This is an optimization exercise on Yosys and OpenROAD, whose aim is small area and a short achievable clock period, not a production implementation. Function was checked by simulation only, so behaviour that the tests miss may differ from the original. The series may have gaps, and a smaller design here may also do less where the tests do not look. Power and IR drop assume default switching activity.

--- flow/run.sh ---
#!/bin/bash
# synth_recipe.tcl (not shown) runs the flow's synth.tcl, then flattens the netlist and writes it again
# the make line also repeats each setting of config.mk as NAME=value (left out here)
make -C /OpenROAD-flow-scripts/flow DESIGN_CONFIG=/design/flow/config.mk WORK_HOME=/design/flow/orfs CLKGATE_MAP_FILE= SYNTH_SCRIPT=/design/flow/synth_recipe.tcl finish
--- flow/config.mk ---
export PLATFORM = sky130hd
export DESIGN_NAME = mips_core
export DESIGN_NICKNAME = mips_core
export VERILOG_FILES = /design/flow/design.v
export SDC_FILE = /design/flow/constraint.sdc
export NUM_CORES = 4
export LEC_CHECK = 0
export CAP_MARGIN = 20
export CORE_MARGIN = 2
export CORE_UTILIZATION = 40
export SLEW_MARGIN = 20
--- flow/constraint.sdc ---
create_clock -name core_clock -period 7.0 [get_ports {clk}]
set_input_delay 1.4000 -clock core_clock [delete_from_list [all_inputs] [get_ports {clk}]]
set_output_delay 1.4000 -clock core_clock [all_outputs]
set_load 0.01 [all_outputs]
--- flow/design.v ---
module adder (out, in1, in2);
    input [31:0] in1 , in2;
    output [31:0] out;
    assign out = in1 + in2;
endmodule
module mux (out, in1 , in2, sel);
    input sel;
    input [31:0] in1,in2;
    output reg [31:0] out;
    always@(sel or in1 or in2)
    case (sel)
      0: out = in1;
      1: out = in2;
    endcase
endmodule
module miniMux (out, in1 , in2, sel);
    input sel;
    input [4:0] in1,in2;
    output reg [4:0] out;
    always@(sel or in1 or in2)
    case (sel)
      0: out = in1;
      1: out = in2;
    endcase
endmodule
module sign_extend(out, in);
    input [15:0] in;
    output reg [31:0] out;
    integer i;
    always@(in)
    begin
      for(i = 16 ; i < 32 ; i = i+1)
      begin
        out[i] = in[15];
      end
      out[15:0] = in;
    end
endmodule
module alu(out, zeroFlag, in1, in2, shamt, aluControl);
    input[31: 0] in1, in2;
    input[4: 0] shamt;
    input[3: 0] aluControl;
    output reg[31: 0] out;
    output reg zeroFlag;
    always @(in1, in2, shamt, aluControl)
    begin
        out = 0;
        zeroFlag = (in1 == in2);
        case (aluControl) 
        4'b 0000: out = in1 & in2  ;  
        4'b 0001: out = in1 | in2  ;   
        4'b 0010: out = in1 + in2  ;  
        4'b 0110: out = in1 - in2  ;  
        4'b 1000: begin out = in1 - in2; if (in1 == in2)   begin zeroFlag = 1;
                    end
                else  zeroFlag = 0; end    
        4'b 0111: out = ($signed(in1) < $signed(in2)) ? 1 : 0  ;  
        4'b 1111: out =  in2 << shamt;   
        4'b 1110: out = in2 >> shamt;     
        4'b 1011: begin out = in1 - in2; if (in1 == in2)   begin zeroFlag = 0;
                    end
                else zeroFlag = 1; end  
        default: out = 0;
        endcase 
    end 
endmodule
module alu_control(funct, AluOp, outp);
    input [5:0] funct;
    input [2:0] AluOp;
    output [3:0] outp;
    reg [3:0] outp;
    always @(funct or AluOp)
    begin
        case (AluOp)
        3'b000: outp = 4'b0010 ; 
        3'b001: outp = 4'b1000 ; 
        3'b010 : if (funct ==  6'b100000) begin  
                    outp=4'b0010 ;
                end
            else if ( funct== 6'b100010) begin  
                    outp=4'b0110 ;
                end
            else if ( funct==6'b100100) begin  
                    outp=4'b0000;
                end
            else if( funct== 6'b100101) begin  
                    outp=4'b0001;
               end
            else  if( funct==6'b101010) begin  
                 outp=4'b0111;  
                end
          else   if( funct==6'b 000000) begin     
                 outp= 4'b 1111; 
               end
         else if ( funct==6'b 000010) begin  
                outp= 4'b 1110;  
                end
         else outp = 4'b 0010;  
         3'b011: outp = 4'b1011 ;    
         3'b100: outp = 4'b0000 ;    
         3'b101: outp = 4'b0001 ;    
        default: outp = 4'b0010;
        endcase
    end
endmodule
module Control (RegDest, Branch, MemRead, MemtoReg, ALUOp, MemWrite, ALUSrc, RegWrite, OpCode);
output reg RegDest;
output reg Branch;
output reg MemRead;
output reg MemtoReg;
output reg MemWrite;
output reg ALUSrc;
output reg RegWrite;
output reg [2:0] ALUOp;
input [5:0] OpCode;
always @(OpCode)
begin
case(OpCode)
6'b000000 : begin RegDest= 1; Branch=0; MemRead=0; MemtoReg=0; MemWrite=0; ALUSrc=0; RegWrite=1; ALUOp=3'b010; end  
6'b001000 : begin RegDest= 0; Branch=0; MemRead=0; MemtoReg=0; MemWrite=0; ALUSrc=1; RegWrite=1; ALUOp=3'b000; end  
6'b100011 : begin RegDest= 0; Branch=0; MemRead=1; MemtoReg=1; MemWrite=0; ALUSrc=1; RegWrite=1; ALUOp=3'b000; end  
6'b101011 : begin RegDest= 0; Branch=0; MemRead=0; MemtoReg=1; MemWrite=1; ALUSrc=1; RegWrite=0; ALUOp=3'b000; end  
6'b001100 : begin RegDest= 0; Branch=0; MemRead=0; MemtoReg=0; MemWrite=0; ALUSrc=1; RegWrite=1; ALUOp=3'b100; end  
6'b001101 : begin RegDest= 0; Branch=0; MemRead=0; MemtoReg=0; MemWrite=0; ALUSrc=1; RegWrite=1; ALUOp=3'b101; end  
6'b000100 : begin RegDest= 0; Branch=1; MemRead=0; MemtoReg=0; MemWrite=0; ALUSrc=0; RegWrite=0; ALUOp=3'b001; end  
6'b000101 : begin RegDest= 0; Branch=1; MemRead=0; MemtoReg=0; MemWrite=0; ALUSrc=0; RegWrite=0; ALUOp=3'b011; end  
default   : begin RegDest= 0; Branch=0; MemRead=0; MemtoReg=0; MemWrite=0; ALUSrc=0; RegWrite=0; ALUOp=3'b000; end  
endcase
end
endmodule
module IDIFreg (instout, pcout, instruction, pc, reset, clock);
output reg[31:0] instout, pcout;
input  [31:0] instruction,pc;
input reset, clock;
always@(posedge clock)
begin
if (reset) instout<=32'b0; else instout<=instruction;
pcout<=pc;
end
endmodule
module IDEXreg ( pcOut, reg1Out, reg2Out, offsetOut, rtOut, rdOut, RegDestOut, ALUOpOut, ALUSrcOut, BranchOut, MemReadOut, MemWriteOut, RegWriteOut,MemtoRegOut, pc, reg1, reg2, offset, rt, rd, RegDest, ALUOp, ALUSrc, Branch, MemRead, MemWrite, RegWrite,MemtoReg, reset, clock);
output reg [31:0] pcOut, reg1Out, reg2Out, offsetOut;
output reg [4:0] rtOut, rdOut;
output reg [2:0] ALUOpOut;
output reg RegDestOut, ALUSrcOut, BranchOut, MemReadOut, MemWriteOut, RegWriteOut,MemtoRegOut; 
input [31:0] pc, reg1, reg2, offset;
input [4:0] rt, rd;
input [2:0] ALUOp;
input RegDest, ALUSrc, Branch, MemRead, MemWrite, RegWrite,MemtoReg, reset, clock; 
always@(posedge clock)
begin
pcOut<=pc;
reg1Out<=reg1;
reg2Out<=reg2;
offsetOut<=offset;
rtOut<=rt;
rdOut<=rd;
ALUOpOut<=ALUOp;
RegDestOut<=RegDest;
ALUSrcOut<=ALUSrc;
MemtoRegOut<=MemtoReg;
if (reset) begin
BranchOut<=0;
MemReadOut<=0;
MemWriteOut<=0;
RegWriteOut<=0;
end else begin
BranchOut<=Branch;
MemReadOut<=MemRead;
MemWriteOut<=MemWrite;
RegWriteOut<=RegWrite;
end
end
endmodule
module EXMEMreg (brachAdrOut, zeroOut, ALUresOut, RegValueOut, writeRegOut,BranchOut, MemReadOut, MemWriteOut, RegWriteOut,MemtoRegOut,brachAdr, zero, ALUres, RegValue, writeReg,Branch, MemRead, MemWrite, RegWrite,MemtoReg, reset, clock);
output reg[31:0] brachAdrOut, ALUresOut, RegValueOut; 
output reg[4:0] writeRegOut; 
output reg zeroOut,BranchOut, MemReadOut, MemWriteOut, RegWriteOut,MemtoRegOut;
input [31:0] brachAdr, ALUres, RegValue; 
input [4:0] writeReg; 
input zero,Branch, MemRead, MemWrite, RegWrite,MemtoReg, reset, clock;
always@(posedge clock)
begin
brachAdrOut<=brachAdr;
ALUresOut<=ALUres;
RegValueOut<=RegValue;
writeRegOut<=writeReg;
zeroOut<=zero;
MemtoRegOut<=MemtoReg;
if (reset) begin
BranchOut<=0;
MemReadOut<=0;
MemWriteOut<=0;
RegWriteOut<=0;
end else begin
BranchOut<=Branch;
MemReadOut<=MemRead;
MemWriteOut<=MemWrite;
RegWriteOut<=RegWrite;
end
end
endmodule
module MEMWBreg(ALUresOut, writeRegOut, RegWriteOut,MemtoRegOut, ALUres, writeReg, RegWrite,MemtoReg, reset, clock);
output  reg[31:0] ALUresOut;
output  reg[4:0] writeRegOut;
output  reg RegWriteOut,MemtoRegOut;
input [31:0] ALUres;
input [4:0] writeReg;
input RegWrite,MemtoReg, reset, clock;
always@(posedge clock)
begin
ALUresOut<=ALUres;
writeRegOut<=writeReg;
MemtoRegOut<=MemtoReg;
if (reset) RegWriteOut<=0; else RegWriteOut<=RegWrite;
end
endmodule
module register_file(clk, rs, rt, rd, regWrite, writeData, readData1, readData2);
input regWrite, clk;
input [4:0] rs, rt, rd;
input [31:0] writeData;
output reg [31:0] readData1, readData2;
reg [31:0] registers [31:0];
always @(*)
begin
     readData1 = (rs==0)? 32'b0:registers[rs];
     readData2 = (rt==0)? 32'b0:registers[rt];   
end
always @(posedge clk)
begin
    if(regWrite)
        registers[rd] <= writeData;
end
endmodule
module fetch(pc, pc_out, pcSrc, reset, clk, pc_branched );
input wire clk, reset, pcSrc; 
input wire [31:0] pc_branched;
wire [31:0] pcOut_mux, mux_pc;
wire [31:0] input_4 = 32'd4;
output reg [31:0] pc;
output wire [31:0] pc_out; 
always@(posedge clk) if (reset) pc <= 0; else pc <= mux_pc;
assign pc_out = pcOut_mux;
mux mux(mux_pc,pcOut_mux, pc_branched, pcSrc);
adder add(pcOut_mux, pc, input_4);
endmodule
module decode (clk, reset, pc, instructionIn, WriteReg, WriteData, RegWriteIn, RegDest, Branch, MemRead, MemtoReg, ALUOp, 
	MemWrite,ALUSrc,RegWriteOut, pcOut, readData1, readData2, signExtendOut, instruction2016, instruction1511);
input clk, reset, RegWriteIn;
input [31:0] pc, instructionIn, WriteData;
input [4:0] WriteReg;
output RegDest, Branch, MemRead, MemtoReg, MemWrite, ALUSrc, RegWriteOut;
output [2:0] ALUOp;
output [31:0] pcOut, readData1, readData2, signExtendOut;
output [4:0] instruction2016, instruction1511;
wire [31:0] instruction;
IDIFreg if_id(instruction, pcOut, instructionIn, pc, reset, clk);
Control ctrl(RegDest, Branch, MemRead, MemtoReg, ALUOp, MemWrite, ALUSrc, RegWriteOut, instruction[31:26]);
register_file rf(clk, instruction[25:21], instruction[20:16], WriteReg, RegWriteIn, WriteData, readData1, readData2);
sign_extend se(signExtendOut, instruction[15:0]);
assign instruction2016= instruction[20:16];
assign instruction1511= instruction[15:11];
endmodule
module ex (brachAdr,zero, ALUres, reg21, writeReg,BranchOut, MemReadOut, MemWriteOut, RegWriteOut,MemtoRegOut,pc, reg1, reg2, offset, rt, rs, RegDest, ALUOp, ALUSrc, Branch, MemRead, MemWrite, RegWrite,MemtoReg, reset, clock);
output [31:0] brachAdr,ALUres,reg21;
output [4:0] writeReg;
output zero,BranchOut, MemReadOut, MemWriteOut, RegWriteOut,MemtoRegOut;
input [31:0] pc, reg1, reg2, offset;
input [4:0] rt, rs;
input [2:0] ALUOp;
input RegDest, ALUSrc, Branch, MemRead, MemWrite, RegWrite,MemtoReg, reset, clock;
wire [4:0] rt1, rs1;
wire [5:0] func;
wire [2:0] ALUOp1;
wire [3:0] aluControl;
wire [31:0] mulof,aluin,immin,pc1, reg11, reg21, offset1;
wire RegDest1, ALUSrc1;
IDEXreg regesters(pc1, reg11, reg21, offset1, rt1, rs1, RegDest1, ALUOp1, ALUSrc1, BranchOut, MemReadOut, MemWriteOut, RegWriteOut,MemtoRegOut,pc, reg1, reg2, offset, rt, rs, RegDest, ALUOp, ALUSrc, Branch, MemRead, MemWrite, RegWrite,MemtoReg, reset, clock);
assign mulof=offset1*4;
adder addBrachAdress(brachAdr,pc1,mulof);
assign immin = ALUOp1[2] ? {16'b0, offset1[15:0]} : offset1;
mux m1(aluin,reg21,immin,ALUSrc1);
assign func=offset1[5:0];
alu_control c1(func, ALUOp1, aluControl);
alu alu1(ALUres, zero, reg11, aluin, offset1[10:6], aluControl);
miniMux m2(writeReg,rt1,rs1,RegDest1);
endmodule
module memory(ALUres_out, writeData_out, memRead_out, memWrite_out, rd_out, WB_out, branch, branchAddr_out, branch_in, memWrite, memRead, regWrite, memToReg, branchAddr, zero, ALUres, writeData, rd, reset, clk);
input branch_in, memWrite, memRead, regWrite, memToReg, zero, reset, clk;
input [31:0] branchAddr, ALUres, writeData;
input [4:0] rd;
output wire [31:0] ALUres_out, branchAddr_out, writeData_out;
output wire [4:0] rd_out;
output wire [1:0] WB_out;
output wire branch, memWrite_out, memRead_out;
wire branch_out, PCSrc_out, memToReg_out, zero_out, regWrite_out;
assign WB_out = {regWrite_out, memToReg_out};
EXMEMreg mem(branchAddr_out, zero_out, ALUres_out, writeData_out, rd_out, branch_out, memRead_out, memWrite_out, regWrite_out,memToReg_out,
                branchAddr, zero, ALUres, writeData, rd, branch_in, memRead, memWrite, regWrite, memToReg, reset, clk);
assign branch = zero_out & branch_out;
endmodule
module writeback(writeData, rd_out, regWrite, ALUres, readData, rd, regWrite_out, memToReg, reset, clk);
input clk, reset, regWrite, memToReg;
input [31:0] readData, ALUres;
input [4:0] rd;
wire [31:0] ALUres_out;
wire memToReg_out;
output wire [4:0] rd_out;
output wire regWrite_out;
output wire [31:0] writeData;
MEMWBreg wb(ALUres_out, rd_out, regWrite_out, memToReg_out, ALUres, rd, regWrite, memToReg, reset, clk);
mux m (writeData, ALUres_out, readData, memToReg_out);
endmodule
module mips_core(clk, rst, imem_addr, imem_rdata, dmem_addr, dmem_wdata, dmem_we, dmem_re, dmem_rdata);
input clk, rst;
output [31:0] imem_addr;
input [31:0] imem_rdata;
output [31:0] dmem_addr, dmem_wdata;
output dmem_we, dmem_re;
input [31:0] dmem_rdata;
wire[31:0] pc_out_fetch, pc_out_IDIF, pc_branched,writeData,pc_out_to_ex,readData1, readData2,signExtendOut,branchAddr,
    ALUres, writeData_to_mem, ALUres_out_toWB;
wire[4:0] WriteReg,instruction2016, instruction1511,rd_out_toWB, writeReg_to_mem;
wire [2:0] ALUOp;
wire [1:0] WB_out;
wire pcSrc, RegDest, Branch, MemRead, MemtoReg, MemWrite, ALUSrc, RegWriteOut_toEx, zero, branch_out_to_mem, memRead_to_mem,
    memWrite_to_mem, RegWriteOut_toMem, memToReg, regWrite_wb_to_decode;
fetch fet(imem_addr, pc_out_fetch, pcSrc, rst, clk, pc_branched);
decode dec(clk, rst, pc_out_fetch, imem_rdata, WriteReg, writeData, regWrite_wb_to_decode, RegDest, Branch, MemRead, MemtoReg, ALUOp, 
	MemWrite,ALUSrc,RegWriteOut_toEx, pc_out_to_ex, readData1, readData2, signExtendOut, instruction2016, instruction1511);
ex ex(branchAddr,zero, ALUres, writeData_to_mem, writeReg_to_mem,branch_out_to_mem, memRead_to_mem, memWrite_to_mem, 
RegWriteOut_toMem,memToReg,pc_out_to_ex, readData1, readData2, signExtendOut, instruction2016, instruction1511, RegDest, ALUOp, ALUSrc, Branch, 
MemRead, MemWrite, RegWriteOut_toEx,MemtoReg, rst, clk);
memory mem(dmem_addr, dmem_wdata, dmem_re, dmem_we, rd_out_toWB, WB_out, pcSrc, pc_branched, branch_out_to_mem, memWrite_to_mem, 
memRead_to_mem, RegWriteOut_toMem, memToReg, branchAddr, zero, ALUres, writeData_to_mem, writeReg_to_mem, rst, clk);
writeback wb(writeData, WriteReg, WB_out[1], dmem_addr, dmem_rdata, rd_out_toWB, regWrite_wb_to_decode, WB_out[0], rst, clk);
endmodule
Figure 1. Nets reached from selected ports (run 1).
Drawn at 2 px/um.
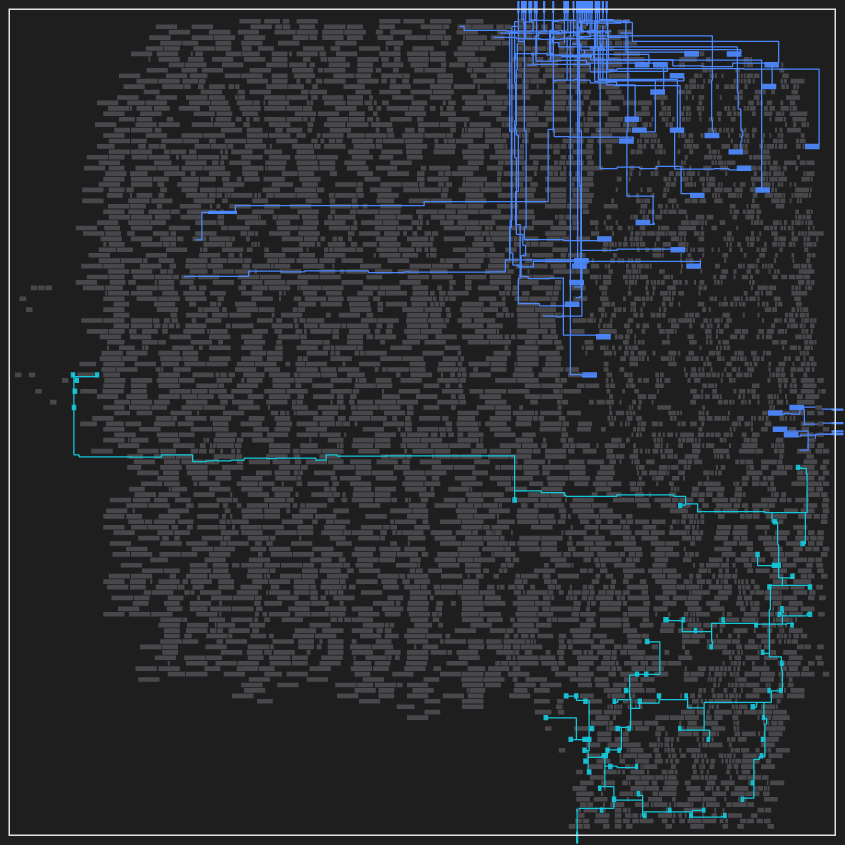
[blue] dmem_addr | bits: 32 | direction: output | end cells: 32 | buffers: 32 | wire: 4830 um
[cyan] rst | bits: 1 | direction: input | end cells: 73 | buffers: 1 | wire: 1340 um
IO Pins: 164
number of buffers added on ports: 163

Figure 2. Metal 4 (run 1).
Drawn at 1 px/um. Supply wires on this layer in grey.
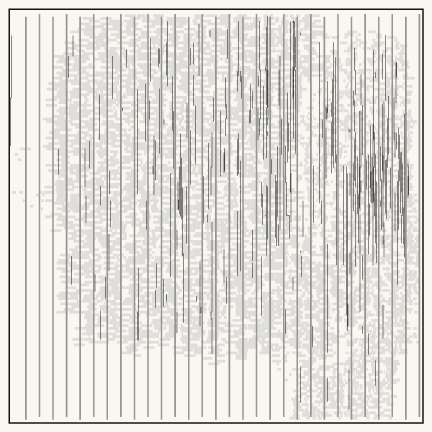
nets with wire on the layer: 138
main direction: vertical
wire length on this layer: 10300 um
longest straight run: 173 um
final wirelength: 230000 um
via count: 44600

Figure 3. Static IR drop (run 1).
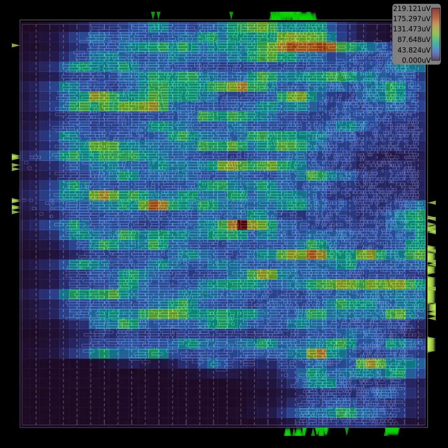
Int Power: 15.6 mW
total chip power: 22.0 mW
NetSw: 6.44 mW
Power Dens Cells: 291 nW/um^2

==> summary.txt, run 1 <==
STA
  – Worst-Margin Slew: 1.18 ns
  – FMAX: 199 MHz
  – Tmin final: 5.03 ns
  – Setup violations, final: 0
  – Normalized max-slew margin: 0.205
  – Pins over their slew limit: 0

Cells and area
  – Clk cell area share: 0.0619
  – # fillers: 14500
  – Sequential cell area share: 0.505
  – Comb_multi_in: 2769
  – ANT cells: 3
  – Seq_cells: 1393
  – Top reg by flops: dec.rf.registers
  – Fraction of layout cells with a size suffix above 1: 0.209
  – Register Area: 38200 um^2
  – Non-clock buffer share: 0.0331
  – Max reg flops: 1024
  – Final non-filler cell total: 7000
  – Area delta synth->final: 13.4%
  – Non-clk invs: 112
  – Area-dominant class: sequential cells

CTS
  – Root buf cell: clkbuf_16
  – Clk buf depth: 3
  – PostCTS Resize Cnt: 0
  – Hold-fix buffers at CTS: 0
  – Clk latency of the worst-skew pair: 0.80 ns
  – Cts bufs inserted: 147

GRT
  – Overall Global Routing Usage: 0.267
  – GR Layer Usage met2: 0.421
  – First-pass GRT wire length: 324000 um
  – Met3 usage: 0.0613
  – M1 GR Usage: 0.356
  – Pin count of the biggest net entering global routing: 109

Worst setup path
  – Crit path launch: ex.regesters.ALUSrcOut$_DFF_P_
  – Crit path cell chain: buf_4 > mux2_2 > inv_1 > ha_1 > nand3_1 > o31ai_1 > a41o_1 > nor4b_1 > o41a_1 > mux2i_1 > o311ai_1
  – Critical Path End: mem.mem.ALUresOut[28]$_DFF_P_
  – Crit path DAT: 5.68 ns
  – Critical path required time: 7.65 ns
  – WP buf/inv: 2
  – WS Path Type: flop to flop
  – R2R setup slack: 1.97 ns
  – Slowest stage delay, CP: 0.78 ns
  – Reg2Reg Depth: 11
  – R2R Path Start: ex.regesters.ALUSrcOut$_DFF_P_

Logic synthesis
  – Syn Inst Count: 4605
  – Synth Area in XOR/XNOR: 0.00906
  – Main combinational cell family by area after synthesis: multiplexers
  – Synth Area in Adders: 0.0245
  – Compound-gate portion of the synthesized area: 0.0899
  – Sequential share of the synthesized area: 0.572
  – Most used DFF post-synth: edfxtp_1
  – FFs w/ async S/R, synth: 0
  – Mux contribution to synthesized area: 0.220
  – Mean Syn Cell Area: 14.5 um^2
  – EDFF count, synth: 1024

Detailed routing
  – M1 WL: 90600 um
  – WL met3: 22500 um
  – DR WL met2: 106000 um
  – Top Metal Used: met5
  – DR DRC count: 0
  – Vias/cell: 6.37
  – Starting DRT DRC Count: 5704

Min path
  – Hold path start: dec.if_id.pcout[18]$_DFF_P_
  – Hold depth: 0

Floorplanning
  – DIE WIDTH: 412 um
  – Die ar.: 170000 um^2
  – Row cnt: 149
  – N_taps: 2189
  – Initial Util: 0.404

Flow run
  – Max-capacitance violation count: 0

Outcome
  – Status: complete, no violations

Power and ir drop
  – Worst vdd ir: 0.000256 V
  – Lkg Pwr: 25.2 nW

Place
  – DP HPWL: 139000 um
run 1: metrics by stage:
step                cell area [um^2]  power, mW
CTS                            75600       22.1
floorplan                      66700       12.7
global placement               70900       14.5
finish                         75600       22.0
detailed placement             70900       14.5
global route                   75600       22.8
run 1: worst reg2reg max path: cells and delay by family (launching register included):
| family | cells | cell delay [ns] |
|---|---|---|
| fa+ha+maj | 1 | 0.37 |
| simple gates | 2 | 0.84 |
| mux | 2 | 0.67 |
| buf+inv | 2 | 0.72 |
| flops | 1 | 0.78 |
| compound gates | 4 | 1.52 |
run 1: layout by cell type, fill, tap and decap left out, types with 55 or more instances in the layout:
cell and instances:
dfxtp_1 353, nand3_1 55, o21ai_0 99, nor3_1 90, nor2_1 276, a221oi_1 76
edfxtp_1 1024, nor2b_1 60, clkdlybuf4s50_1 162, mux4_2 445, nand2_1 156, a211oi_1 80
o221ai_1 62, o22ai_1 87, inv_1 107, clkbuf_16 150, mux2_2 149, ha_1 126
mux2i_1 292, buf_4 93, a21oi_1 181
run 1: power by group:
part	leakage [nW]	switching [mW]	internal (mW)
clock	2.30	3.32	4.31
combinational	10.6	2.64	1.29
sequential	12.3	0.480	10.0
total	25.2	6.44	15.6
Figure 4. Where the registers sit (run 1).
Drawn at 1.5 px/um. Other sequential cells in the stronger grey, the rest of the logic in the fainter grey.
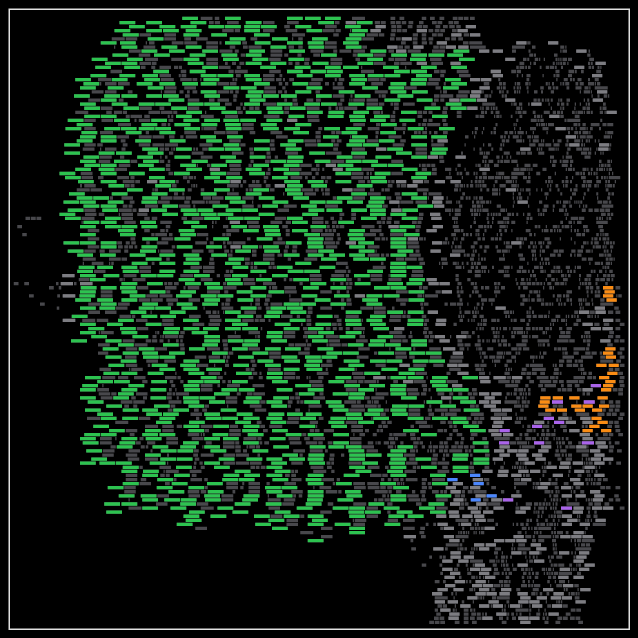

==> run 2: a larger rewrite; changed files in full <==
==> flow/design.v <==
module mips_core(clk, rst, imem_addr, imem_rdata, dmem_addr, dmem_wdata, dmem_we, dmem_re, dmem_rdata);
input clk, rst;
output [31:0] imem_addr;
input [31:0] imem_rdata;
output [31:0] dmem_addr, dmem_wdata;
output dmem_we, dmem_re;
input [31:0] dmem_rdata;
integer k;
genvar i;
reg  [31:2] pc;
wire [31:2] pc_inc = pc + 30'd1;
reg  [31:0] m_res;
reg         m_take;
always @(posedge clk)
    if (rst) pc <= 30'd0;
    else if (m_take) pc <= m_res[31:2];
    else pc <= pc_inc;
assign imem_addr = {pc, 2'b00};
reg [31:0] d_ins;
reg [31:2] d_pc4;
reg        d_v;
reg [31:1] d_rs_oh, d_rt_oh;
always @(posedge clk)
    for (k = 1; k < 32; k = k + 1) begin
        d_rs_oh[k] <= imem_rdata[25:21] == k;
        d_rt_oh[k] <= imem_rdata[20:16] == k;
    end
always @(posedge clk) begin
    d_ins <= imem_rdata;
    d_pc4 <= pc_inc;
    d_v   <= ~rst;
end
wire [5:0] op    = d_ins[31:26];
wire [4:0] rs    = d_ins[25:21];
wire [4:0] rt    = d_ins[20:16];
wire [4:0] rd    = d_ins[15:11];
wire [4:0] shamt = d_ins[10:6];
wire [5:0] funct = d_ins[5:0];
wire [15:0] imm  = d_ins[15:0];
wire is_r    = op == 6'b000000;
wire is_addi = op == 6'b001000;
wire is_andi = op == 6'b001100;
wire is_ori  = op == 6'b001101;
wire is_lw   = op == 6'b100011;
wire is_sw   = op == 6'b101011;
wire is_beq  = op == 6'b000100;
wire is_bne  = op == 6'b000101;
wire is_br   = is_beq | is_bne;
wire f_sub = funct == 6'b100010;
wire f_and = funct == 6'b100100;
wire f_or  = funct == 6'b100101;
wire f_slt = funct == 6'b101010;
wire f_sll = funct == 6'b000000;
wire f_srl = funct == 6'b000010;
wire r_and = is_r & f_and;
wire r_or  = is_r & f_or;
wire r_slt = is_r & f_slt;
wire r_sub = is_r & f_sub;
wire r_sh  = is_r & (f_sll | f_srl);
wire r_srl = is_r & f_srl;
wire sel_and = r_and | is_andi;
wire sel_or  = r_or  | is_ori;
wire sel_add = ~(sel_and | sel_or | r_slt | r_sh);
wire inv_b   = r_sub | r_slt;
wire use_imm = is_addi | is_andi | is_ori | is_lw | is_sw;
wire zext    = is_andi | is_ori;
wire regwrite = is_r | is_addi | is_andi | is_ori | is_lw;
wire [4:0] wreg = is_r ? rd : rt;
reg  [31:0] w_res;
reg  [4:0]  w_wr;
reg         w_rw, w_lw;
wire [31:0] wd = w_lw ? dmem_rdata : w_res;
wire [31:0] rs_acc [0:31];
wire [31:0] rt_acc [0:31];
assign rs_acc[0] = 32'd0;
assign rt_acc[0] = 32'd0;
generate for (i = 1; i < 32; i = i + 1) begin : g_rf
    reg [31:0] q;
    always @(posedge clk)
        if (w_rw && w_wr == i) q <= wd;
    assign rs_acc[i] = rs_acc[i-1] | ({32{d_rs_oh[i]}} & q);
    assign rt_acc[i] = rt_acc[i-1] | ({32{d_rt_oh[i]}} & q);
end endgenerate
wire [31:0] rs_val = rs_acc[31];
wire [31:0] rt_val = rt_acc[31];
wire [31:0] sext = {{16{imm[15]}}, imm};
wire [31:0] immx = zext ? {16'd0, imm} : sext;
wire [31:0] opa = is_br ? {d_pc4, 2'b00} : rs_val;
wire [31:0] opb = is_br ? {sext[29:0], 2'b00} :
                  use_imm ? immx :
                  inv_b ? ~rt_val : rt_val;
wire [31:0] opd = is_br ? (rs_val ^ rt_val) : rt_val;
wire [4:0]  shn = r_srl ? (5'd0 - shamt) : shamt;
reg [31:0] e_a, e_b, e_d;
reg [4:0]  e_sh, e_wr;
reg        e_srl, e_cin, e_add, e_and, e_or, e_slt, e_shf;
reg        e_rw, e_lw, e_sw, e_beq, e_bne;
always @(posedge clk) begin
    e_a   <= opa;
    e_b   <= opb;
    e_d   <= opd;
    e_sh  <= shn;
    e_wr  <= wreg;
    e_srl <= r_srl;
    e_cin <= inv_b;
    e_add <= sel_add;
    e_and <= sel_and;
    e_or  <= sel_or;
    e_slt <= r_slt;
    e_shf <= r_sh;
    if (rst) begin
        e_rw <= 1'b0; e_lw <= 1'b0; e_sw <= 1'b0; e_beq <= 1'b0; e_bne <= 1'b0;
    end else begin
        e_rw  <= d_v & regwrite;
        e_lw  <= d_v & is_lw;
        e_sw  <= d_v & is_sw;
        e_beq <= d_v & is_beq;
        e_bne <= d_v & is_bne;
    end
end
wire [32:0] sum1 = {e_a, 1'b1} + {e_b, e_cin};
wire [31:0] sum = sum1[32:1];
wire lt = (e_a[31] == e_b[31]) ? e_a[31] : sum[31];
reg [31:0] rot;
always @(*) begin
    rot = e_b;
    if (e_sh[0]) rot = {rot[30:0], rot[31]};
    if (e_sh[1]) rot = {rot[29:0], rot[31:30]};
    if (e_sh[2]) rot = {rot[27:0], rot[31:28]};
    if (e_sh[3]) rot = {rot[23:0], rot[31:24]};
    if (e_sh[4]) rot = {rot[15:0], rot[31:16]};
end
reg [31:0] mask;
always @(*)
    for (k = 0; k < 32; k = k + 1)
        mask[k] = e_srl ? (e_sh == 5'd0 || k < e_sh) : (k >= e_sh);
wire [31:0] res = ({32{e_add}} & sum) |
                  ({32{e_and}} & (e_a & e_b)) |
                  ({32{e_or}}  & (e_a | e_b)) |
                  {31'd0, e_slt & lt} |
                  ({32{e_shf}} & rot & mask);
wire eq = ~|e_d;
wire take = (e_beq & eq) | (e_bne & ~eq);
reg [31:0] m_sd;
reg [4:0]  m_wr;
reg        m_rw, m_lw, m_sw;
always @(posedge clk) begin
    m_res <= res;
    m_sd  <= e_d;
    m_wr  <= e_wr;
    if (rst) begin
        m_rw <= 1'b0; m_lw <= 1'b0; m_sw <= 1'b0; m_take <= 1'b0;
    end else begin
        m_rw <= e_rw; m_lw <= e_lw; m_sw <= e_sw; m_take <= take;
    end
end
assign dmem_addr  = m_res;
assign dmem_wdata = m_sd;
assign dmem_we    = m_sw;
assign dmem_re    = m_lw;
always @(posedge clk) begin
    w_res <= m_res;
    w_wr  <= m_wr;
    w_lw  <= m_lw;
    w_rw  <= rst ? 1'b0 : m_rw;
end
endmodule
==> flow/config.mk <==
export PLATFORM = sky130hd
export DESIGN_NAME = mips_core
export DESIGN_NICKNAME = mips_core
export VERILOG_FILES = /design/flow/design.v
export SDC_FILE = /design/flow/constraint.sdc
export NUM_CORES = 4
export LEC_CHECK = 0
export CAP_MARGIN = 20
export CORE_MARGIN = 2
export CORE_UTILIZATION = 50
export PLACE_DENSITY = 0.55
export SETUP_SLACK_MARGIN = 4.3
export SLEW_MARGIN = 20
Figure 5. Where the registers sit (run 2).
Drawn at 1.5 px/um. Other sequential cells in the stronger grey, the rest of the logic in the fainter grey.
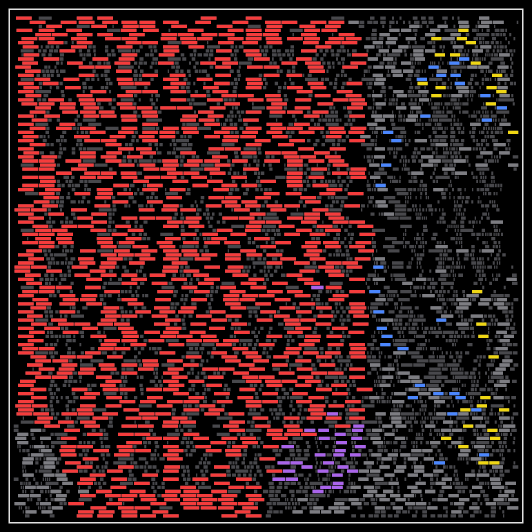
[yellow] d_pc4 | flops: 30 | where: a vertical strip on the right
[purple] d_rt_oh | flops: 31
[red] g_rf.q | flops: 992
[blue] e_a | flops: 32 | where: a vertical strip on the right
not coloured: 287
Register Area: 37700 um^2
Final Util: 0.590
seq pwr: 10.4 mW
sequential cell area share: 0.568

Figure 6. Gate-type map (run 2).
Drawn at 1.5 px/um.
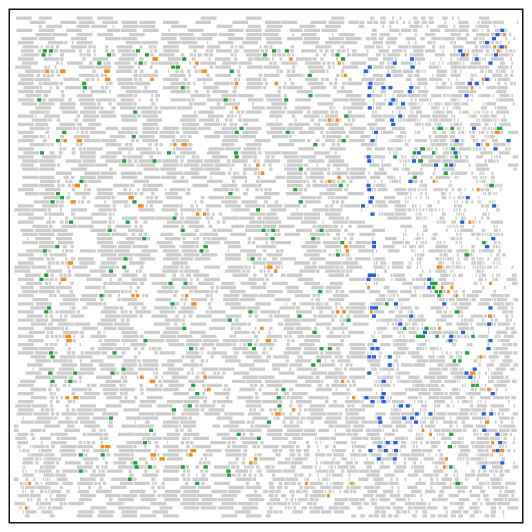
[orange] and/or cells | cells: 102 | where: spread over the die
[green] non-inverting ao/oa cells | cells: 167 | where: spread over the die
[blue] xor and xnor cells | cells: 123 | where: a vertical strip on the right
commonest non-fill, non-tap cell in the layout: edfxtp_1
fraction of area in multi-input gates: 0.283
final non-filler cell total: 6187

==> summary.txt, run 2 <==
Outcome
  – Status: complete, no violations

STA
  – Tmin final: 2.78 ns
  – Normalized max-slew margin: 0.211
  – FMAX: 360 MHz
  – Final worst path period share: 0.397
  – Setup violations, final: 0
  – Pins over their slew limit: 0
  – Worst-Margin Slew: 1.18 ns

Power and ir drop
  – Power Dens Cells: 324 nW/um^2
  – Combinational cell power: 3.29 mW
  – Clk pwr share: 0.365
  – Total chip power: 21.5 mW
  – NetSw: 6.01 mW
  – Worst vdd ir: 0.000238 V
  – Clk. pwr: 7.87 mW
  – Int Power: 15.5 mW
  – Net Sw Frac: 0.279
  – Lkg Pwr: 23.0 nW
  – Pwr top: sequential cells
  – Reg power frac: 0.482
  – Comb power frac: 0.153

Detailed routing
  – DR DRC count: 0
  – Vias/cell: 7.46
  – Avg WL per Cell: 43.2 um
  – Final wirelength: 267000 um
  – Starting DRT DRC Count: 8707

Worst setup path
  – R2R setup slack: 4.22 ns
  – Crit path launch: d_rs_oh[18]$_DFF_P_
  – WP buf/inv: 1
  – Crit end category: flop
  – Crit path DAT: 3.47 ns
  – Reg2Reg Depth: 7
  – Critical Path End: e_d[21]$_DFF_P_
  – Critical path required time: 7.69 ns
  – WS Path Type: flop to flop
  – R2R Path Start: d_rs_oh[18]$_DFF_P_
  – Slowest stage delay, CP: 0.79 ns

Logic synthesis
  – Mux contribution to synthesized area: 0.0281
  – Simple-gate share of the synthesized area: 0.0871
  – Netlist cell types: 73
  – FFs w/ async S/R, synth: 0
  – Synth Area in XOR/XNOR: 0.0189
  – Most used DFF post-synth: edfxtp_1
  – Compound-gate portion of the synthesized area: 0.169
  – Synth warnings: 1
  – Mean Syn Cell Area: 13.1 um^2
  – Syn Inst Count: 4360
  – Synth Area in Adders: 0.0149

Cells and area
  – ANT cells: 4
  – Seq_cells: 1372
  – Fraction of layout cells with a size suffix above 1: 0.181
  – Area-dominant class: sequential cells
  – Clk cell area share: 0.0719
  – Non-clock buffer share: 0.0443
  – Most frequent cells in the layout: edfxtp_1, a22oi_1, nor2_1
  – Design Area, Final: 66400 um^2
  – # fillers: 9081
  – Non-clk invs: 86

GRT
  – Overall Global Routing Usage: 0.448
  – Pin count of the biggest net entering global routing: 72
  – First-pass GRT wire length: 357000 um
  – Vias in the first global route: 43700

Floorplanning
  – Initial Util: 0.505
  – Row cnt: 123
  – N_taps: 1500
  – Die ar.: 117000 um^2

Min path
  – Hold depth: 0
  – Hold path start: e_wr[3]$_DFF_P_

CTS
  – Root buf cell: clkbuf_16
  – Clk buf depth: 3
  – Cts bufs inserted: 143
  – Clk latency of the worst-skew pair: 0.78 ns

Place
  – DP HPWL: 140000 um
  – Placed Instance Area: 60500 um^2

Flow run
  – Max-capacitance violation count: 0
Figure 7. Nets reached from selected ports (run 2).
Drawn at 2 px/um.
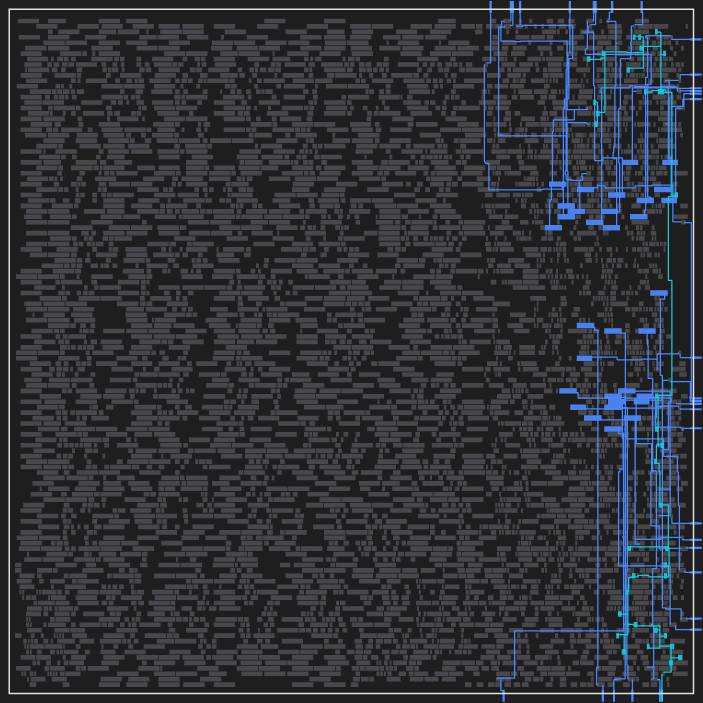
number of buffers added on ports: 161

==> run 2: changes by cell type after synthesis, moves of 75 or more <==
cell	delta
a22oi_1	+629
mux4_2	-413
mux2i_1	-248
nand3_1	+170
a22o_1	+124
mux2_2	-110
a21oi_1	-85
nand2_1	+83
o22ai_1	-80
a211oi_1	-75
==> run 2: cell families (layout without fill, tap and decap cells) <==
family                   Yosys count  count (layout)
AO/OA/AOI/OAI                   1273            1273
XOR/XNOR                         123             123
adder cells (fa/ha/maj)           67              67
buffers and inverters            375             697
flip-flops                      1372            1372
multiplexers                     115             115
other                              1               6
AND/OR/NAND/NOR                 1034            1034
==> run 2: metal layers <==
layer	up-vias	wire (um)	track usage
met2	4559	113000	0.660
li1	17800	-	-
met5	-	21	0.00613
met4	4	21200	0.277
met3	1202	42000	0.171
met1	22600	90900	0.558
==> run 2: what timing repair did <==
item                       in CTS  in global routing
buffers inserted               55                 26
resized for setup             581                110
pin swaps                      21                 30
setup endpoints to repair     276                147
hold buffers                    0                  0
Figure 8. Metal 4 (run 2).
Drawn at 1.5 px/um. Supply wires on this layer in grey.
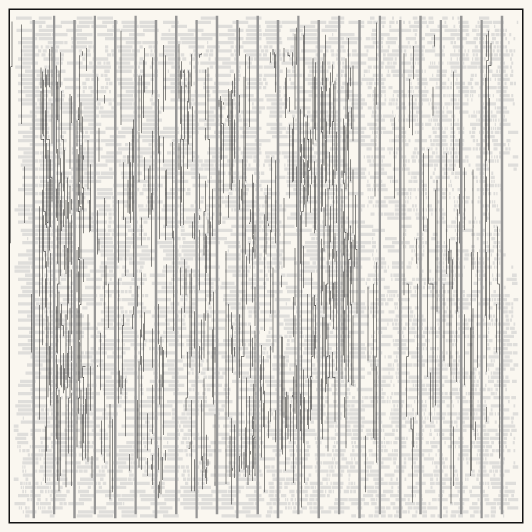

## Run 3: what changed since run 2
--- a/flow/config.mk
+++ b/flow/config.mk
@@ -9,4 +9,6 @@
 export CORE_MARGIN = 2
 export CORE_UTILIZATION = 50
+export CTS_CLUSTER_DIAMETER = 80
+export CTS_CLUSTER_SIZE = 20
 export PLACE_DENSITY = 0.55
 export SETUP_SLACK_MARGIN = 4.3
Figure 9. Metal 4 (run 3).
Drawn at 1.5 px/um. Supply wires on this layer in grey.
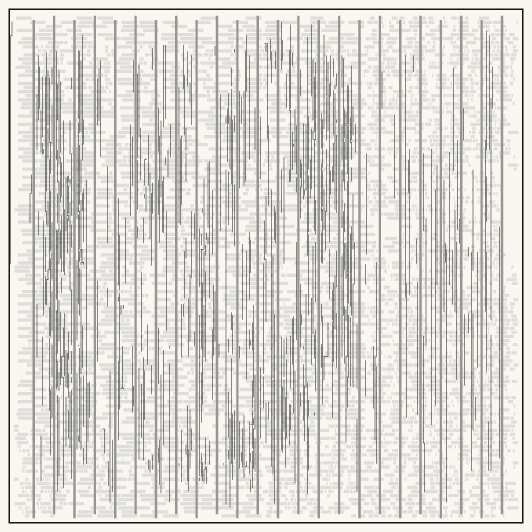
final wirelength: 265000 um
via count: 46000

Figure 10. Static IR drop (run 3).
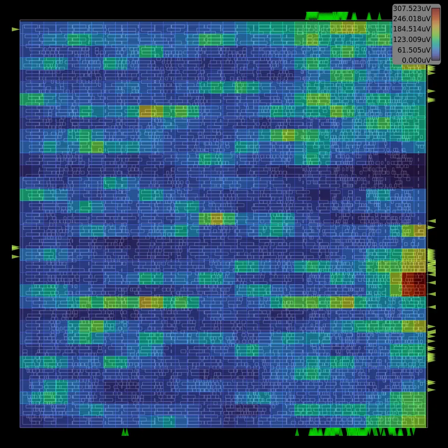
Power Dens Cells: 291 nW/um^2
total chip power: 18.7 mW
NetSw: 5.49 mW
Int Power: 13.2 mW

Figure 11. Routing view (run 3).
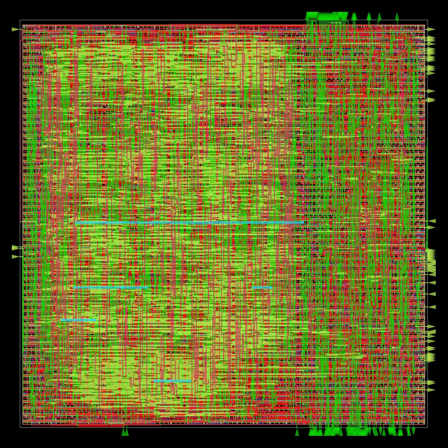
M1 WL: 90400 um
Top Metal Used: met5

==> summary.txt, run 3 <==
Logic synthesis
  – Mean Syn Cell Area: 13.1 um^2
  – Synth warnings: 1
  – Synth top cells by count: edfxtp_1, a22oi_1, dfxtp_1
  – Most used DFF post-synth: edfxtp_1
  – Sequential share of the synthesized area: 0.657
  – FFs w/ async S/R, synth: 0
  – Post-synth top area share: 0.523
  – Netlist cell types: 73
  – Top cells by area, synth: edfxtp_1, dfxtp_1, a22oi_1, a221oi_1, a22o_1
  – Cell with the most instances after synthesis: edfxtp_1
  – Syn Inst Count: 4360
  – EDFF count, synth: 992

Flow run
  – Max-capacitance violation count: 0

Power and ir drop
  – Pwr top: sequential cells
  – Net Sw Frac: 0.294
  – Seq pwr: 10.4 mW
  – Clk pwr share: 0.271
  – Comb power frac: 0.175
  – Lkg Pwr: 21.8 nW
  – Reg power frac: 0.554
  – Combinational cell power: 3.26 mW
  – Clk. pwr: 5.07 mW
  – Worst vdd ir: 0.000261 V

Worst setup path
  – Reg2Reg Depth: 8
  – Critical path required time: 7.55 ns
  – WP buf/inv: 1
  – R2R setup slack: 4.26 ns
  – Crit end category: flop
  – WS Path Type: flop to flop
  – Slowest stage delay, CP: 0.67 ns
  – R2R Path Start: d_rt_oh[18]$_DFF_P_
  – Critical-path top delay cell: or4_1
  – Crit path launch: d_rt_oh[18]$_DFF_P_
  – Crit path DAT: 3.30 ns
  – Critical Path End: e_b[25]$_DFF_P_
  – Crit path cell chain: buf_12 > a22o_1 > a221oi_1 > nand3_1 > or4_1 > xor2_1 > nand2_1 > a21oi_1
  – Crit path max-delay family: simple AND/OR/NAND/NOR gates
  – Startpoint types: flop

CTS
  – Root buf cell: clkbuf_16
  – Cts bufs inserted: 82
  – PostCTS Resize Cnt: 468
  – Reg clk slew, reported paths: 0.09 ns
  – Hold-fix buffers at CTS: 0
  – Postcts setup bufs: 60
  – Clk latency of the worst-skew pair: 0.73 ns
  – Clk buf depth: 3
  – H-tree depth: 3
  – CTS Sinks: 1372

Cells and area
  – Area delta synth->final: 12.8%
  – Max reg flops: 992
  – Final Util: 0.570
  – Most frequent cells in the layout: edfxtp_1, a22oi_1, nor2_1
  – Commonest non-fill, non-tap cell in the layout: edfxtp_1
  – Fraction of layout cells with a size suffix above 1: 0.163
  – Top reg by flops: g_rf.q
  – Multi-input combinational cell area: 18800 um^2
  – Final non-filler cell total: 6065
  – Register Area: 37700 um^2
  – Nets: 4653
  – # fillers: 9309

STA
  – Setup_tns: 0 ns
  – Final Skew: 0.0452 ns
  – Final hold viol count: 0
  – Setup violations, final: 0
  – Pins over their slew limit: 0
  – Final worst path period share: 0.392
  – Hold Slack: 0.335 ns
  – Normalized max-slew margin: 0.236
  – Tmin final: 2.74 ns
  – FMAX: 365 MHz
  – RSZ-0062 raised after global routing: true
  – Worst-Margin Slew: 1.15 ns

Place
  – Post-placement cell count: 5845
  – Number of buffers added on ports: 161
  – DP HPWL: 140000 um

GRT
  – Pin count of the biggest net entering global routing: 72
  – First-pass GRT wire length: 355000 um
  – Gr ovfl total: 0
  – Overall Global Routing Usage: 0.445
  – Initial antenna violation count: 5
  – Vias in the first global route: 43100

Detailed routing
  – Starting DRT DRC Count: 8926
  – DR DRC count: 0
  – DR pass1 iterations: 9
  – Avg WL per Cell: 43.7 um
  – Vias/cell: 7.59

Floorplanning
  – Row cnt: 123
  – Die ar.: 117000 um^2
  – DIE WIDTH: 341 um
  – Die Ht: 341 um
  – Initial Util: 0.505
  – IO Pins: 164
  – Core Area: 113000 um^2

Min path
  – Hold path start: e_wr[0]$_DFF_P_
  – Hold depth: 0

Outcome
  – Status: complete, no violations
[run 3: cell counts after synthesis]
No cell type changed its count.
[run 3: area by class of cell]
type | count | area share
sequential | 1372 | 0.587
inverter | 86 | 0.00526
antenna | 7 | 0.000273
clock buffer | 106 | 0.0342
multi-input combinational | 2614 | 0.293
tap | 1500 | 0.0292
clock inverter | 16 | 0.00275
timing repair buffer | 364 | 0.0484
[run 3: kinds of logic after synthesis]
kind of cell | synth area share
AOI/OAI and AO/OA | 0.169
xor gates and xnor gates | 0.0189
adders and majority gates | 0.0149
buffers and inverters | 0.0253
DFF | 0.657
muxes | 0.0281
other | 0.0000659
and+or+nand+nor | 0.0871
[run 3: stage by stage]
stage,setup WS (ns),instance area (um^2)
3_5_place_dp,3.83,60500
4_1_cts,4.18,63700
6_report,4.26,64200
3_3_place_gp,3.69,60500
2_1_floorplan,4.41,56900
5_1_grt,4.21,64200
[run 3: per-layer routing]
layer | GRT usage | vias up | wire length, um
met5 | 0.0131 | - | 322
met3 | 0.162 | 1141 | 40900
met2 | 0.660 | 4554 | 114000
met1 | 0.559 | 22700 | 90400
met4 | 0.265 | 11 | 19800
li1 | - | 17600 | -
Figure 12. Where the registers sit (run 3).
Drawn at 1.5 px/um. Other sequential cells in the stronger grey, the rest of the logic in the fainter grey.
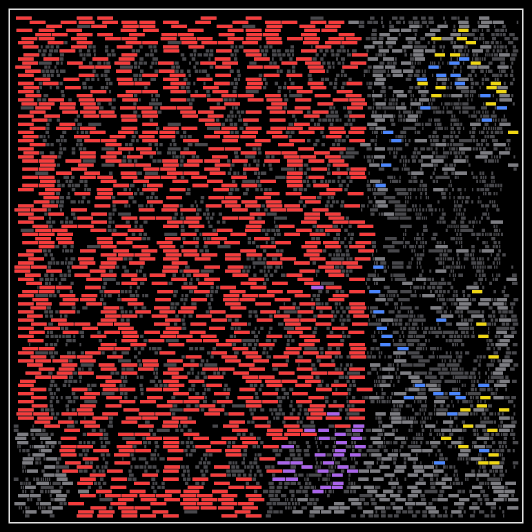

## Run 4: what changed since run 3
--- a/flow/config.mk
+++ b/flow/config.mk
@@ -12,4 +12,4 @@
 export CTS_CLUSTER_SIZE = 20
 export PLACE_DENSITY = 0.55
-export SETUP_SLACK_MARGIN = 4.3
+export SETUP_SLACK_MARGIN = 4.2
 export SLEW_MARGIN = 20
Figure 13. Where the registers sit (run 4).
Drawn at 1.5 px/um. Other sequential cells in the stronger grey, the rest of the logic in the fainter grey.
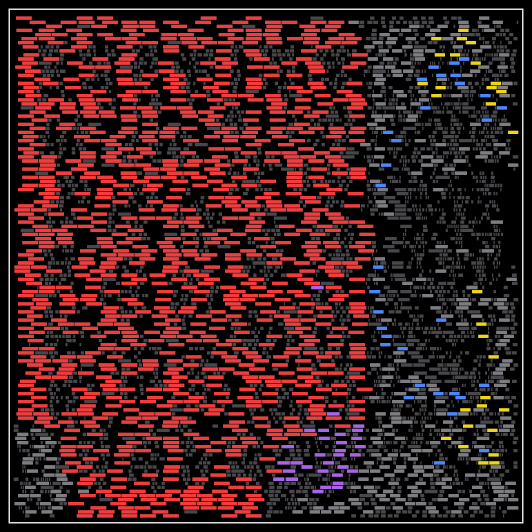
[yellow] d_pc4 | flops: 30 | where: a vertical strip on the right
[purple] d_rt_oh | flops: 31
[red] g_rf.q | flops: 992
[blue] e_a | flops: 32 | where: a vertical strip on the right
not coloured: 287
Register Area: 37700 um^2
sequential cell area share: 0.593

Figure 14. Routing view (run 4).
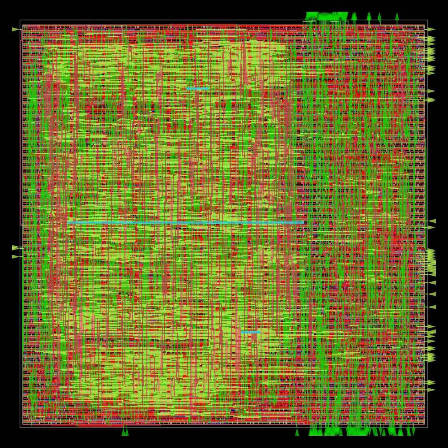
DR WL met2: 112000 um
WL met3: 41500 um

Figure 15. Gate-type map (run 4).
Drawn at 1.5 px/um.
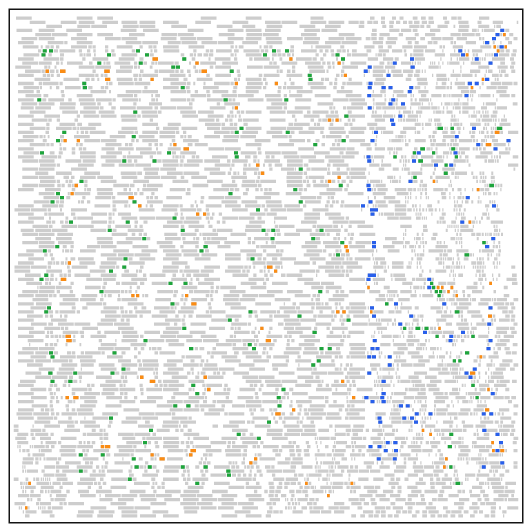
[orange] and/or cells | cells: 102 | where: spread over the die
[blue] xor and xnor cells | cells: 123 | where: a vertical strip on the right
[green] non-inverting ao/oa cells | cells: 167 | where: spread over the die
final non-filler cell total: 5993
fraction of area in multi-input gates: 0.293

==> summary.txt, run 4 <==
Cells and area
  – Design Area, Final: 63500 um^2
  – Non-clock buffer share: 0.0417
  – Max reg flops: 992
  – Final Util: 0.564
  – Area delta synth->final: 11.6%
  – Fraction of layout cells with a size suffix above 1: 0.119
  – Seq_cells: 1372
  – Clk cell area share: 0.0373
  – Commonest non-fill, non-tap cell in the layout: edfxtp_1
  – Non-CTS buffers: 292
  – Area-dominant class: sequential cells
  – Comb_multi_in: 2614
  – Non-clk invs: 86

Place
  – Placed Instance Area: 60500 um^2
  – DP HPWL: 140000 um
  – Post-placement cell count: 5845
  – Pre-CTS WS: 3.83 ns

Floorplanning
  – N_taps: 1500
  – Core Area: 113000 um^2
  – Initial Util: 0.505
  – IO Pins: 164
  – Die ar.: 117000 um^2
  – Row cnt: 123

Power and ir drop
  – Lkg Pwr: 21.5 nW
  – Power Dens Cells: 291 nW/um^2
  – Combinational cell power: 3.07 mW
  – Clk pwr share: 0.274
  – Int Power: 13.1 mW
  – Total chip power: 18.5 mW

Logic synthesis
  – FFs w/ async S/R, synth: 0
  – Top cells by area, synth: edfxtp_1, dfxtp_1, a22oi_1, a221oi_1, a22o_1
  – Synth Area in XOR/XNOR: 0.0189
  – Compound-gate portion of the synthesized area: 0.169
  – Mean Syn Cell Area: 13.1 um^2
  – Most used DFF post-synth: edfxtp_1
  – Synth top cells by count: edfxtp_1, a22oi_1, dfxtp_1
  – Mux contribution to synthesized area: 0.0281
  – Sequential share of the synthesized area: 0.657
  – Post-synth top area share: 0.523
  – Syn Inst Count: 4360

GRT
  – Overall Global Routing Usage: 0.443
  – Gr ovfl total: 0
  – Vias in the first global route: 42700
  – Pin count of the biggest net entering global routing: 72
  – First-pass GRT wire length: 354000 um

Detailed routing
  – Via count: 45800
  – DR pass1 iterations: 10
  – Starting DRT DRC Count: 8933
  – Avg WL per Cell: 44.0 um
  – Vias/cell: 7.64

STA
  – Post-route setup slack: 4.16 ns
  – RSZ-0062 raised after global routing: true
  – Final Skew: 0.0423 ns
  – Setup violations, final: 0
  – Worst-Margin Slew: 1.15 ns
  – Setup_tns: 0 ns

Worst setup path
  – Crit path DAT: 3.45 ns
  – Startpoint types: flop
  – R2R Path Start: d_rs_oh[24]$_DFF_P_

CTS
  – Reg clk slew, reported paths: 0.09 ns
  – Clk latency of the worst-skew pair: 0.73 ns
  – CTS Sinks: 1372
  – H-tree depth: 3

Outcome
  – Status: complete, no violations
[run 4: cell types whose count changed in the layout (fill, tap and decap cells not counted), sizes merged]
cell | previous run | this run
buf | 249 | 133
clkbuf | 119 | 107
clkdlybuf4s15 | 37 | 18
clkinvlp | 4 | 2
dlygate4sd2 | 1 | 76
inv | 92 | 94
[run 4: path summary, 6_finish.rpt]
check	endpoint	slack, ns	depth (start not counted)
max	e_d[17]$_DFF_P_	4.16	7
min	m_wr[3]$_DFF_P_	0.34	0
max reg2reg	e_d[17]$_DFF_P_	4.16	7
min reg2reg	m_wr[3]$_DFF_P_	0.34	0
[run 4: layer usage]
layer,part of all wire,GRT usage,vias up
met1,0.34,0.558,22300
met2,0.42,0.658,4743
li1,-,-,17500
met3,0.16,0.156,1307
met5,0.00086,0.0155,-
met4,0.080,0.265,6
[run 4: worst max-delay path, cell delays in order, from the launching register on]
cell      delay [ns]
dfxtp_2         0.50
buf_4           0.43
a22o_1          0.30
a221oi_1        0.25
nand3_1         0.10
or4_1           0.75
nand2_1         0.20
xnor2_2         0.16
Figure 16. Nets reached from selected ports (run 4).
Drawn at 2 px/um.
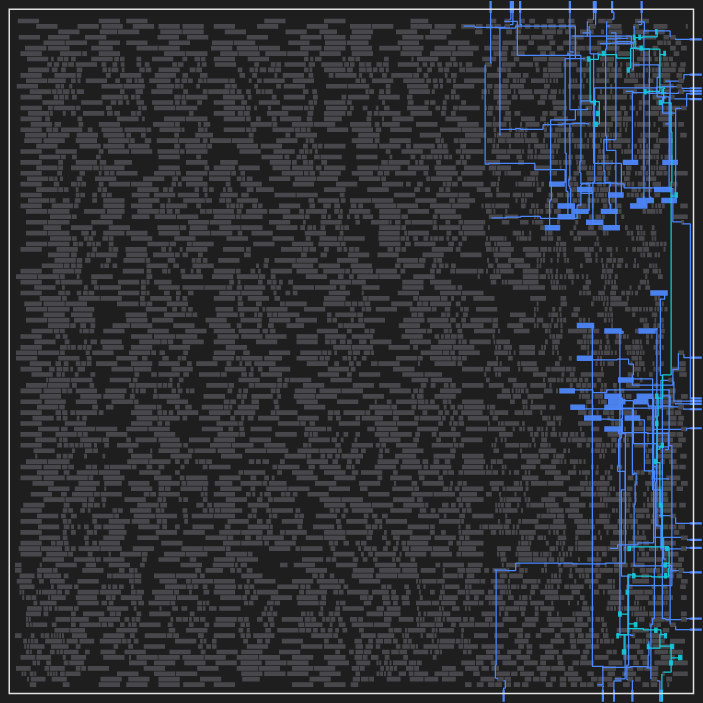

## Run 5: what changed since run 4
--- a/flow/config.mk
+++ b/flow/config.mk
@@ -12,4 +12,4 @@
 export CTS_CLUSTER_SIZE = 20
 export PLACE_DENSITY = 0.55
-export SETUP_SLACK_MARGIN = 4.2
+export SETUP_SLACK_MARGIN = 4.4
 export SLEW_MARGIN = 20
Figure 17. Nets reached from selected ports (run 5).
Drawn at 2 px/um.
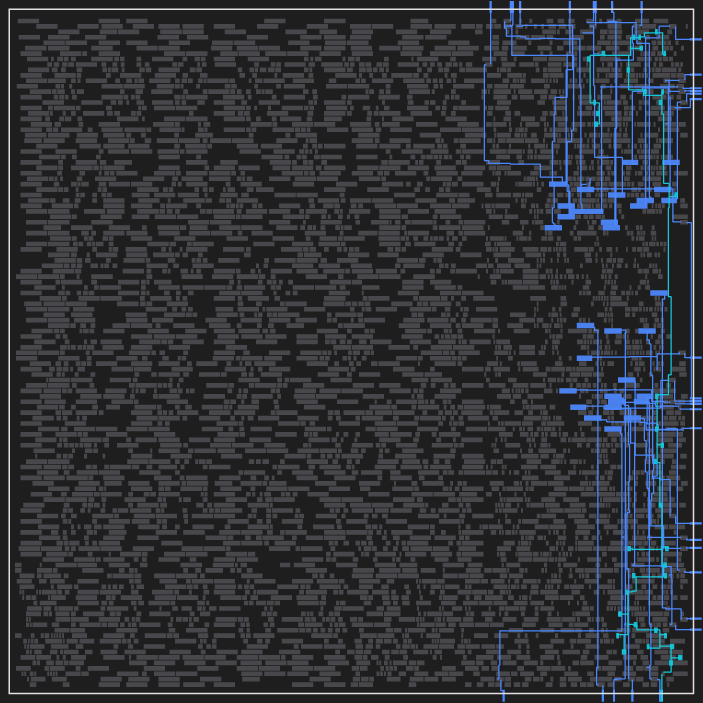
[cyan] rst | bits: 1 | direction: input | end cells: 36 | buffers: 1 | wire: 579 um
[blue] dmem_addr | bits: 32 | direction: output | end cells: 32 | buffers: 32 | wire: 3690 um

Figure 18. Gate-type map (run 5).
Drawn at 1.5 px/um.
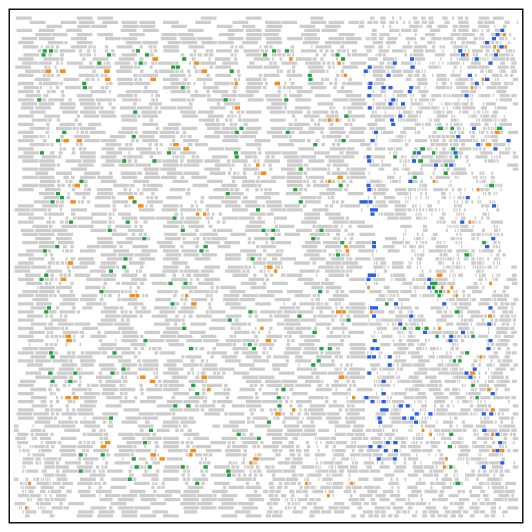
[blue] xor and xnor cells | cells: 123 | where: a vertical strip on the right
[orange] and/or cells | cells: 102 | where: spread over the die
[green] non-inverting ao/oa cells | cells: 167 | where: spread over the die
fraction of area in multi-input gates: 0.291
final non-filler cell total: 6097

==> summary.txt, run 5 <==
Cells and area
  – Design Area, Final: 65000 um^2
  – Multi-input combinational cell area: 18900 um^2
  – # fillers: 9198
  – Comb_multi_in: 2614
  – Commonest non-fill, non-tap cell in the layout: edfxtp_1
  – Clk cell area share: 0.0365
  – Area-dominant class: sequential cells
  – Clock buffer count: 106
  – Non-CTS buffers: 397
  – Final Util: 0.577
  – Nets: 4686
  – ANT cells: 6
  – Area delta synth->final: 14.2%
  – Sequential cell area share: 0.581
  – Seq_cells: 1372
  – Fraction of layout cells with a size suffix above 1: 0.178

Detailed routing
  – DR WL met2: 113000 um
  – DR pass1 iterations: 9
  – DR DRC count: 0
  – Top Metal Used: met5
  – Final wirelength: 266000 um

GRT
  – Vias in the first global route: 43200
  – First-pass GRT wire length: 356000 um
  – Pin count of the biggest net entering global routing: 72
  – Initial antenna violation count: 2

Logic synthesis
  – Top cells by area, synth: edfxtp_1, dfxtp_1, a22oi_1, a221oi_1, a22o_1
  – Synth warnings: 1
  – Sequential share of the synthesized area: 0.657
  – Syn Inst Count: 4360
  – Netlist cell types: 73
  – Mean Syn Cell Area: 13.1 um^2
  – Most used DFF post-synth: edfxtp_1
  – Synth top cells by count: edfxtp_1, a22oi_1, dfxtp_1
  – Post-synth top area share: 0.523

Worst setup path
  – WP buf/inv: 1
  – Crit path max-delay family: compound AO/OA/AOI/OAI gates
  – Startpoint types: flop
  – Critical Path Stages: 11
  – Crit end category: flop
  – R2R Path End: m_res[0]$_DFF_P_
  – Critical path required time: 7.59 ns
  – Slowest stage delay, CP: 0.38 ns
  – Critical Path End: m_res[0]$_DFF_P_
  – Crit path launch: e_b[1]$_SDFF_PN0_
  – R2R Path Start: e_b[1]$_SDFF_PN0_
  – R2R setup slack: 4.28 ns
  – Crit path DAT: 3.30 ns

Outcome
  – Status: complete, no violations

CTS
  – Clk latency of the worst-skew pair: 0.73 ns
  – PostCTS Resize Cnt: 667
  – H-tree depth: 3
  – Root buf cell: clkbuf_16
  – Clk buf depth: 3
  – Reg clk slew, reported paths: 0.09 ns
  – Hold-fix buffers at CTS: 0

STA
  – RSZ-0062 raised after global routing: true
  – Setup_tns: 0 ns
  – Post-route setup slack: 4.28 ns
  – Final Skew: 0.0428 ns
  – FMAX: 368 MHz
  – Hold Slack: 0.333 ns
  – Setup violations, final: 0
  – Tmin final: 2.72 ns

Min path
  – Hold depth: 0
  – Hold path start: e_wr[3]$_DFF_P_

Power and ir drop
  – Total chip power: 18.9 mW
  – Worst vdd ir: 0.000258 V
  – Power Dens Cells: 290 nW/um^2

Flow run
  – Max-capacitance violation count: 0

Floorplanning
  – Die Ht: 341 um
  – Initial Util: 0.505
  – Core Area: 113000 um^2
  – Die ar.: 117000 um^2
  – DIE WIDTH: 341 um
  – Row cnt: 123
  – N_taps: 1500
  – IO Pins: 164

Place
  – Placed Instance Area: 60500 um^2
  – DP HPWL: 140000 um
  – Pre-CTS WS: 3.83 ns
Figure 19. Routing view (run 5).
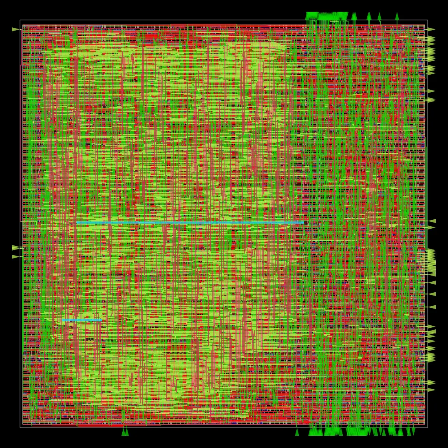
via count: 45900
Avg WL per Cell: 43.7 um
M1 WL: 89800 um
WL met3: 41800 um

-- run 5: cell types whose count changed in the layout (fill, tap and decap cells not counted), sizes merged --
cell,change
buf,+199
clkdlybuf4s15,-18
clkinvlp,+2
diode,-1
dlygate4sd2,-76
inv,-2
-- run 5: power breakdown --
| part | switching (mW) | internal (mW) | total, mW |
|---|---|---|---|
| Combinational | 2.32 | 1.11 | 3.43 |
| Clock | 2.83 | 2.24 | 5.07 |
| Sequential | 0.380 | 9.99 | 10.4 |
| Total | 5.52 | 13.3 | 18.9 |
-- run 5: cells by family (layout without fill, tap and decap cells) --
family,after synthesis,in the layout,share of synthesized area
DFF,1372,1372,0.657
xor gates and xnor gates,123,123,0.0189
buffers and inverters,375,605,0.0253
AOI/OAI and AO/OA,1273,1273,0.169
muxes,115,115,0.0281
adders and majority gates,67,67,0.0149
other,1,8,0.0000659
and+or+nand+nor,1034,1034,0.0871
-- run 5: per-layer routing --
| metal | up-vias | track usage |
|---|---|---|
| met3 | 1224 | 0.157 |
| met4 | 4 | 0.275 |
| met2 | 4529 | 0.660 |
| met1 | 22500 | 0.562 |
| li1 | 17700 | - |
| met5 | - | 0.0131 |
Figure 20. Where the registers sit (run 5).
Drawn at 1.5 px/um. Other sequential cells in the stronger grey, the rest of the logic in the fainter grey.
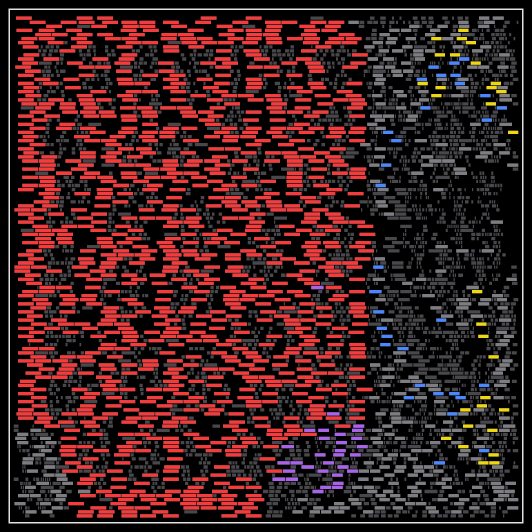

## Run 6: what changed since run 5
==> flow/flow/run.sh (new file) <==
#!/bin/bash
# The standard layout (standard.sh, with the standard synthesis), except that
# ports are buffered with buf_2 cells instead of the delay cells that
# buffer_ports otherwise picks (every port still gets its own buffer).
# Each ORFS step writes its full log under orfs/logs; make's own output goes
# to flow_make.log in this folder.
set -euo pipefail
export BUFFER_PORTS_ARGS="-buffer_cell sky130_fd_sc_hd__buf_2"
bash standard.sh > flow_make.log 2>&1
==> flow/standard.sh (new file) <==
#!/bin/bash
# synth_recipe.tcl (not shown) runs the flow's synth.tcl, then flattens the netlist and writes it again
# the make line also repeats each setting of config.mk as NAME=value (left out here)
make -C /OpenROAD-flow-scripts/flow DESIGN_CONFIG=/design/flow/config.mk WORK_HOME=/design/flow/orfs CLKGATE_MAP_FILE= SYNTH_SCRIPT=/design/flow/synth_recipe.tcl "${@:-finish}"
--- a/flow/config.mk
+++ b/flow/config.mk
@@ -12,4 +12,4 @@
 export CTS_CLUSTER_SIZE = 20
 export PLACE_DENSITY = 0.55
-export SETUP_SLACK_MARGIN = 4.4
+export SETUP_SLACK_MARGIN = 4.2
 export SLEW_MARGIN = 20
removed: flow/run.sh
Figure 21. Where the registers sit (run 6).
Drawn at 1.5 px/um. Other sequential cells in the stronger grey, the rest of the logic in the fainter grey.
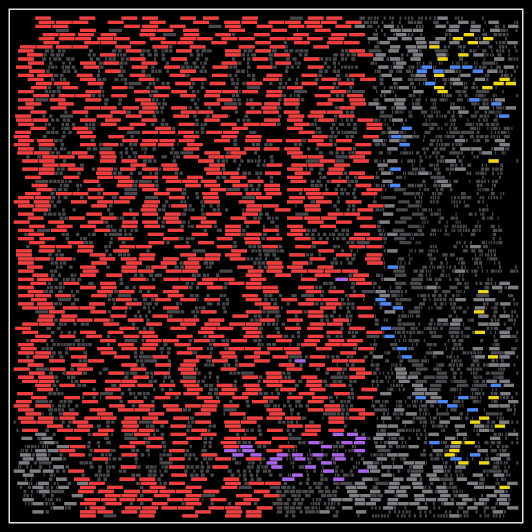
[blue] e_a | flops: 32 | where: a vertical strip on the right
[purple] d_rt_oh | flops: 31 | where: bottom middle
[red] g_rf.q | flops: 992
[yellow] d_pc4 | flops: 30 | where: a vertical strip on the right
Final Util: 0.557
sequential cell area share: 0.599
Register Area: 37500 um^2
seq pwr: 10.3 mW

Figure 22. Nets reached from selected ports (run 6).
Drawn at 2 px/um.
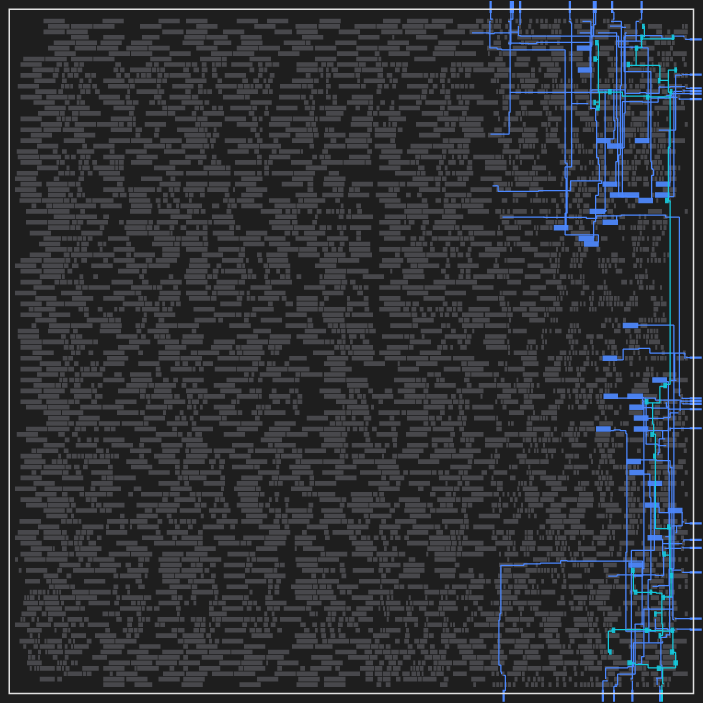
[blue] dmem_addr | bits: 32 | direction: output | end cells: 32 | buffers: 32 | wire: 3440 um
[cyan] rst | bits: 1 | direction: input | end cells: 36 | buffers: 1 | wire: 597 um

==> summary.txt, run 6 <==
Outcome
  – Status: complete, no violations

Logic synthesis
  – Post-synth top area share: 0.523
  – Mux contribution to synthesized area: 0.0281
  – Synth warnings: 1
  – Synth top cells by count: edfxtp_1, a22oi_1, dfxtp_1
  – Compound-gate portion of the synthesized area: 0.169
  – Synth Area in Adders: 0.0149
  – Mean Syn Cell Area: 13.1 um^2
  – FFs w/ async S/R, synth: 0
  – Sequential share of the synthesized area: 0.657
  – Synth Area in XOR/XNOR: 0.0189
  – Cell taking the most area after synthesis: edfxtp_1
  – Top cells by area, synth: edfxtp_1, dfxtp_1, a22oi_1, a221oi_1, a22o_1
  – Simple-gate share of the synthesized area: 0.0871
  – Most used DFF post-synth: edfxtp_1
  – Main combinational cell family by area after synthesis: compound AO/OA/AOI/OAI gates
  – Syn Inst Count: 4360
  – Cell with the most instances after synthesis: edfxtp_1
  – Netlist cell types: 73

Place
  – DP HPWL: 143000 um
  – Pre-CTS WS: 3.84 ns
  – Placed Instance Area: 59700 um^2
  – Number of buffers added on ports: 161
  – Post-placement cell count: 5846

Worst setup path
  – Critical path required time: 7.58 ns
  – WS Path Type: flop to flop
  – R2R setup slack: 4.12 ns
  – R2R Path End: e_a[24]$_DFF_P_
  – Startpoint types: flop
  – WP buf/inv: 1
  – Critical-path top delay cell: or4_1
  – Crit path DAT: 3.46 ns
  – Crit path cell chain: buf_4 > a22o_1 > a221oi_1 > nand3_1 > or4_1 > nor2_1 > nor2_1
  – CP dominant cell by count: nor2_1
  – Slowest stage delay, CP: 0.78 ns
  – Crit end category: flop
  – Crit path max-delay family: simple AND/OR/NAND/NOR gates
  – Reg2Reg Depth: 7
  – R2R Path Start: d_rs_oh[28]$_DFF_P_

Power and ir drop
  – Clk pwr share: 0.270
  – Power Dens Cells: 291 nW/um^2
  – Lkg Pwr: 21.4 nW
  – Int Power: 12.9 mW
  – Worst vdd ir: 0.000172 V
  – NetSw: 5.29 mW
  – Reg power frac: 0.566
  – Pwr top: sequential cells
  – Comb power frac: 0.164
  – Total chip power: 18.2 mW
  – Net Sw Frac: 0.290
  – Combinational cell power: 2.98 mW
  – Clk. pwr: 4.92 mW

CTS
  – Clk buf depth: 3
  – CTS Sinks: 1372
  – Cts bufs inserted: 80
  – H-tree depth: 3
  – Clk latency of the worst-skew pair: 0.71 ns
  – PostCTS Resize Cnt: 46
  – Root buf cell: clkbuf_16
  – Reg clk slew, reported paths: 0.08 ns
  – Postcts setup bufs: 9

GRT
  – Overall Global Routing Usage: 0.440
  – Pin count of the biggest net entering global routing: 72
  – Vias in the first global route: 42800
  – Met3 usage: 0.158
  – GR Layer Usage met2: 0.651
  – Gr ovfl total: 0
  – First-pass GRT wire length: 352000 um
  – M1 GR Usage: 0.561
  – Busiest grt layer: met2
  – Initial antenna violation count: 4

Detailed routing
  – WL met3: 39200 um
  – Via count: 45100
  – DR DRC count: 0
  – M1 WL: 91500 um
  – DR WL met2: 112000 um
  – DR pass1 iterations: 9
  – Avg WL per Cell: 43.5 um
  – Starting DRT DRC Count: 8847
  – Top Metal Used: met4

Cells and area
  – # fillers: 9495
  – Design Area, Final: 62700 um^2
  – Commonest non-fill, non-tap cell in the layout: edfxtp_1
  – Nets: 4597
  – Max reg flops: 992
  – Most frequent cells in the layout: edfxtp_1, a22oi_1, dfxtp_1
  – Area delta synth->final: 10.2%
  – Top reg by flops: g_rf.q
  – Multi-input combinational cell area: 18600 um^2

STA
  – FMAX: 348 MHz
  – Setup_tns: 0 ns
  – Tmin final: 2.88 ns
  – Setup violations, final: 0
  – Pins over their slew limit: 0
  – Post-route setup slack: 4.12 ns
  – Hold Slack: 0.336 ns
  – Final hold viol count: 0
  – Normalized max-slew margin: 0.197
  – Final worst path period share: 0.411
  – Final Skew: 0.0414 ns
  – Worst-Margin Slew: 1.20 ns
  – RSZ-0062 raised after global routing: true

Floorplanning
  – Die ar.: 117000 um^2
  – Die Ht: 341 um
  – Row cnt: 123
  – Initial Util: 0.505
  – Core Area: 113000 um^2
  – IO Pins: 164
  – DIE WIDTH: 341 um

Min path
  – Hold path start: e_wr[0]$_DFF_P_
  – Hold Path End: m_wr[0]$_DFF_P_
  – Hold depth: 0

Flow run
  – Max-capacitance violation count: 0
Figure 23. Gate-type map (run 6).
Drawn at 1.5 px/um.
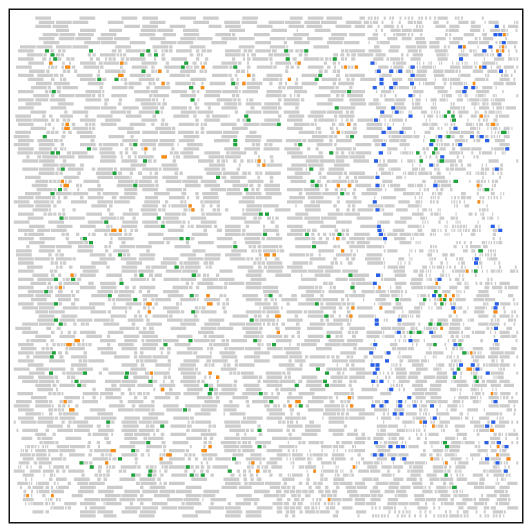
[orange] and/or cells | cells: 102 | where: spread over the die
[green] non-inverting ao/oa cells | cells: 167 | where: spread over the die
[blue] xor and xnor cells | cells: 123 | where: a vertical strip on the right
final non-filler cell total: 6010
fraction of area in multi-input gates: 0.297

==> run 6: changes by cell type in the layout (fill, tap and decap cells not counted), sizes merged <==
cell	before	now
clkinvlp	4	3
clkbuf	107	109
bufinv	0	1
clkdlybuf4s50	64	0
inv	92	89
buf	332	310
==> run 6: worst max path at each step <==
stage	from	endpoint	depth (start not counted)
6_report	d_rs_oh[28]$_DFF_P_	e_a[24]$_DFF_P_	7
5_1_grt	e_b[3]$_DFF_P_	m_res[0]$_DFF_P_	11
4_1_cts	e_b[1]$_SDFF_PN0_	m_res[0]$_DFF_P_	11
3_5_place_dp	e_b[2]$_DFF_P_	m_res[0]$_DFF_P_	11
3_3_place_gp	e_b[2]$_DFF_P_	m_res[0]$_DFF_P_	11
2_1_floorplan	e_b[0]$_SDFF_PN0_	m_res[26]$_DFF_P_	11
==> run 6: final cells by class <==
cell class | instances | area share
Sequential cell | 1372 | 0.599
Multi-Input combinational cell | 2614 | 0.297
Clock buffer | 109 | 0.0343
Timing Repair Buffer | 310 | 0.0331
Tap cell | 1500 | 0.0299
Inverter | 86 | 0.00525
Clock inverter | 13 | 0.00182
Antenna cell | 6 | 0.000239
Figure 24. Routing view (run 6).
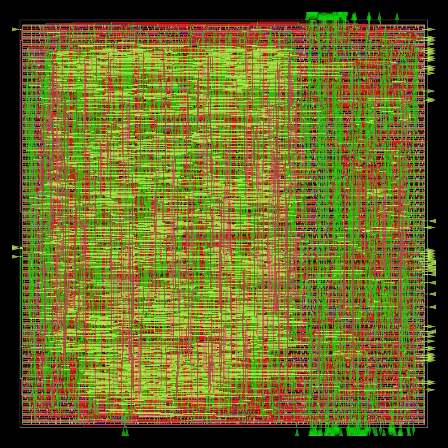

## Run 7: what changed since run 6
--- a/flow/config.mk
+++ b/flow/config.mk
@@ -12,4 +12,4 @@
 export CTS_CLUSTER_SIZE = 20
 export PLACE_DENSITY = 0.55
-export SETUP_SLACK_MARGIN = 4.2
+export SETUP_SLACK_MARGIN = 4.3
 export SLEW_MARGIN = 20
Figure 25. Routing view (run 7).
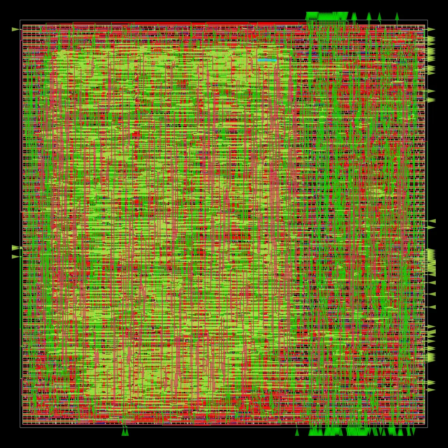
via count: 45200
Avg WL per Cell: 43.7 um
WL met3: 40400 um
DR WL met2: 112000 um

Figure 26. Where the registers sit (run 7).
Drawn at 1.5 px/um. Other sequential cells in the stronger grey, the rest of the logic in the fainter grey.
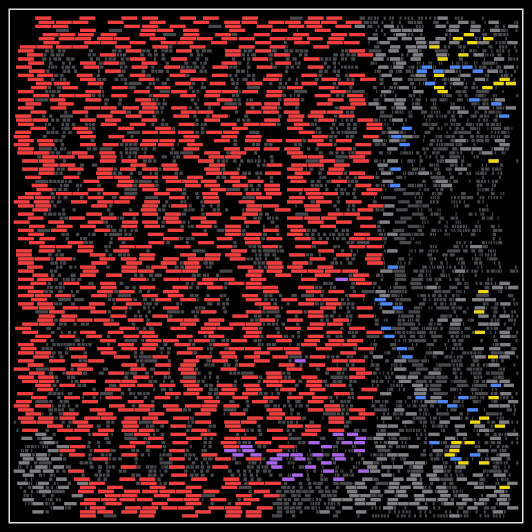
[blue] e_a | flops: 32 | where: a vertical strip on the right
[purple] d_rt_oh | flops: 31 | where: bottom middle
[red] g_rf.q | flops: 992
[yellow] d_pc4 | flops: 30 | where: a vertical strip on the right
not coloured: 287
Register Area: 37600 um^2
sequential cell area share: 0.596

==> summary.txt, run 7 <==
Outcome
  – Status: complete, no violations

GRT
  – Met3 usage: 0.155
  – Busiest grt layer: met2
  – Overall Global Routing Usage: 0.443
  – M1 GR Usage: 0.563
  – Vias in the first global route: 42900
  – Initial antenna violation count: 6
  – GR Layer Usage met2: 0.656
  – Gr ovfl total: 0
  – First-pass GRT wire length: 353000 um

Logic synthesis
  – Sequential share of the synthesized area: 0.657
  – Cell with the most instances after synthesis: edfxtp_1
  – Synth warnings: 1
  – Synth Area in Adders: 0.0149
  – Synth top cells by count: edfxtp_1, a22oi_1, dfxtp_1
  – Simple-gate share of the synthesized area: 0.0871
  – Post-synth top area share: 0.523
  – Top cells by area, synth: edfxtp_1, dfxtp_1, a22oi_1, a221oi_1, a22o_1
  – FFs w/ async S/R, synth: 0
  – Main combinational cell family by area after synthesis: compound AO/OA/AOI/OAI gates
  – Compound-gate portion of the synthesized area: 0.169
  – Synth Area in XOR/XNOR: 0.0189
  – Most used DFF post-synth: edfxtp_1
  – Mux contribution to synthesized area: 0.0281
  – Mean Syn Cell Area: 13.1 um^2
  – Cell taking the most area after synthesis: edfxtp_1
  – Syn Inst Count: 4360

Place
  – Number of buffers added on ports: 161
  – DP HPWL: 143000 um
  – Post-placement cell count: 5846
  – Pre-CTS WS: 3.84 ns

CTS
  – H-tree depth: 3
  – Postcts setup bufs: 26
  – Clk latency of the worst-skew pair: 0.71 ns
  – Reg clk slew, reported paths: 0.09 ns
  – Clk buf depth: 3
  – Hold-fix buffers at CTS: 0
  – CTS Sinks: 1372
  – Cts bufs inserted: 80
  – Root buf cell: clkbuf_16
  – PostCTS Resize Cnt: 125

Worst setup path
  – R2R Path End: m_res[0]$_DFF_P_
  – R2R Path Start: e_b[3]$_DFF_P_
  – Critical-path top delay cell: dfxtp_4
  – Critical path required time: 7.57 ns
  – WS Path Type: flop to flop
  – Reg2Reg Depth: 11
  – Crit path DAT: 3.30 ns
  – Crit end category: flop
  – Critical Path End: m_res[0]$_DFF_P_
  – Crit path max-delay family: compound AO/OA/AOI/OAI gates
  – Slowest stage delay, CP: 0.37 ns
  – WP buf/inv: 1
  – R2R setup slack: 4.27 ns
  – Crit path cell chain: inv_1 > ha_4 > nand2_4 > o211a_4 > nor4_4 > o21ai_4 > a211oi_4 > nand3_2 > a31oi_4 > a211oi_2 > a311o_1

STA
  – Post-route setup slack: 4.27 ns
  – Final Skew: 0.0372 ns
  – Setup_tns: 0 ns
  – Pins over their slew limit: 0
  – Final hold viol count: 0
  – Hold Slack: 0.336 ns
  – Normalized max-slew margin: 0.212
  – RSZ-0062 raised after global routing: true
  – Worst-Margin Slew: 1.18 ns
  – Tmin final: 2.73 ns

Detailed routing
  – Top Metal Used: met5
  – Final wirelength: 263000 um
  – M1 WL: 90800 um
  – DR DRC count: 0
  – Starting DRT DRC Count: 8907
  – DR pass1 iterations: 11

Cells and area
  – Fraction of layout cells with a size suffix above 1: 0.163
  – Design Area, Final: 63200 um^2
  – Most frequent cells in the layout: edfxtp_1, a22oi_1, dfxtp_1
  – Commonest non-fill, non-tap cell in the layout: edfxtp_1
  – Top reg by flops: g_rf.q
  – Max reg flops: 992
  – Final Util: 0.561
  – Nets: 4605
  – Area delta synth->final: 11.0%

Floorplanning
  – DIE WIDTH: 341 um
  – Die Ht: 341 um
  – Initial Util: 0.505
  – Row cnt: 123
  – Core Area: 113000 um^2
  – IO Pins: 164
  – Die ar.: 117000 um^2

Flow run
  – Max-capacitance violation count: 0

Power and ir drop
  – Total chip power: 18.3 mW
Figure 27. Gate-type map (run 7).
Drawn at 1.5 px/um.
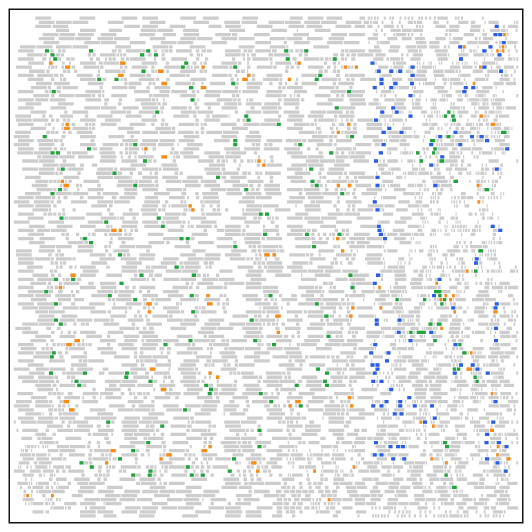
[blue] xor and xnor cells | cells: 123 | where: a vertical strip on the right
[orange] and/or cells | cells: 102 | where: spread over the die
[green] non-inverting ao/oa cells | cells: 167 | where: spread over the die
final non-filler cell total: 6016
fraction of area in multi-input gates: 0.297

[run 7: cell counts after synthesis]
Identical to the previous run, type by type.
[run 7: power by group]
group          switching (mW)  internal, mW  total (mW)
registers               0.382          9.95        10.3
clock network            2.74          2.19        4.93
logic                    2.22         0.863        3.08
total                    5.34          13.0        18.3
[run 7: worst min path at each step]
stage,start,to,cells past startpoint
after floorplan,e_wr[0]$_DFF_P_,m_wr[0]$_DFF_P_,0
after global placement,m_wr[1]$_DFF_P_,w_wr[1]$_DFF_P_,0
after detailed placement,m_wr[0]$_DFF_P_,w_wr[0]$_DFF_P_,0
after CTS,m_wr[0]$_DFF_P_,w_wr[0]$_DFF_P_,0
after global routing,e_wr[2]$_DFF_P_,m_wr[2]$_DFF_P_,0
final,e_wr[0]$_DFF_P_,m_wr[0]$_DFF_P_,0
[run 7: cell type report]
cell class / instances / area [um^2]
fillers: 9440 / 49500
flip-flops and latches: 1372 / 37600
multi-input cells: 2614 / 18800
repair buffers: 318 / 2270
clock buffers: 109 / 2150
well taps: 1500 / 1880
inverters: 86 / 327
clock inverters: 13 / 114
diodes: 4 / 10.0
Figure 28. Static IR drop (run 7).
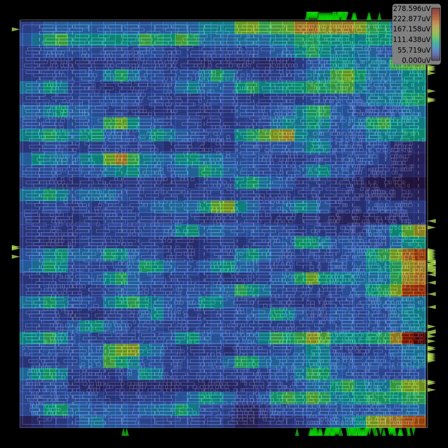

## Run 8: what changed since run 7
--- a/flow/config.mk
+++ b/flow/config.mk
@@ -12,4 +12,4 @@
 export CTS_CLUSTER_SIZE = 20
 export PLACE_DENSITY = 0.55
-export SETUP_SLACK_MARGIN = 4.3
+export SETUP_SLACK_MARGIN = 4.35
 export SLEW_MARGIN = 20
Figure 29. Static IR drop (run 8).
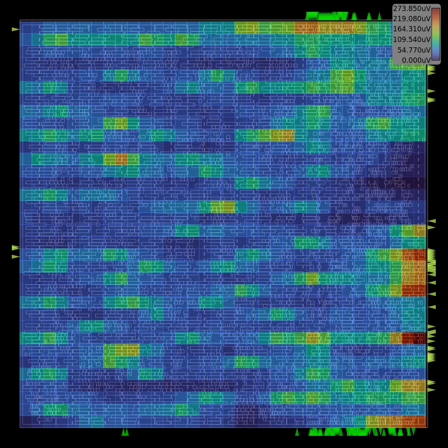
NetSw: 5.38 mW
total chip power: 18.5 mW
Power Dens Cells: 290 nW/um^2
Int Power: 13.1 mW

Figure 30. Metal 4 (run 8).
Drawn at 1.5 px/um. Supply wires on this layer in grey.
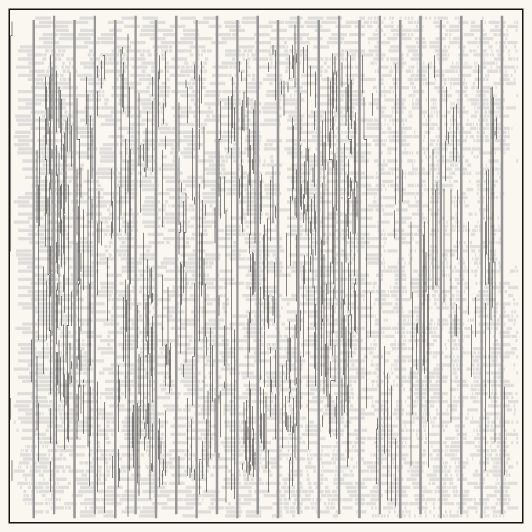
main direction: vertical
wire length on this layer: 19200 um
longest straight run: 269 um
nets with wire on the layer: 189
final wirelength: 264000 um
via count: 45300

Figure 31. Where the registers sit (run 8).
Drawn at 1.5 px/um. Other sequential cells in the stronger grey, the rest of the logic in the fainter grey.
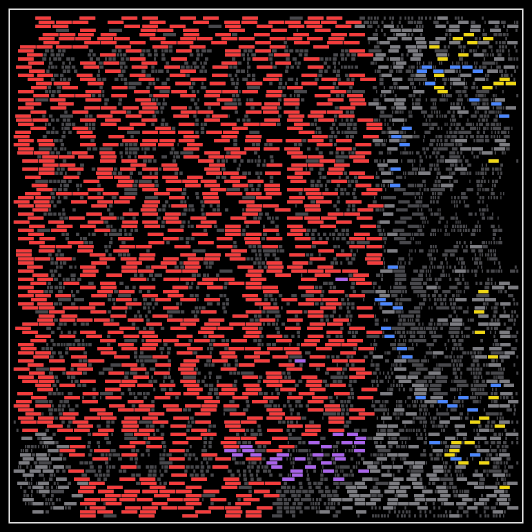
Register Area: 37700 um^2
Final Util: 0.564
sequential cell area share: 0.593

==> summary.txt, run 8 <==
Outcome
  – Status: complete, no violations

GRT
  – Busiest grt layer: met2
  – Met3 usage: 0.155
  – First-pass GRT wire length: 354000 um
  – M1 GR Usage: 0.564
  – Overall Global Routing Usage: 0.444
  – Pin count of the biggest net entering global routing: 72
  – Gr ovfl total: 0
  – Vias in the first global route: 42900
  – Initial antenna violation count: 5
  – GR Layer Usage met2: 0.661

Worst setup path
  – Crit path max-delay family: compound AO/OA/AOI/OAI gates
  – Crit end category: flop
  – WP buf/inv: 1
  – WS Path Type: flop to flop
  – Crit path cell chain: inv_1 > ha_4 > a21oi_4 > o211a_4 > nor4_4 > o21ai_4 > a211oi_4 > nand3_2 > a31oi_4 > a211oi_2 > a311o_1
  – Slowest stage delay, CP: 0.37 ns
  – Critical Path Fanout Max: 4
  – Critical-path top delay cell: dfxtp_4
  – Startpoint types: flop
  – Crit path DAT: 3.32 ns
  – Critical path required time: 7.57 ns

Logic synthesis
  – Post-synth top area share: 0.523
  – Cell with the most instances after synthesis: edfxtp_1
  – Top cells by area, synth: edfxtp_1, dfxtp_1, a22oi_1, a221oi_1, a22o_1
  – Synth Area in XOR/XNOR: 0.0189
  – Cell taking the most area after synthesis: edfxtp_1
  – Compound-gate portion of the synthesized area: 0.169
  – Seq cells post-synth: 1372
  – Main combinational cell family by area after synthesis: compound AO/OA/AOI/OAI gates
  – Netlist cell types: 73
  – Mux contribution to synthesized area: 0.0281
  – FFs w/ async S/R, synth: 0
  – Syn Inst Count: 4360
  – Cell area after synthesis: 56900 um^2
  – Simple-gate share of the synthesized area: 0.0871
  – Synth warnings: 1
  – Synth top cells by count: edfxtp_1, a22oi_1, dfxtp_1
  – EDFF count, synth: 992
  – Mean Syn Cell Area: 13.1 um^2
  – Sequential share of the synthesized area: 0.657
  – Synth Area in Adders: 0.0149
  – Most used DFF post-synth: edfxtp_1

Detailed routing
  – Top Metal Used: met5
  – DR WL met2: 113000 um
  – DR pass1 iterations: 9
  – DR DRC count: 0
  – Starting DRT DRC Count: 8676
  – WL met3: 40200 um
  – M1 WL: 91600 um
  – Vias/cell: 7.50
  – Detail Route Antenna Nets: 0
  – Avg WL per Cell: 43.9 um

Place
  – Pre-CTS WS: 3.84 ns
  – GP Congestion: 0.959
  – Number of buffers added on ports: 161
  – Placed Instance Area: 59700 um^2
  – DP HPWL: 143000 um
  – Post-placement cell count: 5846

Power and ir drop
  – Lkg Pwr: 21.6 nW
  – Clk. pwr: 4.94 mW
  – Seq pwr: 10.3 mW
  – Net Sw Frac: 0.292
  – Reg power frac: 0.561
  – Worst vdd ir: 0.000173 V
  – Combinational cell power: 3.17 mW
  – Clk pwr share: 0.268
  – Comb power frac: 0.172
  – Pwr top: sequential cells

CTS
  – Postcts setup bufs: 40
  – Hold-fix buffers at CTS: 0
  – Cts bufs inserted: 80
  – H-tree depth: 3
  – Clk buf depth: 3
  – CTS tree: yes
  – PostCTS Resize Cnt: 187
  – CTS Sinks: 1372
  – Root buf cell: clkbuf_16
  – Clk latency of the worst-skew pair: 0.71 ns
  – Reg clk slew, reported paths: 0.09 ns

Cells and area
  – Design Area, Final: 63500 um^2
  – Most frequent cells in the layout: edfxtp_1, a22oi_1, nor2_1
  – Area delta synth->final: 11.6%
  – ANT cells: 0
  – Top reg by flops: g_rf.q
  – # fillers: 9401
  – Nets: 4623
  – Commonest non-fill, non-tap cell in the layout: edfxtp_1
  – Fraction of layout cells with a size suffix above 1: 0.174
  – Final non-filler cell total: 6030
  – Multi-input combinational cell area: 18800 um^2
  – Max reg flops: 992

Min path
  – Worst min path class: flop to flop

Flow run
  – Max-capacitance violation count: 0

STA
  – RSZ-0062 raised after global routing: true
  – Final hold viol count: 0
  – Setup violations, final: 0
  – Hold Slack: 0.336 ns
  – Normalized max-slew margin: 0.184
  – Final Skew: 0.0370 ns
  – Final worst path period share: 0.394
  – Tmin final: 2.75 ns
  – FMAX: 363 MHz
  – Post-route setup slack: 4.25 ns
  – Worst-Margin Slew: 1.22 ns
  – Pins over their slew limit: 0
  – Setup_tns: 0 ns

Floorplanning
  – Initial Util: 0.505
  – Core Area: 113000 um^2
  – Row cnt: 123
  – DIE WIDTH: 341 um
  – Die Ht: 341 um
  – IO Pins: 164
  – Die ar.: 117000 um^2
==> run 8: changes by cell type in the layout (fill, tap and decap cells not counted), moves of 3 or more <==
| cell | previous run | this run |
|---|---|---|
| dfxtp_1 | 258 | 237 |
| dfxtp_4 | 31 | 49 |
| buf_4 | 113 | 122 |
| or4_1 | 38 | 30 |
| or4_4 | 27 | 35 |
| buf_12 | 8 | 14 |
| diode_2 | 4 | 0 |
| buf_6 | 29 | 32 |
| dfxtp_2 | 91 | 94 |
==> run 8: final timing paths <==
kind | cells after the start | end | from | slack [ns]
worst min register to register | 0 | m_wr[0]$_DFF_P_ | e_wr[0]$_DFF_P_ | 0.34
worst max-delay path | 11 | m_res[0]$_DFF_P_ | e_b[1]$_SDFF_PN0_ | 4.25
worst min-delay path | 0 | m_wr[0]$_DFF_P_ | e_wr[0]$_DFF_P_ | 0.34
worst max register to register | 11 | m_res[0]$_DFF_P_ | e_b[1]$_SDFF_PN0_ | 4.25
==> run 8: final cells by class <==
class | count | area share
flip-flops and latches | 1372 | 0.593
multi-input cells | 2614 | 0.297
repair buffers | 336 | 0.0397
clock buffers | 109 | 0.0339
well taps | 1500 | 0.0295
inverters | 86 | 0.00522
clock inverters | 13 | 0.00179
Figure 32. Gate-type map (run 8).
Drawn at 1.5 px/um.
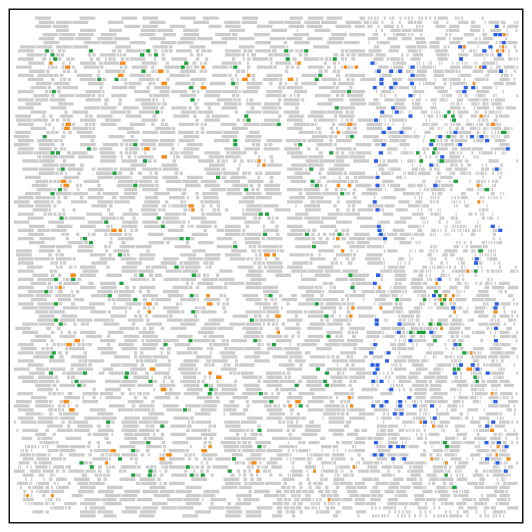

## Run 9: what changed since run 8
--- a/flow/config.mk
+++ b/flow/config.mk
@@ -12,4 +12,4 @@
 export CTS_CLUSTER_SIZE = 20
 export PLACE_DENSITY = 0.55
-export SETUP_SLACK_MARGIN = 4.35
+export SETUP_SLACK_MARGIN = 4.4
 export SLEW_MARGIN = 20
Figure 33. Gate-type map (run 9).
Drawn at 1.5 px/um.
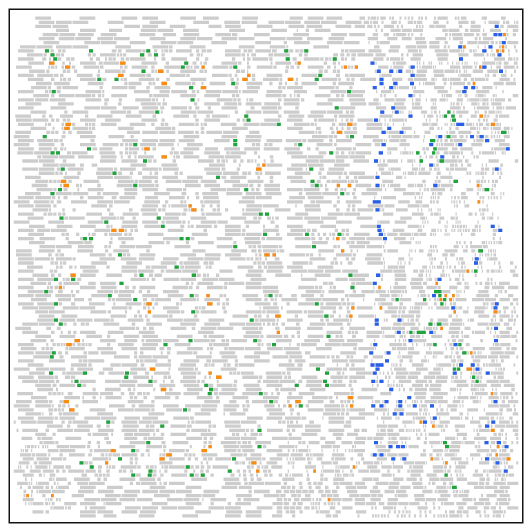
final non-filler cell total: 6086
fraction of area in multi-input gates: 0.295

Figure 34. Nets reached from selected ports (run 9).
Drawn at 2 px/um.
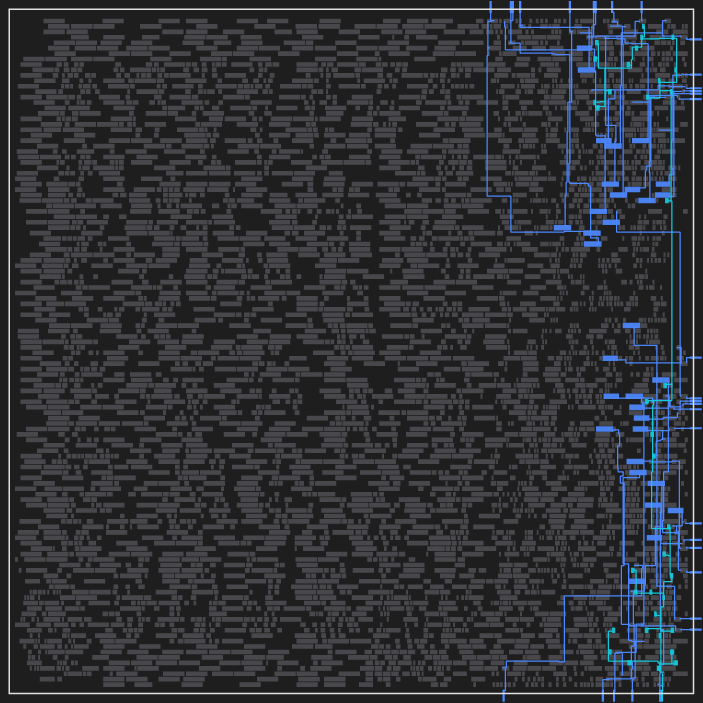
[cyan] rst | bits: 1 | direction: input | end cells: 36 | buffers: 1 | wire: 610 um
[blue] dmem_addr | bits: 32 | direction: output | end cells: 32 | buffers: 32 | wire: 3020 um

==> summary.txt, run 9 <==
Power and ir drop
  – Lkg Pwr: 22.0 nW
  – Combinational cell power: 3.36 mW
  – Clk. pwr: 4.93 mW
  – Total chip power: 18.6 mW
  – Comb power frac: 0.180
  – Worst vdd ir: 0.000176 V
  – Pwr top: sequential cells

Outcome
  – Status: complete, no violations

Cells and area
  – Commonest non-fill, non-tap cell in the layout: edfxtp_1
  – Multi-input combinational cell area: 18900 um^2
  – Clock buffer count: 109
  – Clk cell area share: 0.0352
  – Nets: 4678
  – ANT cells: 1
  – Seq_cells: 1372
  – Design Area, Final: 64300 um^2
  – Max reg flops: 992
  – Area-dominant class: sequential cells
  – Non-clk invs: 86
  – Area delta synth->final: 13.0%

Detailed routing
  – DR DRC count: 0
  – Final wirelength: 266000 um
  – Starting DRT DRC Count: 8795
  – Avg WL per Cell: 43.7 um

Floorplanning
  – Row cnt: 123
  – IO Pins: 164
  – Die Ht: 341 um
  – Die ar.: 117000 um^2
  – Core Area: 113000 um^2

STA
  – Normalized max-slew margin: 0.212
  – RSZ-0062 raised after global routing: true
  – FMAX: 371 MHz
  – Setup_tns: 0 ns
  – Final hold viol count: 0
  – Worst-Margin Slew: 1.18 ns
  – Setup violations, final: 0

Worst setup path
  – Critical path required time: 7.62 ns
  – Crit path cell chain: inv_2 > ha_4 > a21o_1 > a21oi_2 > o21ai_4 > a31oi_4 > o31ai_4 > buf_6 > a2111oi_4 > o31a_1 > buf_4 > nand4_1 > nand4_1
  – WP buf/inv: 3
  – Startpoint types: flop
  – CP dominant cell by count: nand4_1
  – Crit end category: flop
  – Critical Path Fanout Max: 4

Logic synthesis
  – Main combinational cell family by area after synthesis: compound AO/OA/AOI/OAI gates
  – Cell area after synthesis: 56900 um^2
  – Cell taking the most area after synthesis: edfxtp_1
  – Sequential share of the synthesized area: 0.657
  – Mux contribution to synthesized area: 0.0281
  – FFs w/ async S/R, synth: 0
  – Netlist cell types: 73
  – Synth Area in Adders: 0.0149
  – Synth warnings: 1
  – Syn Inst Count: 4360
  – EDFF count, synth: 992
  – Cell with the most instances after synthesis: edfxtp_1

GRT
  – First-pass GRT wire length: 356000 um
  – Gr ovfl total: 0
  – Overall Global Routing Usage: 0.446
  – Vias in the first global route: 43300

Place
  – DP HPWL: 143000 um
  – Post-placement cell count: 5846
  – Placed Instance Area: 59700 um^2

CTS
  – Hold-fix buffers at CTS: 0
  – CTS Sinks: 1372
  – Reg clk slew, reported paths: 0.09 ns
  – Root buf cell: clkbuf_16
  – Cts bufs inserted: 80
Figure 35. Static IR drop (run 9).
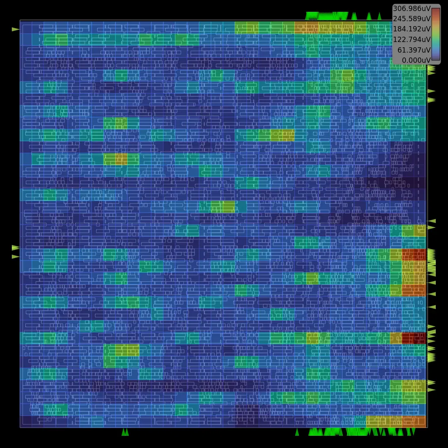
NetSw: 5.42 mW
Int Power: 13.2 mW
Power Dens Cells: 290 nW/um^2

## run 9: changes by cell type in the layout (fill, tap and decap cells not counted), moves of 8 or more
cell | previous run | this run
buf_2 | 159 | 133
buf_4 | 122 | 170
buf_6 | 32 | 59
dfxtp_1 | 237 | 224
dfxtp_4 | 49 | 57
## run 9: path summary, 6_finish.rpt
path | start | slack [ns] | depth (start not counted) | end
setup / recovery | e_b[2]$_DFF_P_ | 4.30 | 13 | m_res[26]$_DFF_P_
hold / removal | e_wr[0]$_DFF_P_ | 0.34 | 0 | m_wr[0]$_DFF_P_
setup reg to reg | e_b[2]$_DFF_P_ | 4.30 | 13 | m_res[26]$_DFF_P_
hold reg to reg | e_wr[0]$_DFF_P_ | 0.34 | 0 | m_wr[0]$_DFF_P_
## run 9: routing by layer
metal  GRT usage  vias up  routed length [um]
met4       0.259        0               19900
met3       0.156     1141               41200
met2       0.660     4360              113000
met5           0        -                   0
met1       0.568    22400               91500
li1            -    17700                   -
## run 9: repair_timing
item	4_1_cts	5_1_grt
endpoints found under the setup margin	270	156
gates cloned	0	3
pin swaps	38	27
gates resized for setup	278	126
buffers inserted	86	28
Figure 36. Routing view (run 9).
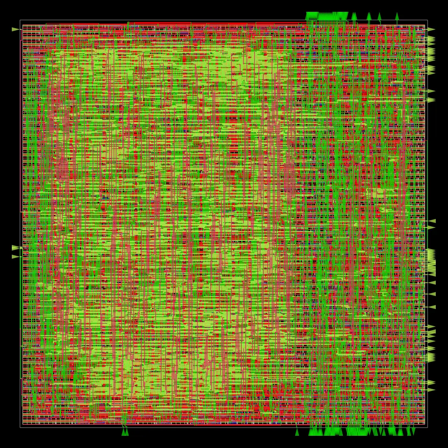

## Run 10: what changed since run 9
==> flow/flow/run.sh (replaced) <==
#!/bin/bash
# The standard layout (standard.sh, with the standard synthesis), with two
# changes to what ORFS does by default:
#  - ports are buffered with buf_2 cells instead of the delay cells that
#    buffer_ports otherwise picks (every port still gets its own buffer);
#  - clock tree synthesis inserts no dummy load cells.
# Each tool's output goes to the logs under orfs/logs; make's own output to
# flow_make.log in this folder.
set -euo pipefail
export BUFFER_PORTS_ARGS="-buffer_cell sky130_fd_sc_hd__buf_2"
export CTS_ARGS="-sink_clustering_enable -repair_clock_nets -dont_use_dummy_load -sink_clustering_size 20 -sink_clustering_max_diameter 80"
bash standard.sh > flow_make.log 2>&1
--- a/flow/config.mk
+++ b/flow/config.mk
@@ -12,4 +12,4 @@
 export CTS_CLUSTER_SIZE = 20
 export PLACE_DENSITY = 0.55
-export SETUP_SLACK_MARGIN = 4.4
+export SETUP_SLACK_MARGIN = 4.3
 export SLEW_MARGIN = 20
Figure 37. Routing view (run 10).
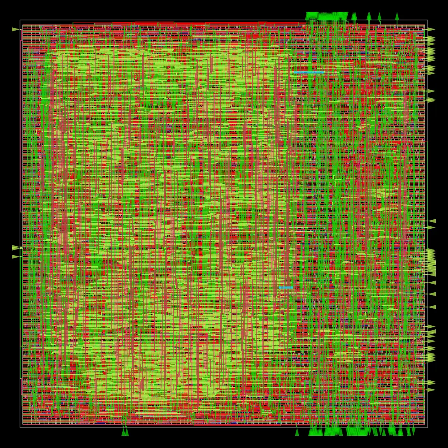
Overall Global Routing Usage: 0.442
WL met3: 41200 um

Figure 38. Nets reached from selected ports (run 10).
Drawn at 2 px/um.
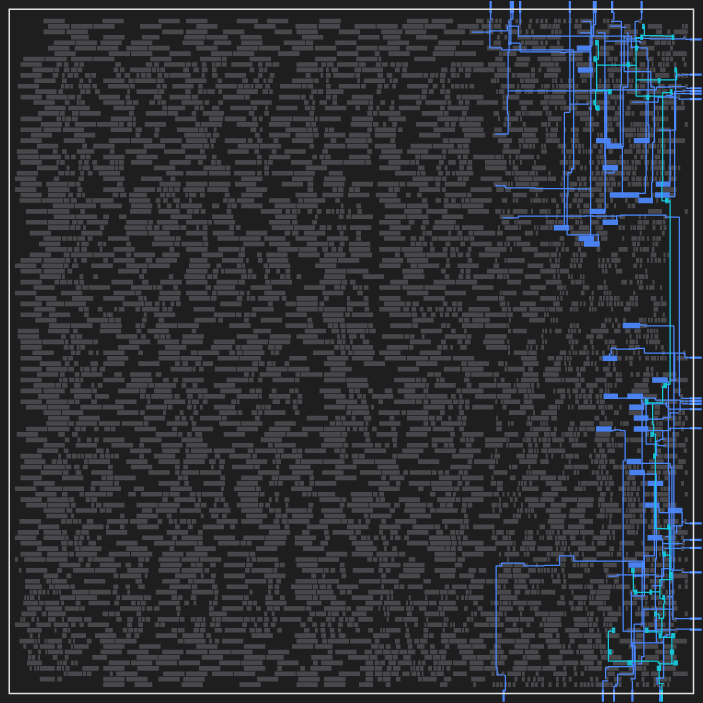
[cyan] rst | bits: 1 | direction: input | end cells: 36 | buffers: 1 | wire: 604 um
[blue] dmem_addr | bits: 32 | direction: output | end cells: 32 | buffers: 32 | wire: 3430 um

==> summary.txt, run 10 <==
STA
  – Pins over their slew limit: 0
  – Final hold viol count: 0
  – FMAX: 347 MHz
  – Setup_tns: 0 ns
  – Hold Slack: 0.334 ns
  – Worst-Margin Slew: 1.24 ns
  – Final worst path period share: 0.412
  – Tmin final: 2.88 ns
  – RSZ-0062 raised after global routing: true
  – Post-route setup slack: 4.12 ns
  – Setup violations, final: 0
  – Final Skew: 0.0675 ns
  – Normalized max-slew margin: 0.171

Flow run
  – Max-capacitance violation count: 0

Worst setup path
  – Slowest stage delay, CP: 0.40 ns
  – Crit path cell chain: fa_1 > a21oi_4 > o211a_4 > nor4_4 > o21ai_4 > a211oi_4 > buf_4 > nand3_4 > a31oi_4 > a211oi_2 > a311o_1
  – Crit end category: flop
  – Crit path launch: e_b[0]$_SDFF_PN0_
  – R2R Path Start: e_b[0]$_SDFF_PN0_
  – Startpoint types: flop
  – Critical Path Fanout Max: 7
  – Crit path DAT: 3.41 ns
  – Crit path max-delay family: compound AO/OA/AOI/OAI gates
  – WP buf/inv: 1
  – Critical-path top delay cell: dfxtp_4
  – Critical path required time: 7.53 ns

CTS
  – Clk buf depth: 3
  – CTS tree: yes
  – Clk latency of the worst-skew pair: 0.71 ns
  – Reg clk slew, reported paths: 0.09 ns
  – Root buf cell: clkbuf_16
  – CTS Sinks: 1372
  – H-tree depth: 3

Cells and area
  – Final Util: 0.558
  – Max reg flops: 992
  – Design Area, Final: 62900 um^2
  – Multi-input combinational cell area: 18800 um^2
  – Top reg by flops: g_rf.q
  – Most frequent cells in the layout: edfxtp_1, a22oi_1, dfxtp_1
  – # fillers: 9458
  – Commonest non-fill, non-tap cell in the layout: edfxtp_1
  – Final non-filler cell total: 5972
  – Fraction of layout cells with a size suffix above 1: 0.160
  – Nets: 4605
  – Area delta synth->final: 10.5%
  – Register Area: 37600 um^2

Detailed routing
  – DR DRC count: 0
  – DR pass1 iterations: 10
  – Detail Route Antenna Nets: 0
  – Avg WL per Cell: 44.1 um
  – Vias/cell: 7.54
  – Starting DRT DRC Count: 8917
  – Via count: 45100
  – Final wirelength: 263000 um

Logic synthesis
  – Syn Inst Count: 4360
  – Main combinational cell family by area after synthesis: compound AO/OA/AOI/OAI gates
  – FFs w/ async S/R, synth: 0
  – Cell area after synthesis: 56900 um^2
  – Most used DFF post-synth: edfxtp_1
  – Compound-gate portion of the synthesized area: 0.169
  – Synth Area in XOR/XNOR: 0.0189
  – Cell with the most instances after synthesis: edfxtp_1
  – Mux contribution to synthesized area: 0.0281
  – Synth warnings: 1
  – EDFF count, synth: 992
  – Sequential share of the synthesized area: 0.657
  – Top cells by area, synth: edfxtp_1, dfxtp_1, a22oi_1, a221oi_1, a22o_1
  – Cell taking the most area after synthesis: edfxtp_1
  – Synth Area in Adders: 0.0149
  – Mean Syn Cell Area: 13.1 um^2
  – Post-synth top area share: 0.523
  – Synth top cells by count: edfxtp_1, a22oi_1, dfxtp_1
  – Seq cells post-synth: 1372
  – Simple-gate share of the synthesized area: 0.0871
  – Netlist cell types: 73

Floorplanning
  – DIE WIDTH: 341 um
  – Die ar.: 117000 um^2
  – Die Ht: 341 um
  – IO Pins: 164
  – Initial Util: 0.505
  – Row cnt: 123

Power and ir drop
  – NetSw: 5.25 mW
  – Net Sw Frac: 0.290
  – Reg power frac: 0.571
  – Clk pwr share: 0.258
  – Comb power frac: 0.171
  – Lkg Pwr: 21.4 nW
  – Worst vdd ir: 0.000169 V
  – Clk. pwr: 4.67 mW
  – Combinational cell power: 3.09 mW
  – Pwr top: sequential cells
  – Seq pwr: 10.3 mW

Outcome
  – Status: complete, no violations

GRT
  – Pin count of the biggest net entering global routing: 72
  – First-pass GRT wire length: 352000 um
  – Initial antenna violation count: 8
  – Gr ovfl total: 0

Place
  – Pre-CTS WS: 3.84 ns
  – Post-placement cell count: 5846
  – DP HPWL: 143000 um
  – GP Congestion: 0.959
  – Number of buffers added on ports: 161

Min path
  – Hold path start: e_wr[0]$_DFF_P_
  – Worst min path class: flop to flop
Figure 39. Static IR drop (run 10).
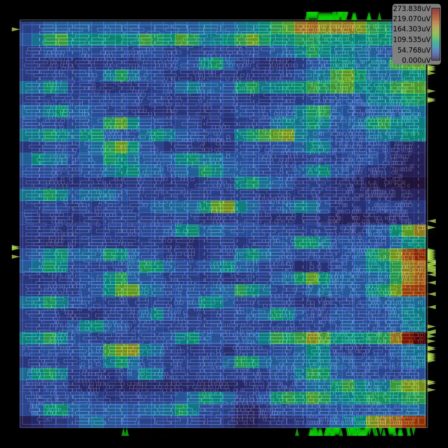
Power Dens Cells: 288 nW/um^2
total chip power: 18.1 mW
Int Power: 12.8 mW

-- run 10: cell counts after synthesis --
No cell type changed its count.
-- run 10: layout make-up --
| type | count | area share |
|---|---|---|
| Antenna cell | 2 | 0.0000796 |
| Clock buffer | 80 | 0.0318 |
| Inverter | 86 | 0.00527 |
| Multi-Input combinational cell | 2614 | 0.299 |
| Sequential cell | 1372 | 0.598 |
| Tap cell | 1500 | 0.0298 |
| Timing Repair Buffer | 318 | 0.0359 |
-- run 10: path summary, 6_finish.rpt --
kind	end	slack [ns]	cells past startpoint
worst min register to register	m_wr[0]$_DFF_P_	0.33	0
worst max-delay path	m_res[0]$_DFF_P_	4.12	11
worst max register to register	m_res[0]$_DFF_P_	4.12	11
worst min-delay path	m_wr[0]$_DFF_P_	0.33	0
-- run 10: timing repair --
action                     CTS  global route
hold buffers                 0             0
resized for setup          103           129
setup endpoints to repair  179           110
pin swaps                   13            27
buffers inserted            16            27
gates cloned                 0             1
-- run 10: per-layer routing --
metal / up-vias / share of wire / track usage
met5: - / 0.00013 / 0
met4: 4 / 0.076 / 0.250
met3: 1139 / 0.16 / 0.150
met2: 4329 / 0.43 / 0.660
met1: 22100 / 0.34 / 0.563
li1: 17400 / - / -

==> gallery <==
Routing view.
image #1
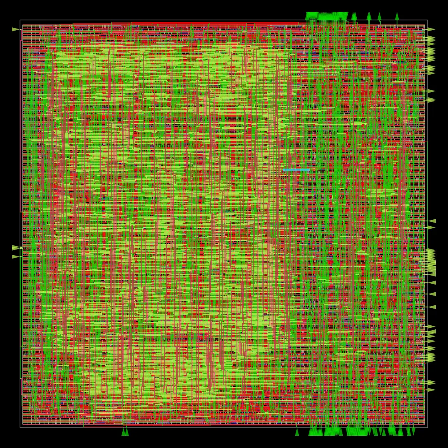
image #2
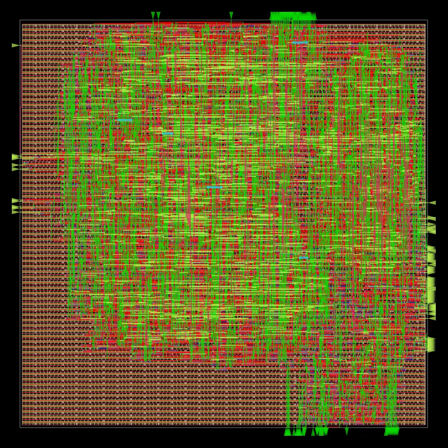
Image #2 is run 1.
Image #1 is run 8.
- highest track usage: image #1

==> afterwards: timing with drivers on the ports <==
No port has a modelled driver above. Below, the same layouts with a new extraction and two added sets of constraints. Step 1, drivers: a clkbuf_16 drives clk and a buf_2 each remaining input, both assumed. Step 2 also shifts input and output timing later by t, the mid clock arrival at the registers, as if the neighbouring blocks saw the same clock. Slacks: ideal ports / drivers / drivers and shift; pairs: ideal ports / drivers.
| run | shift t [ns] | slack for setup (ns) | hold slack, ns |
|---|---|---|---|
| run 1 | 0.867 | 1.972 / 1.972 / 1.972 | 0.321 / 0.321 / 0.321 |
| run 2 | 0.837 | 4.223 / 4.223 / 3.880 | 0.328 / 0.328 / 0.328 |
| run 3 | 0.782 | 4.257 / 4.249 / 3.897 | 0.335 / 0.335 / 0.335 |
| run 4 | 0.780 | 4.157 / 4.154 / 3.916 | 0.336 / 0.336 / 0.336 |
| run 5 | 0.781 | 4.282 / 4.282 / 3.941 | 0.333 / 0.333 / 0.333 |
| run 6 | 0.761 | 4.123 / 4.123 / 4.123 | 0.336 / 0.336 / 0.336 |
| run 7 | 0.760 | 4.265 / 4.257 / 4.265 | 0.336 / 0.336 / 0.336 |
| run 8 | 0.761 | 4.245 / 4.245 / 4.245 | 0.336 / 0.336 / 0.336 |
| run 9 | 0.759 | 4.305 / 4.291 / 4.305 | 0.337 / 0.337 / 0.337 |
| run 10 | 0.747 | 4.115 / 4.115 / 4.115 | 0.334 / 0.334 / 0.334 |
After both steps every run listed still meets setup and hold. The setup slack of run 3, which loses most, moves by -0.008 ns with the drivers and by -0.360 ns with both steps.
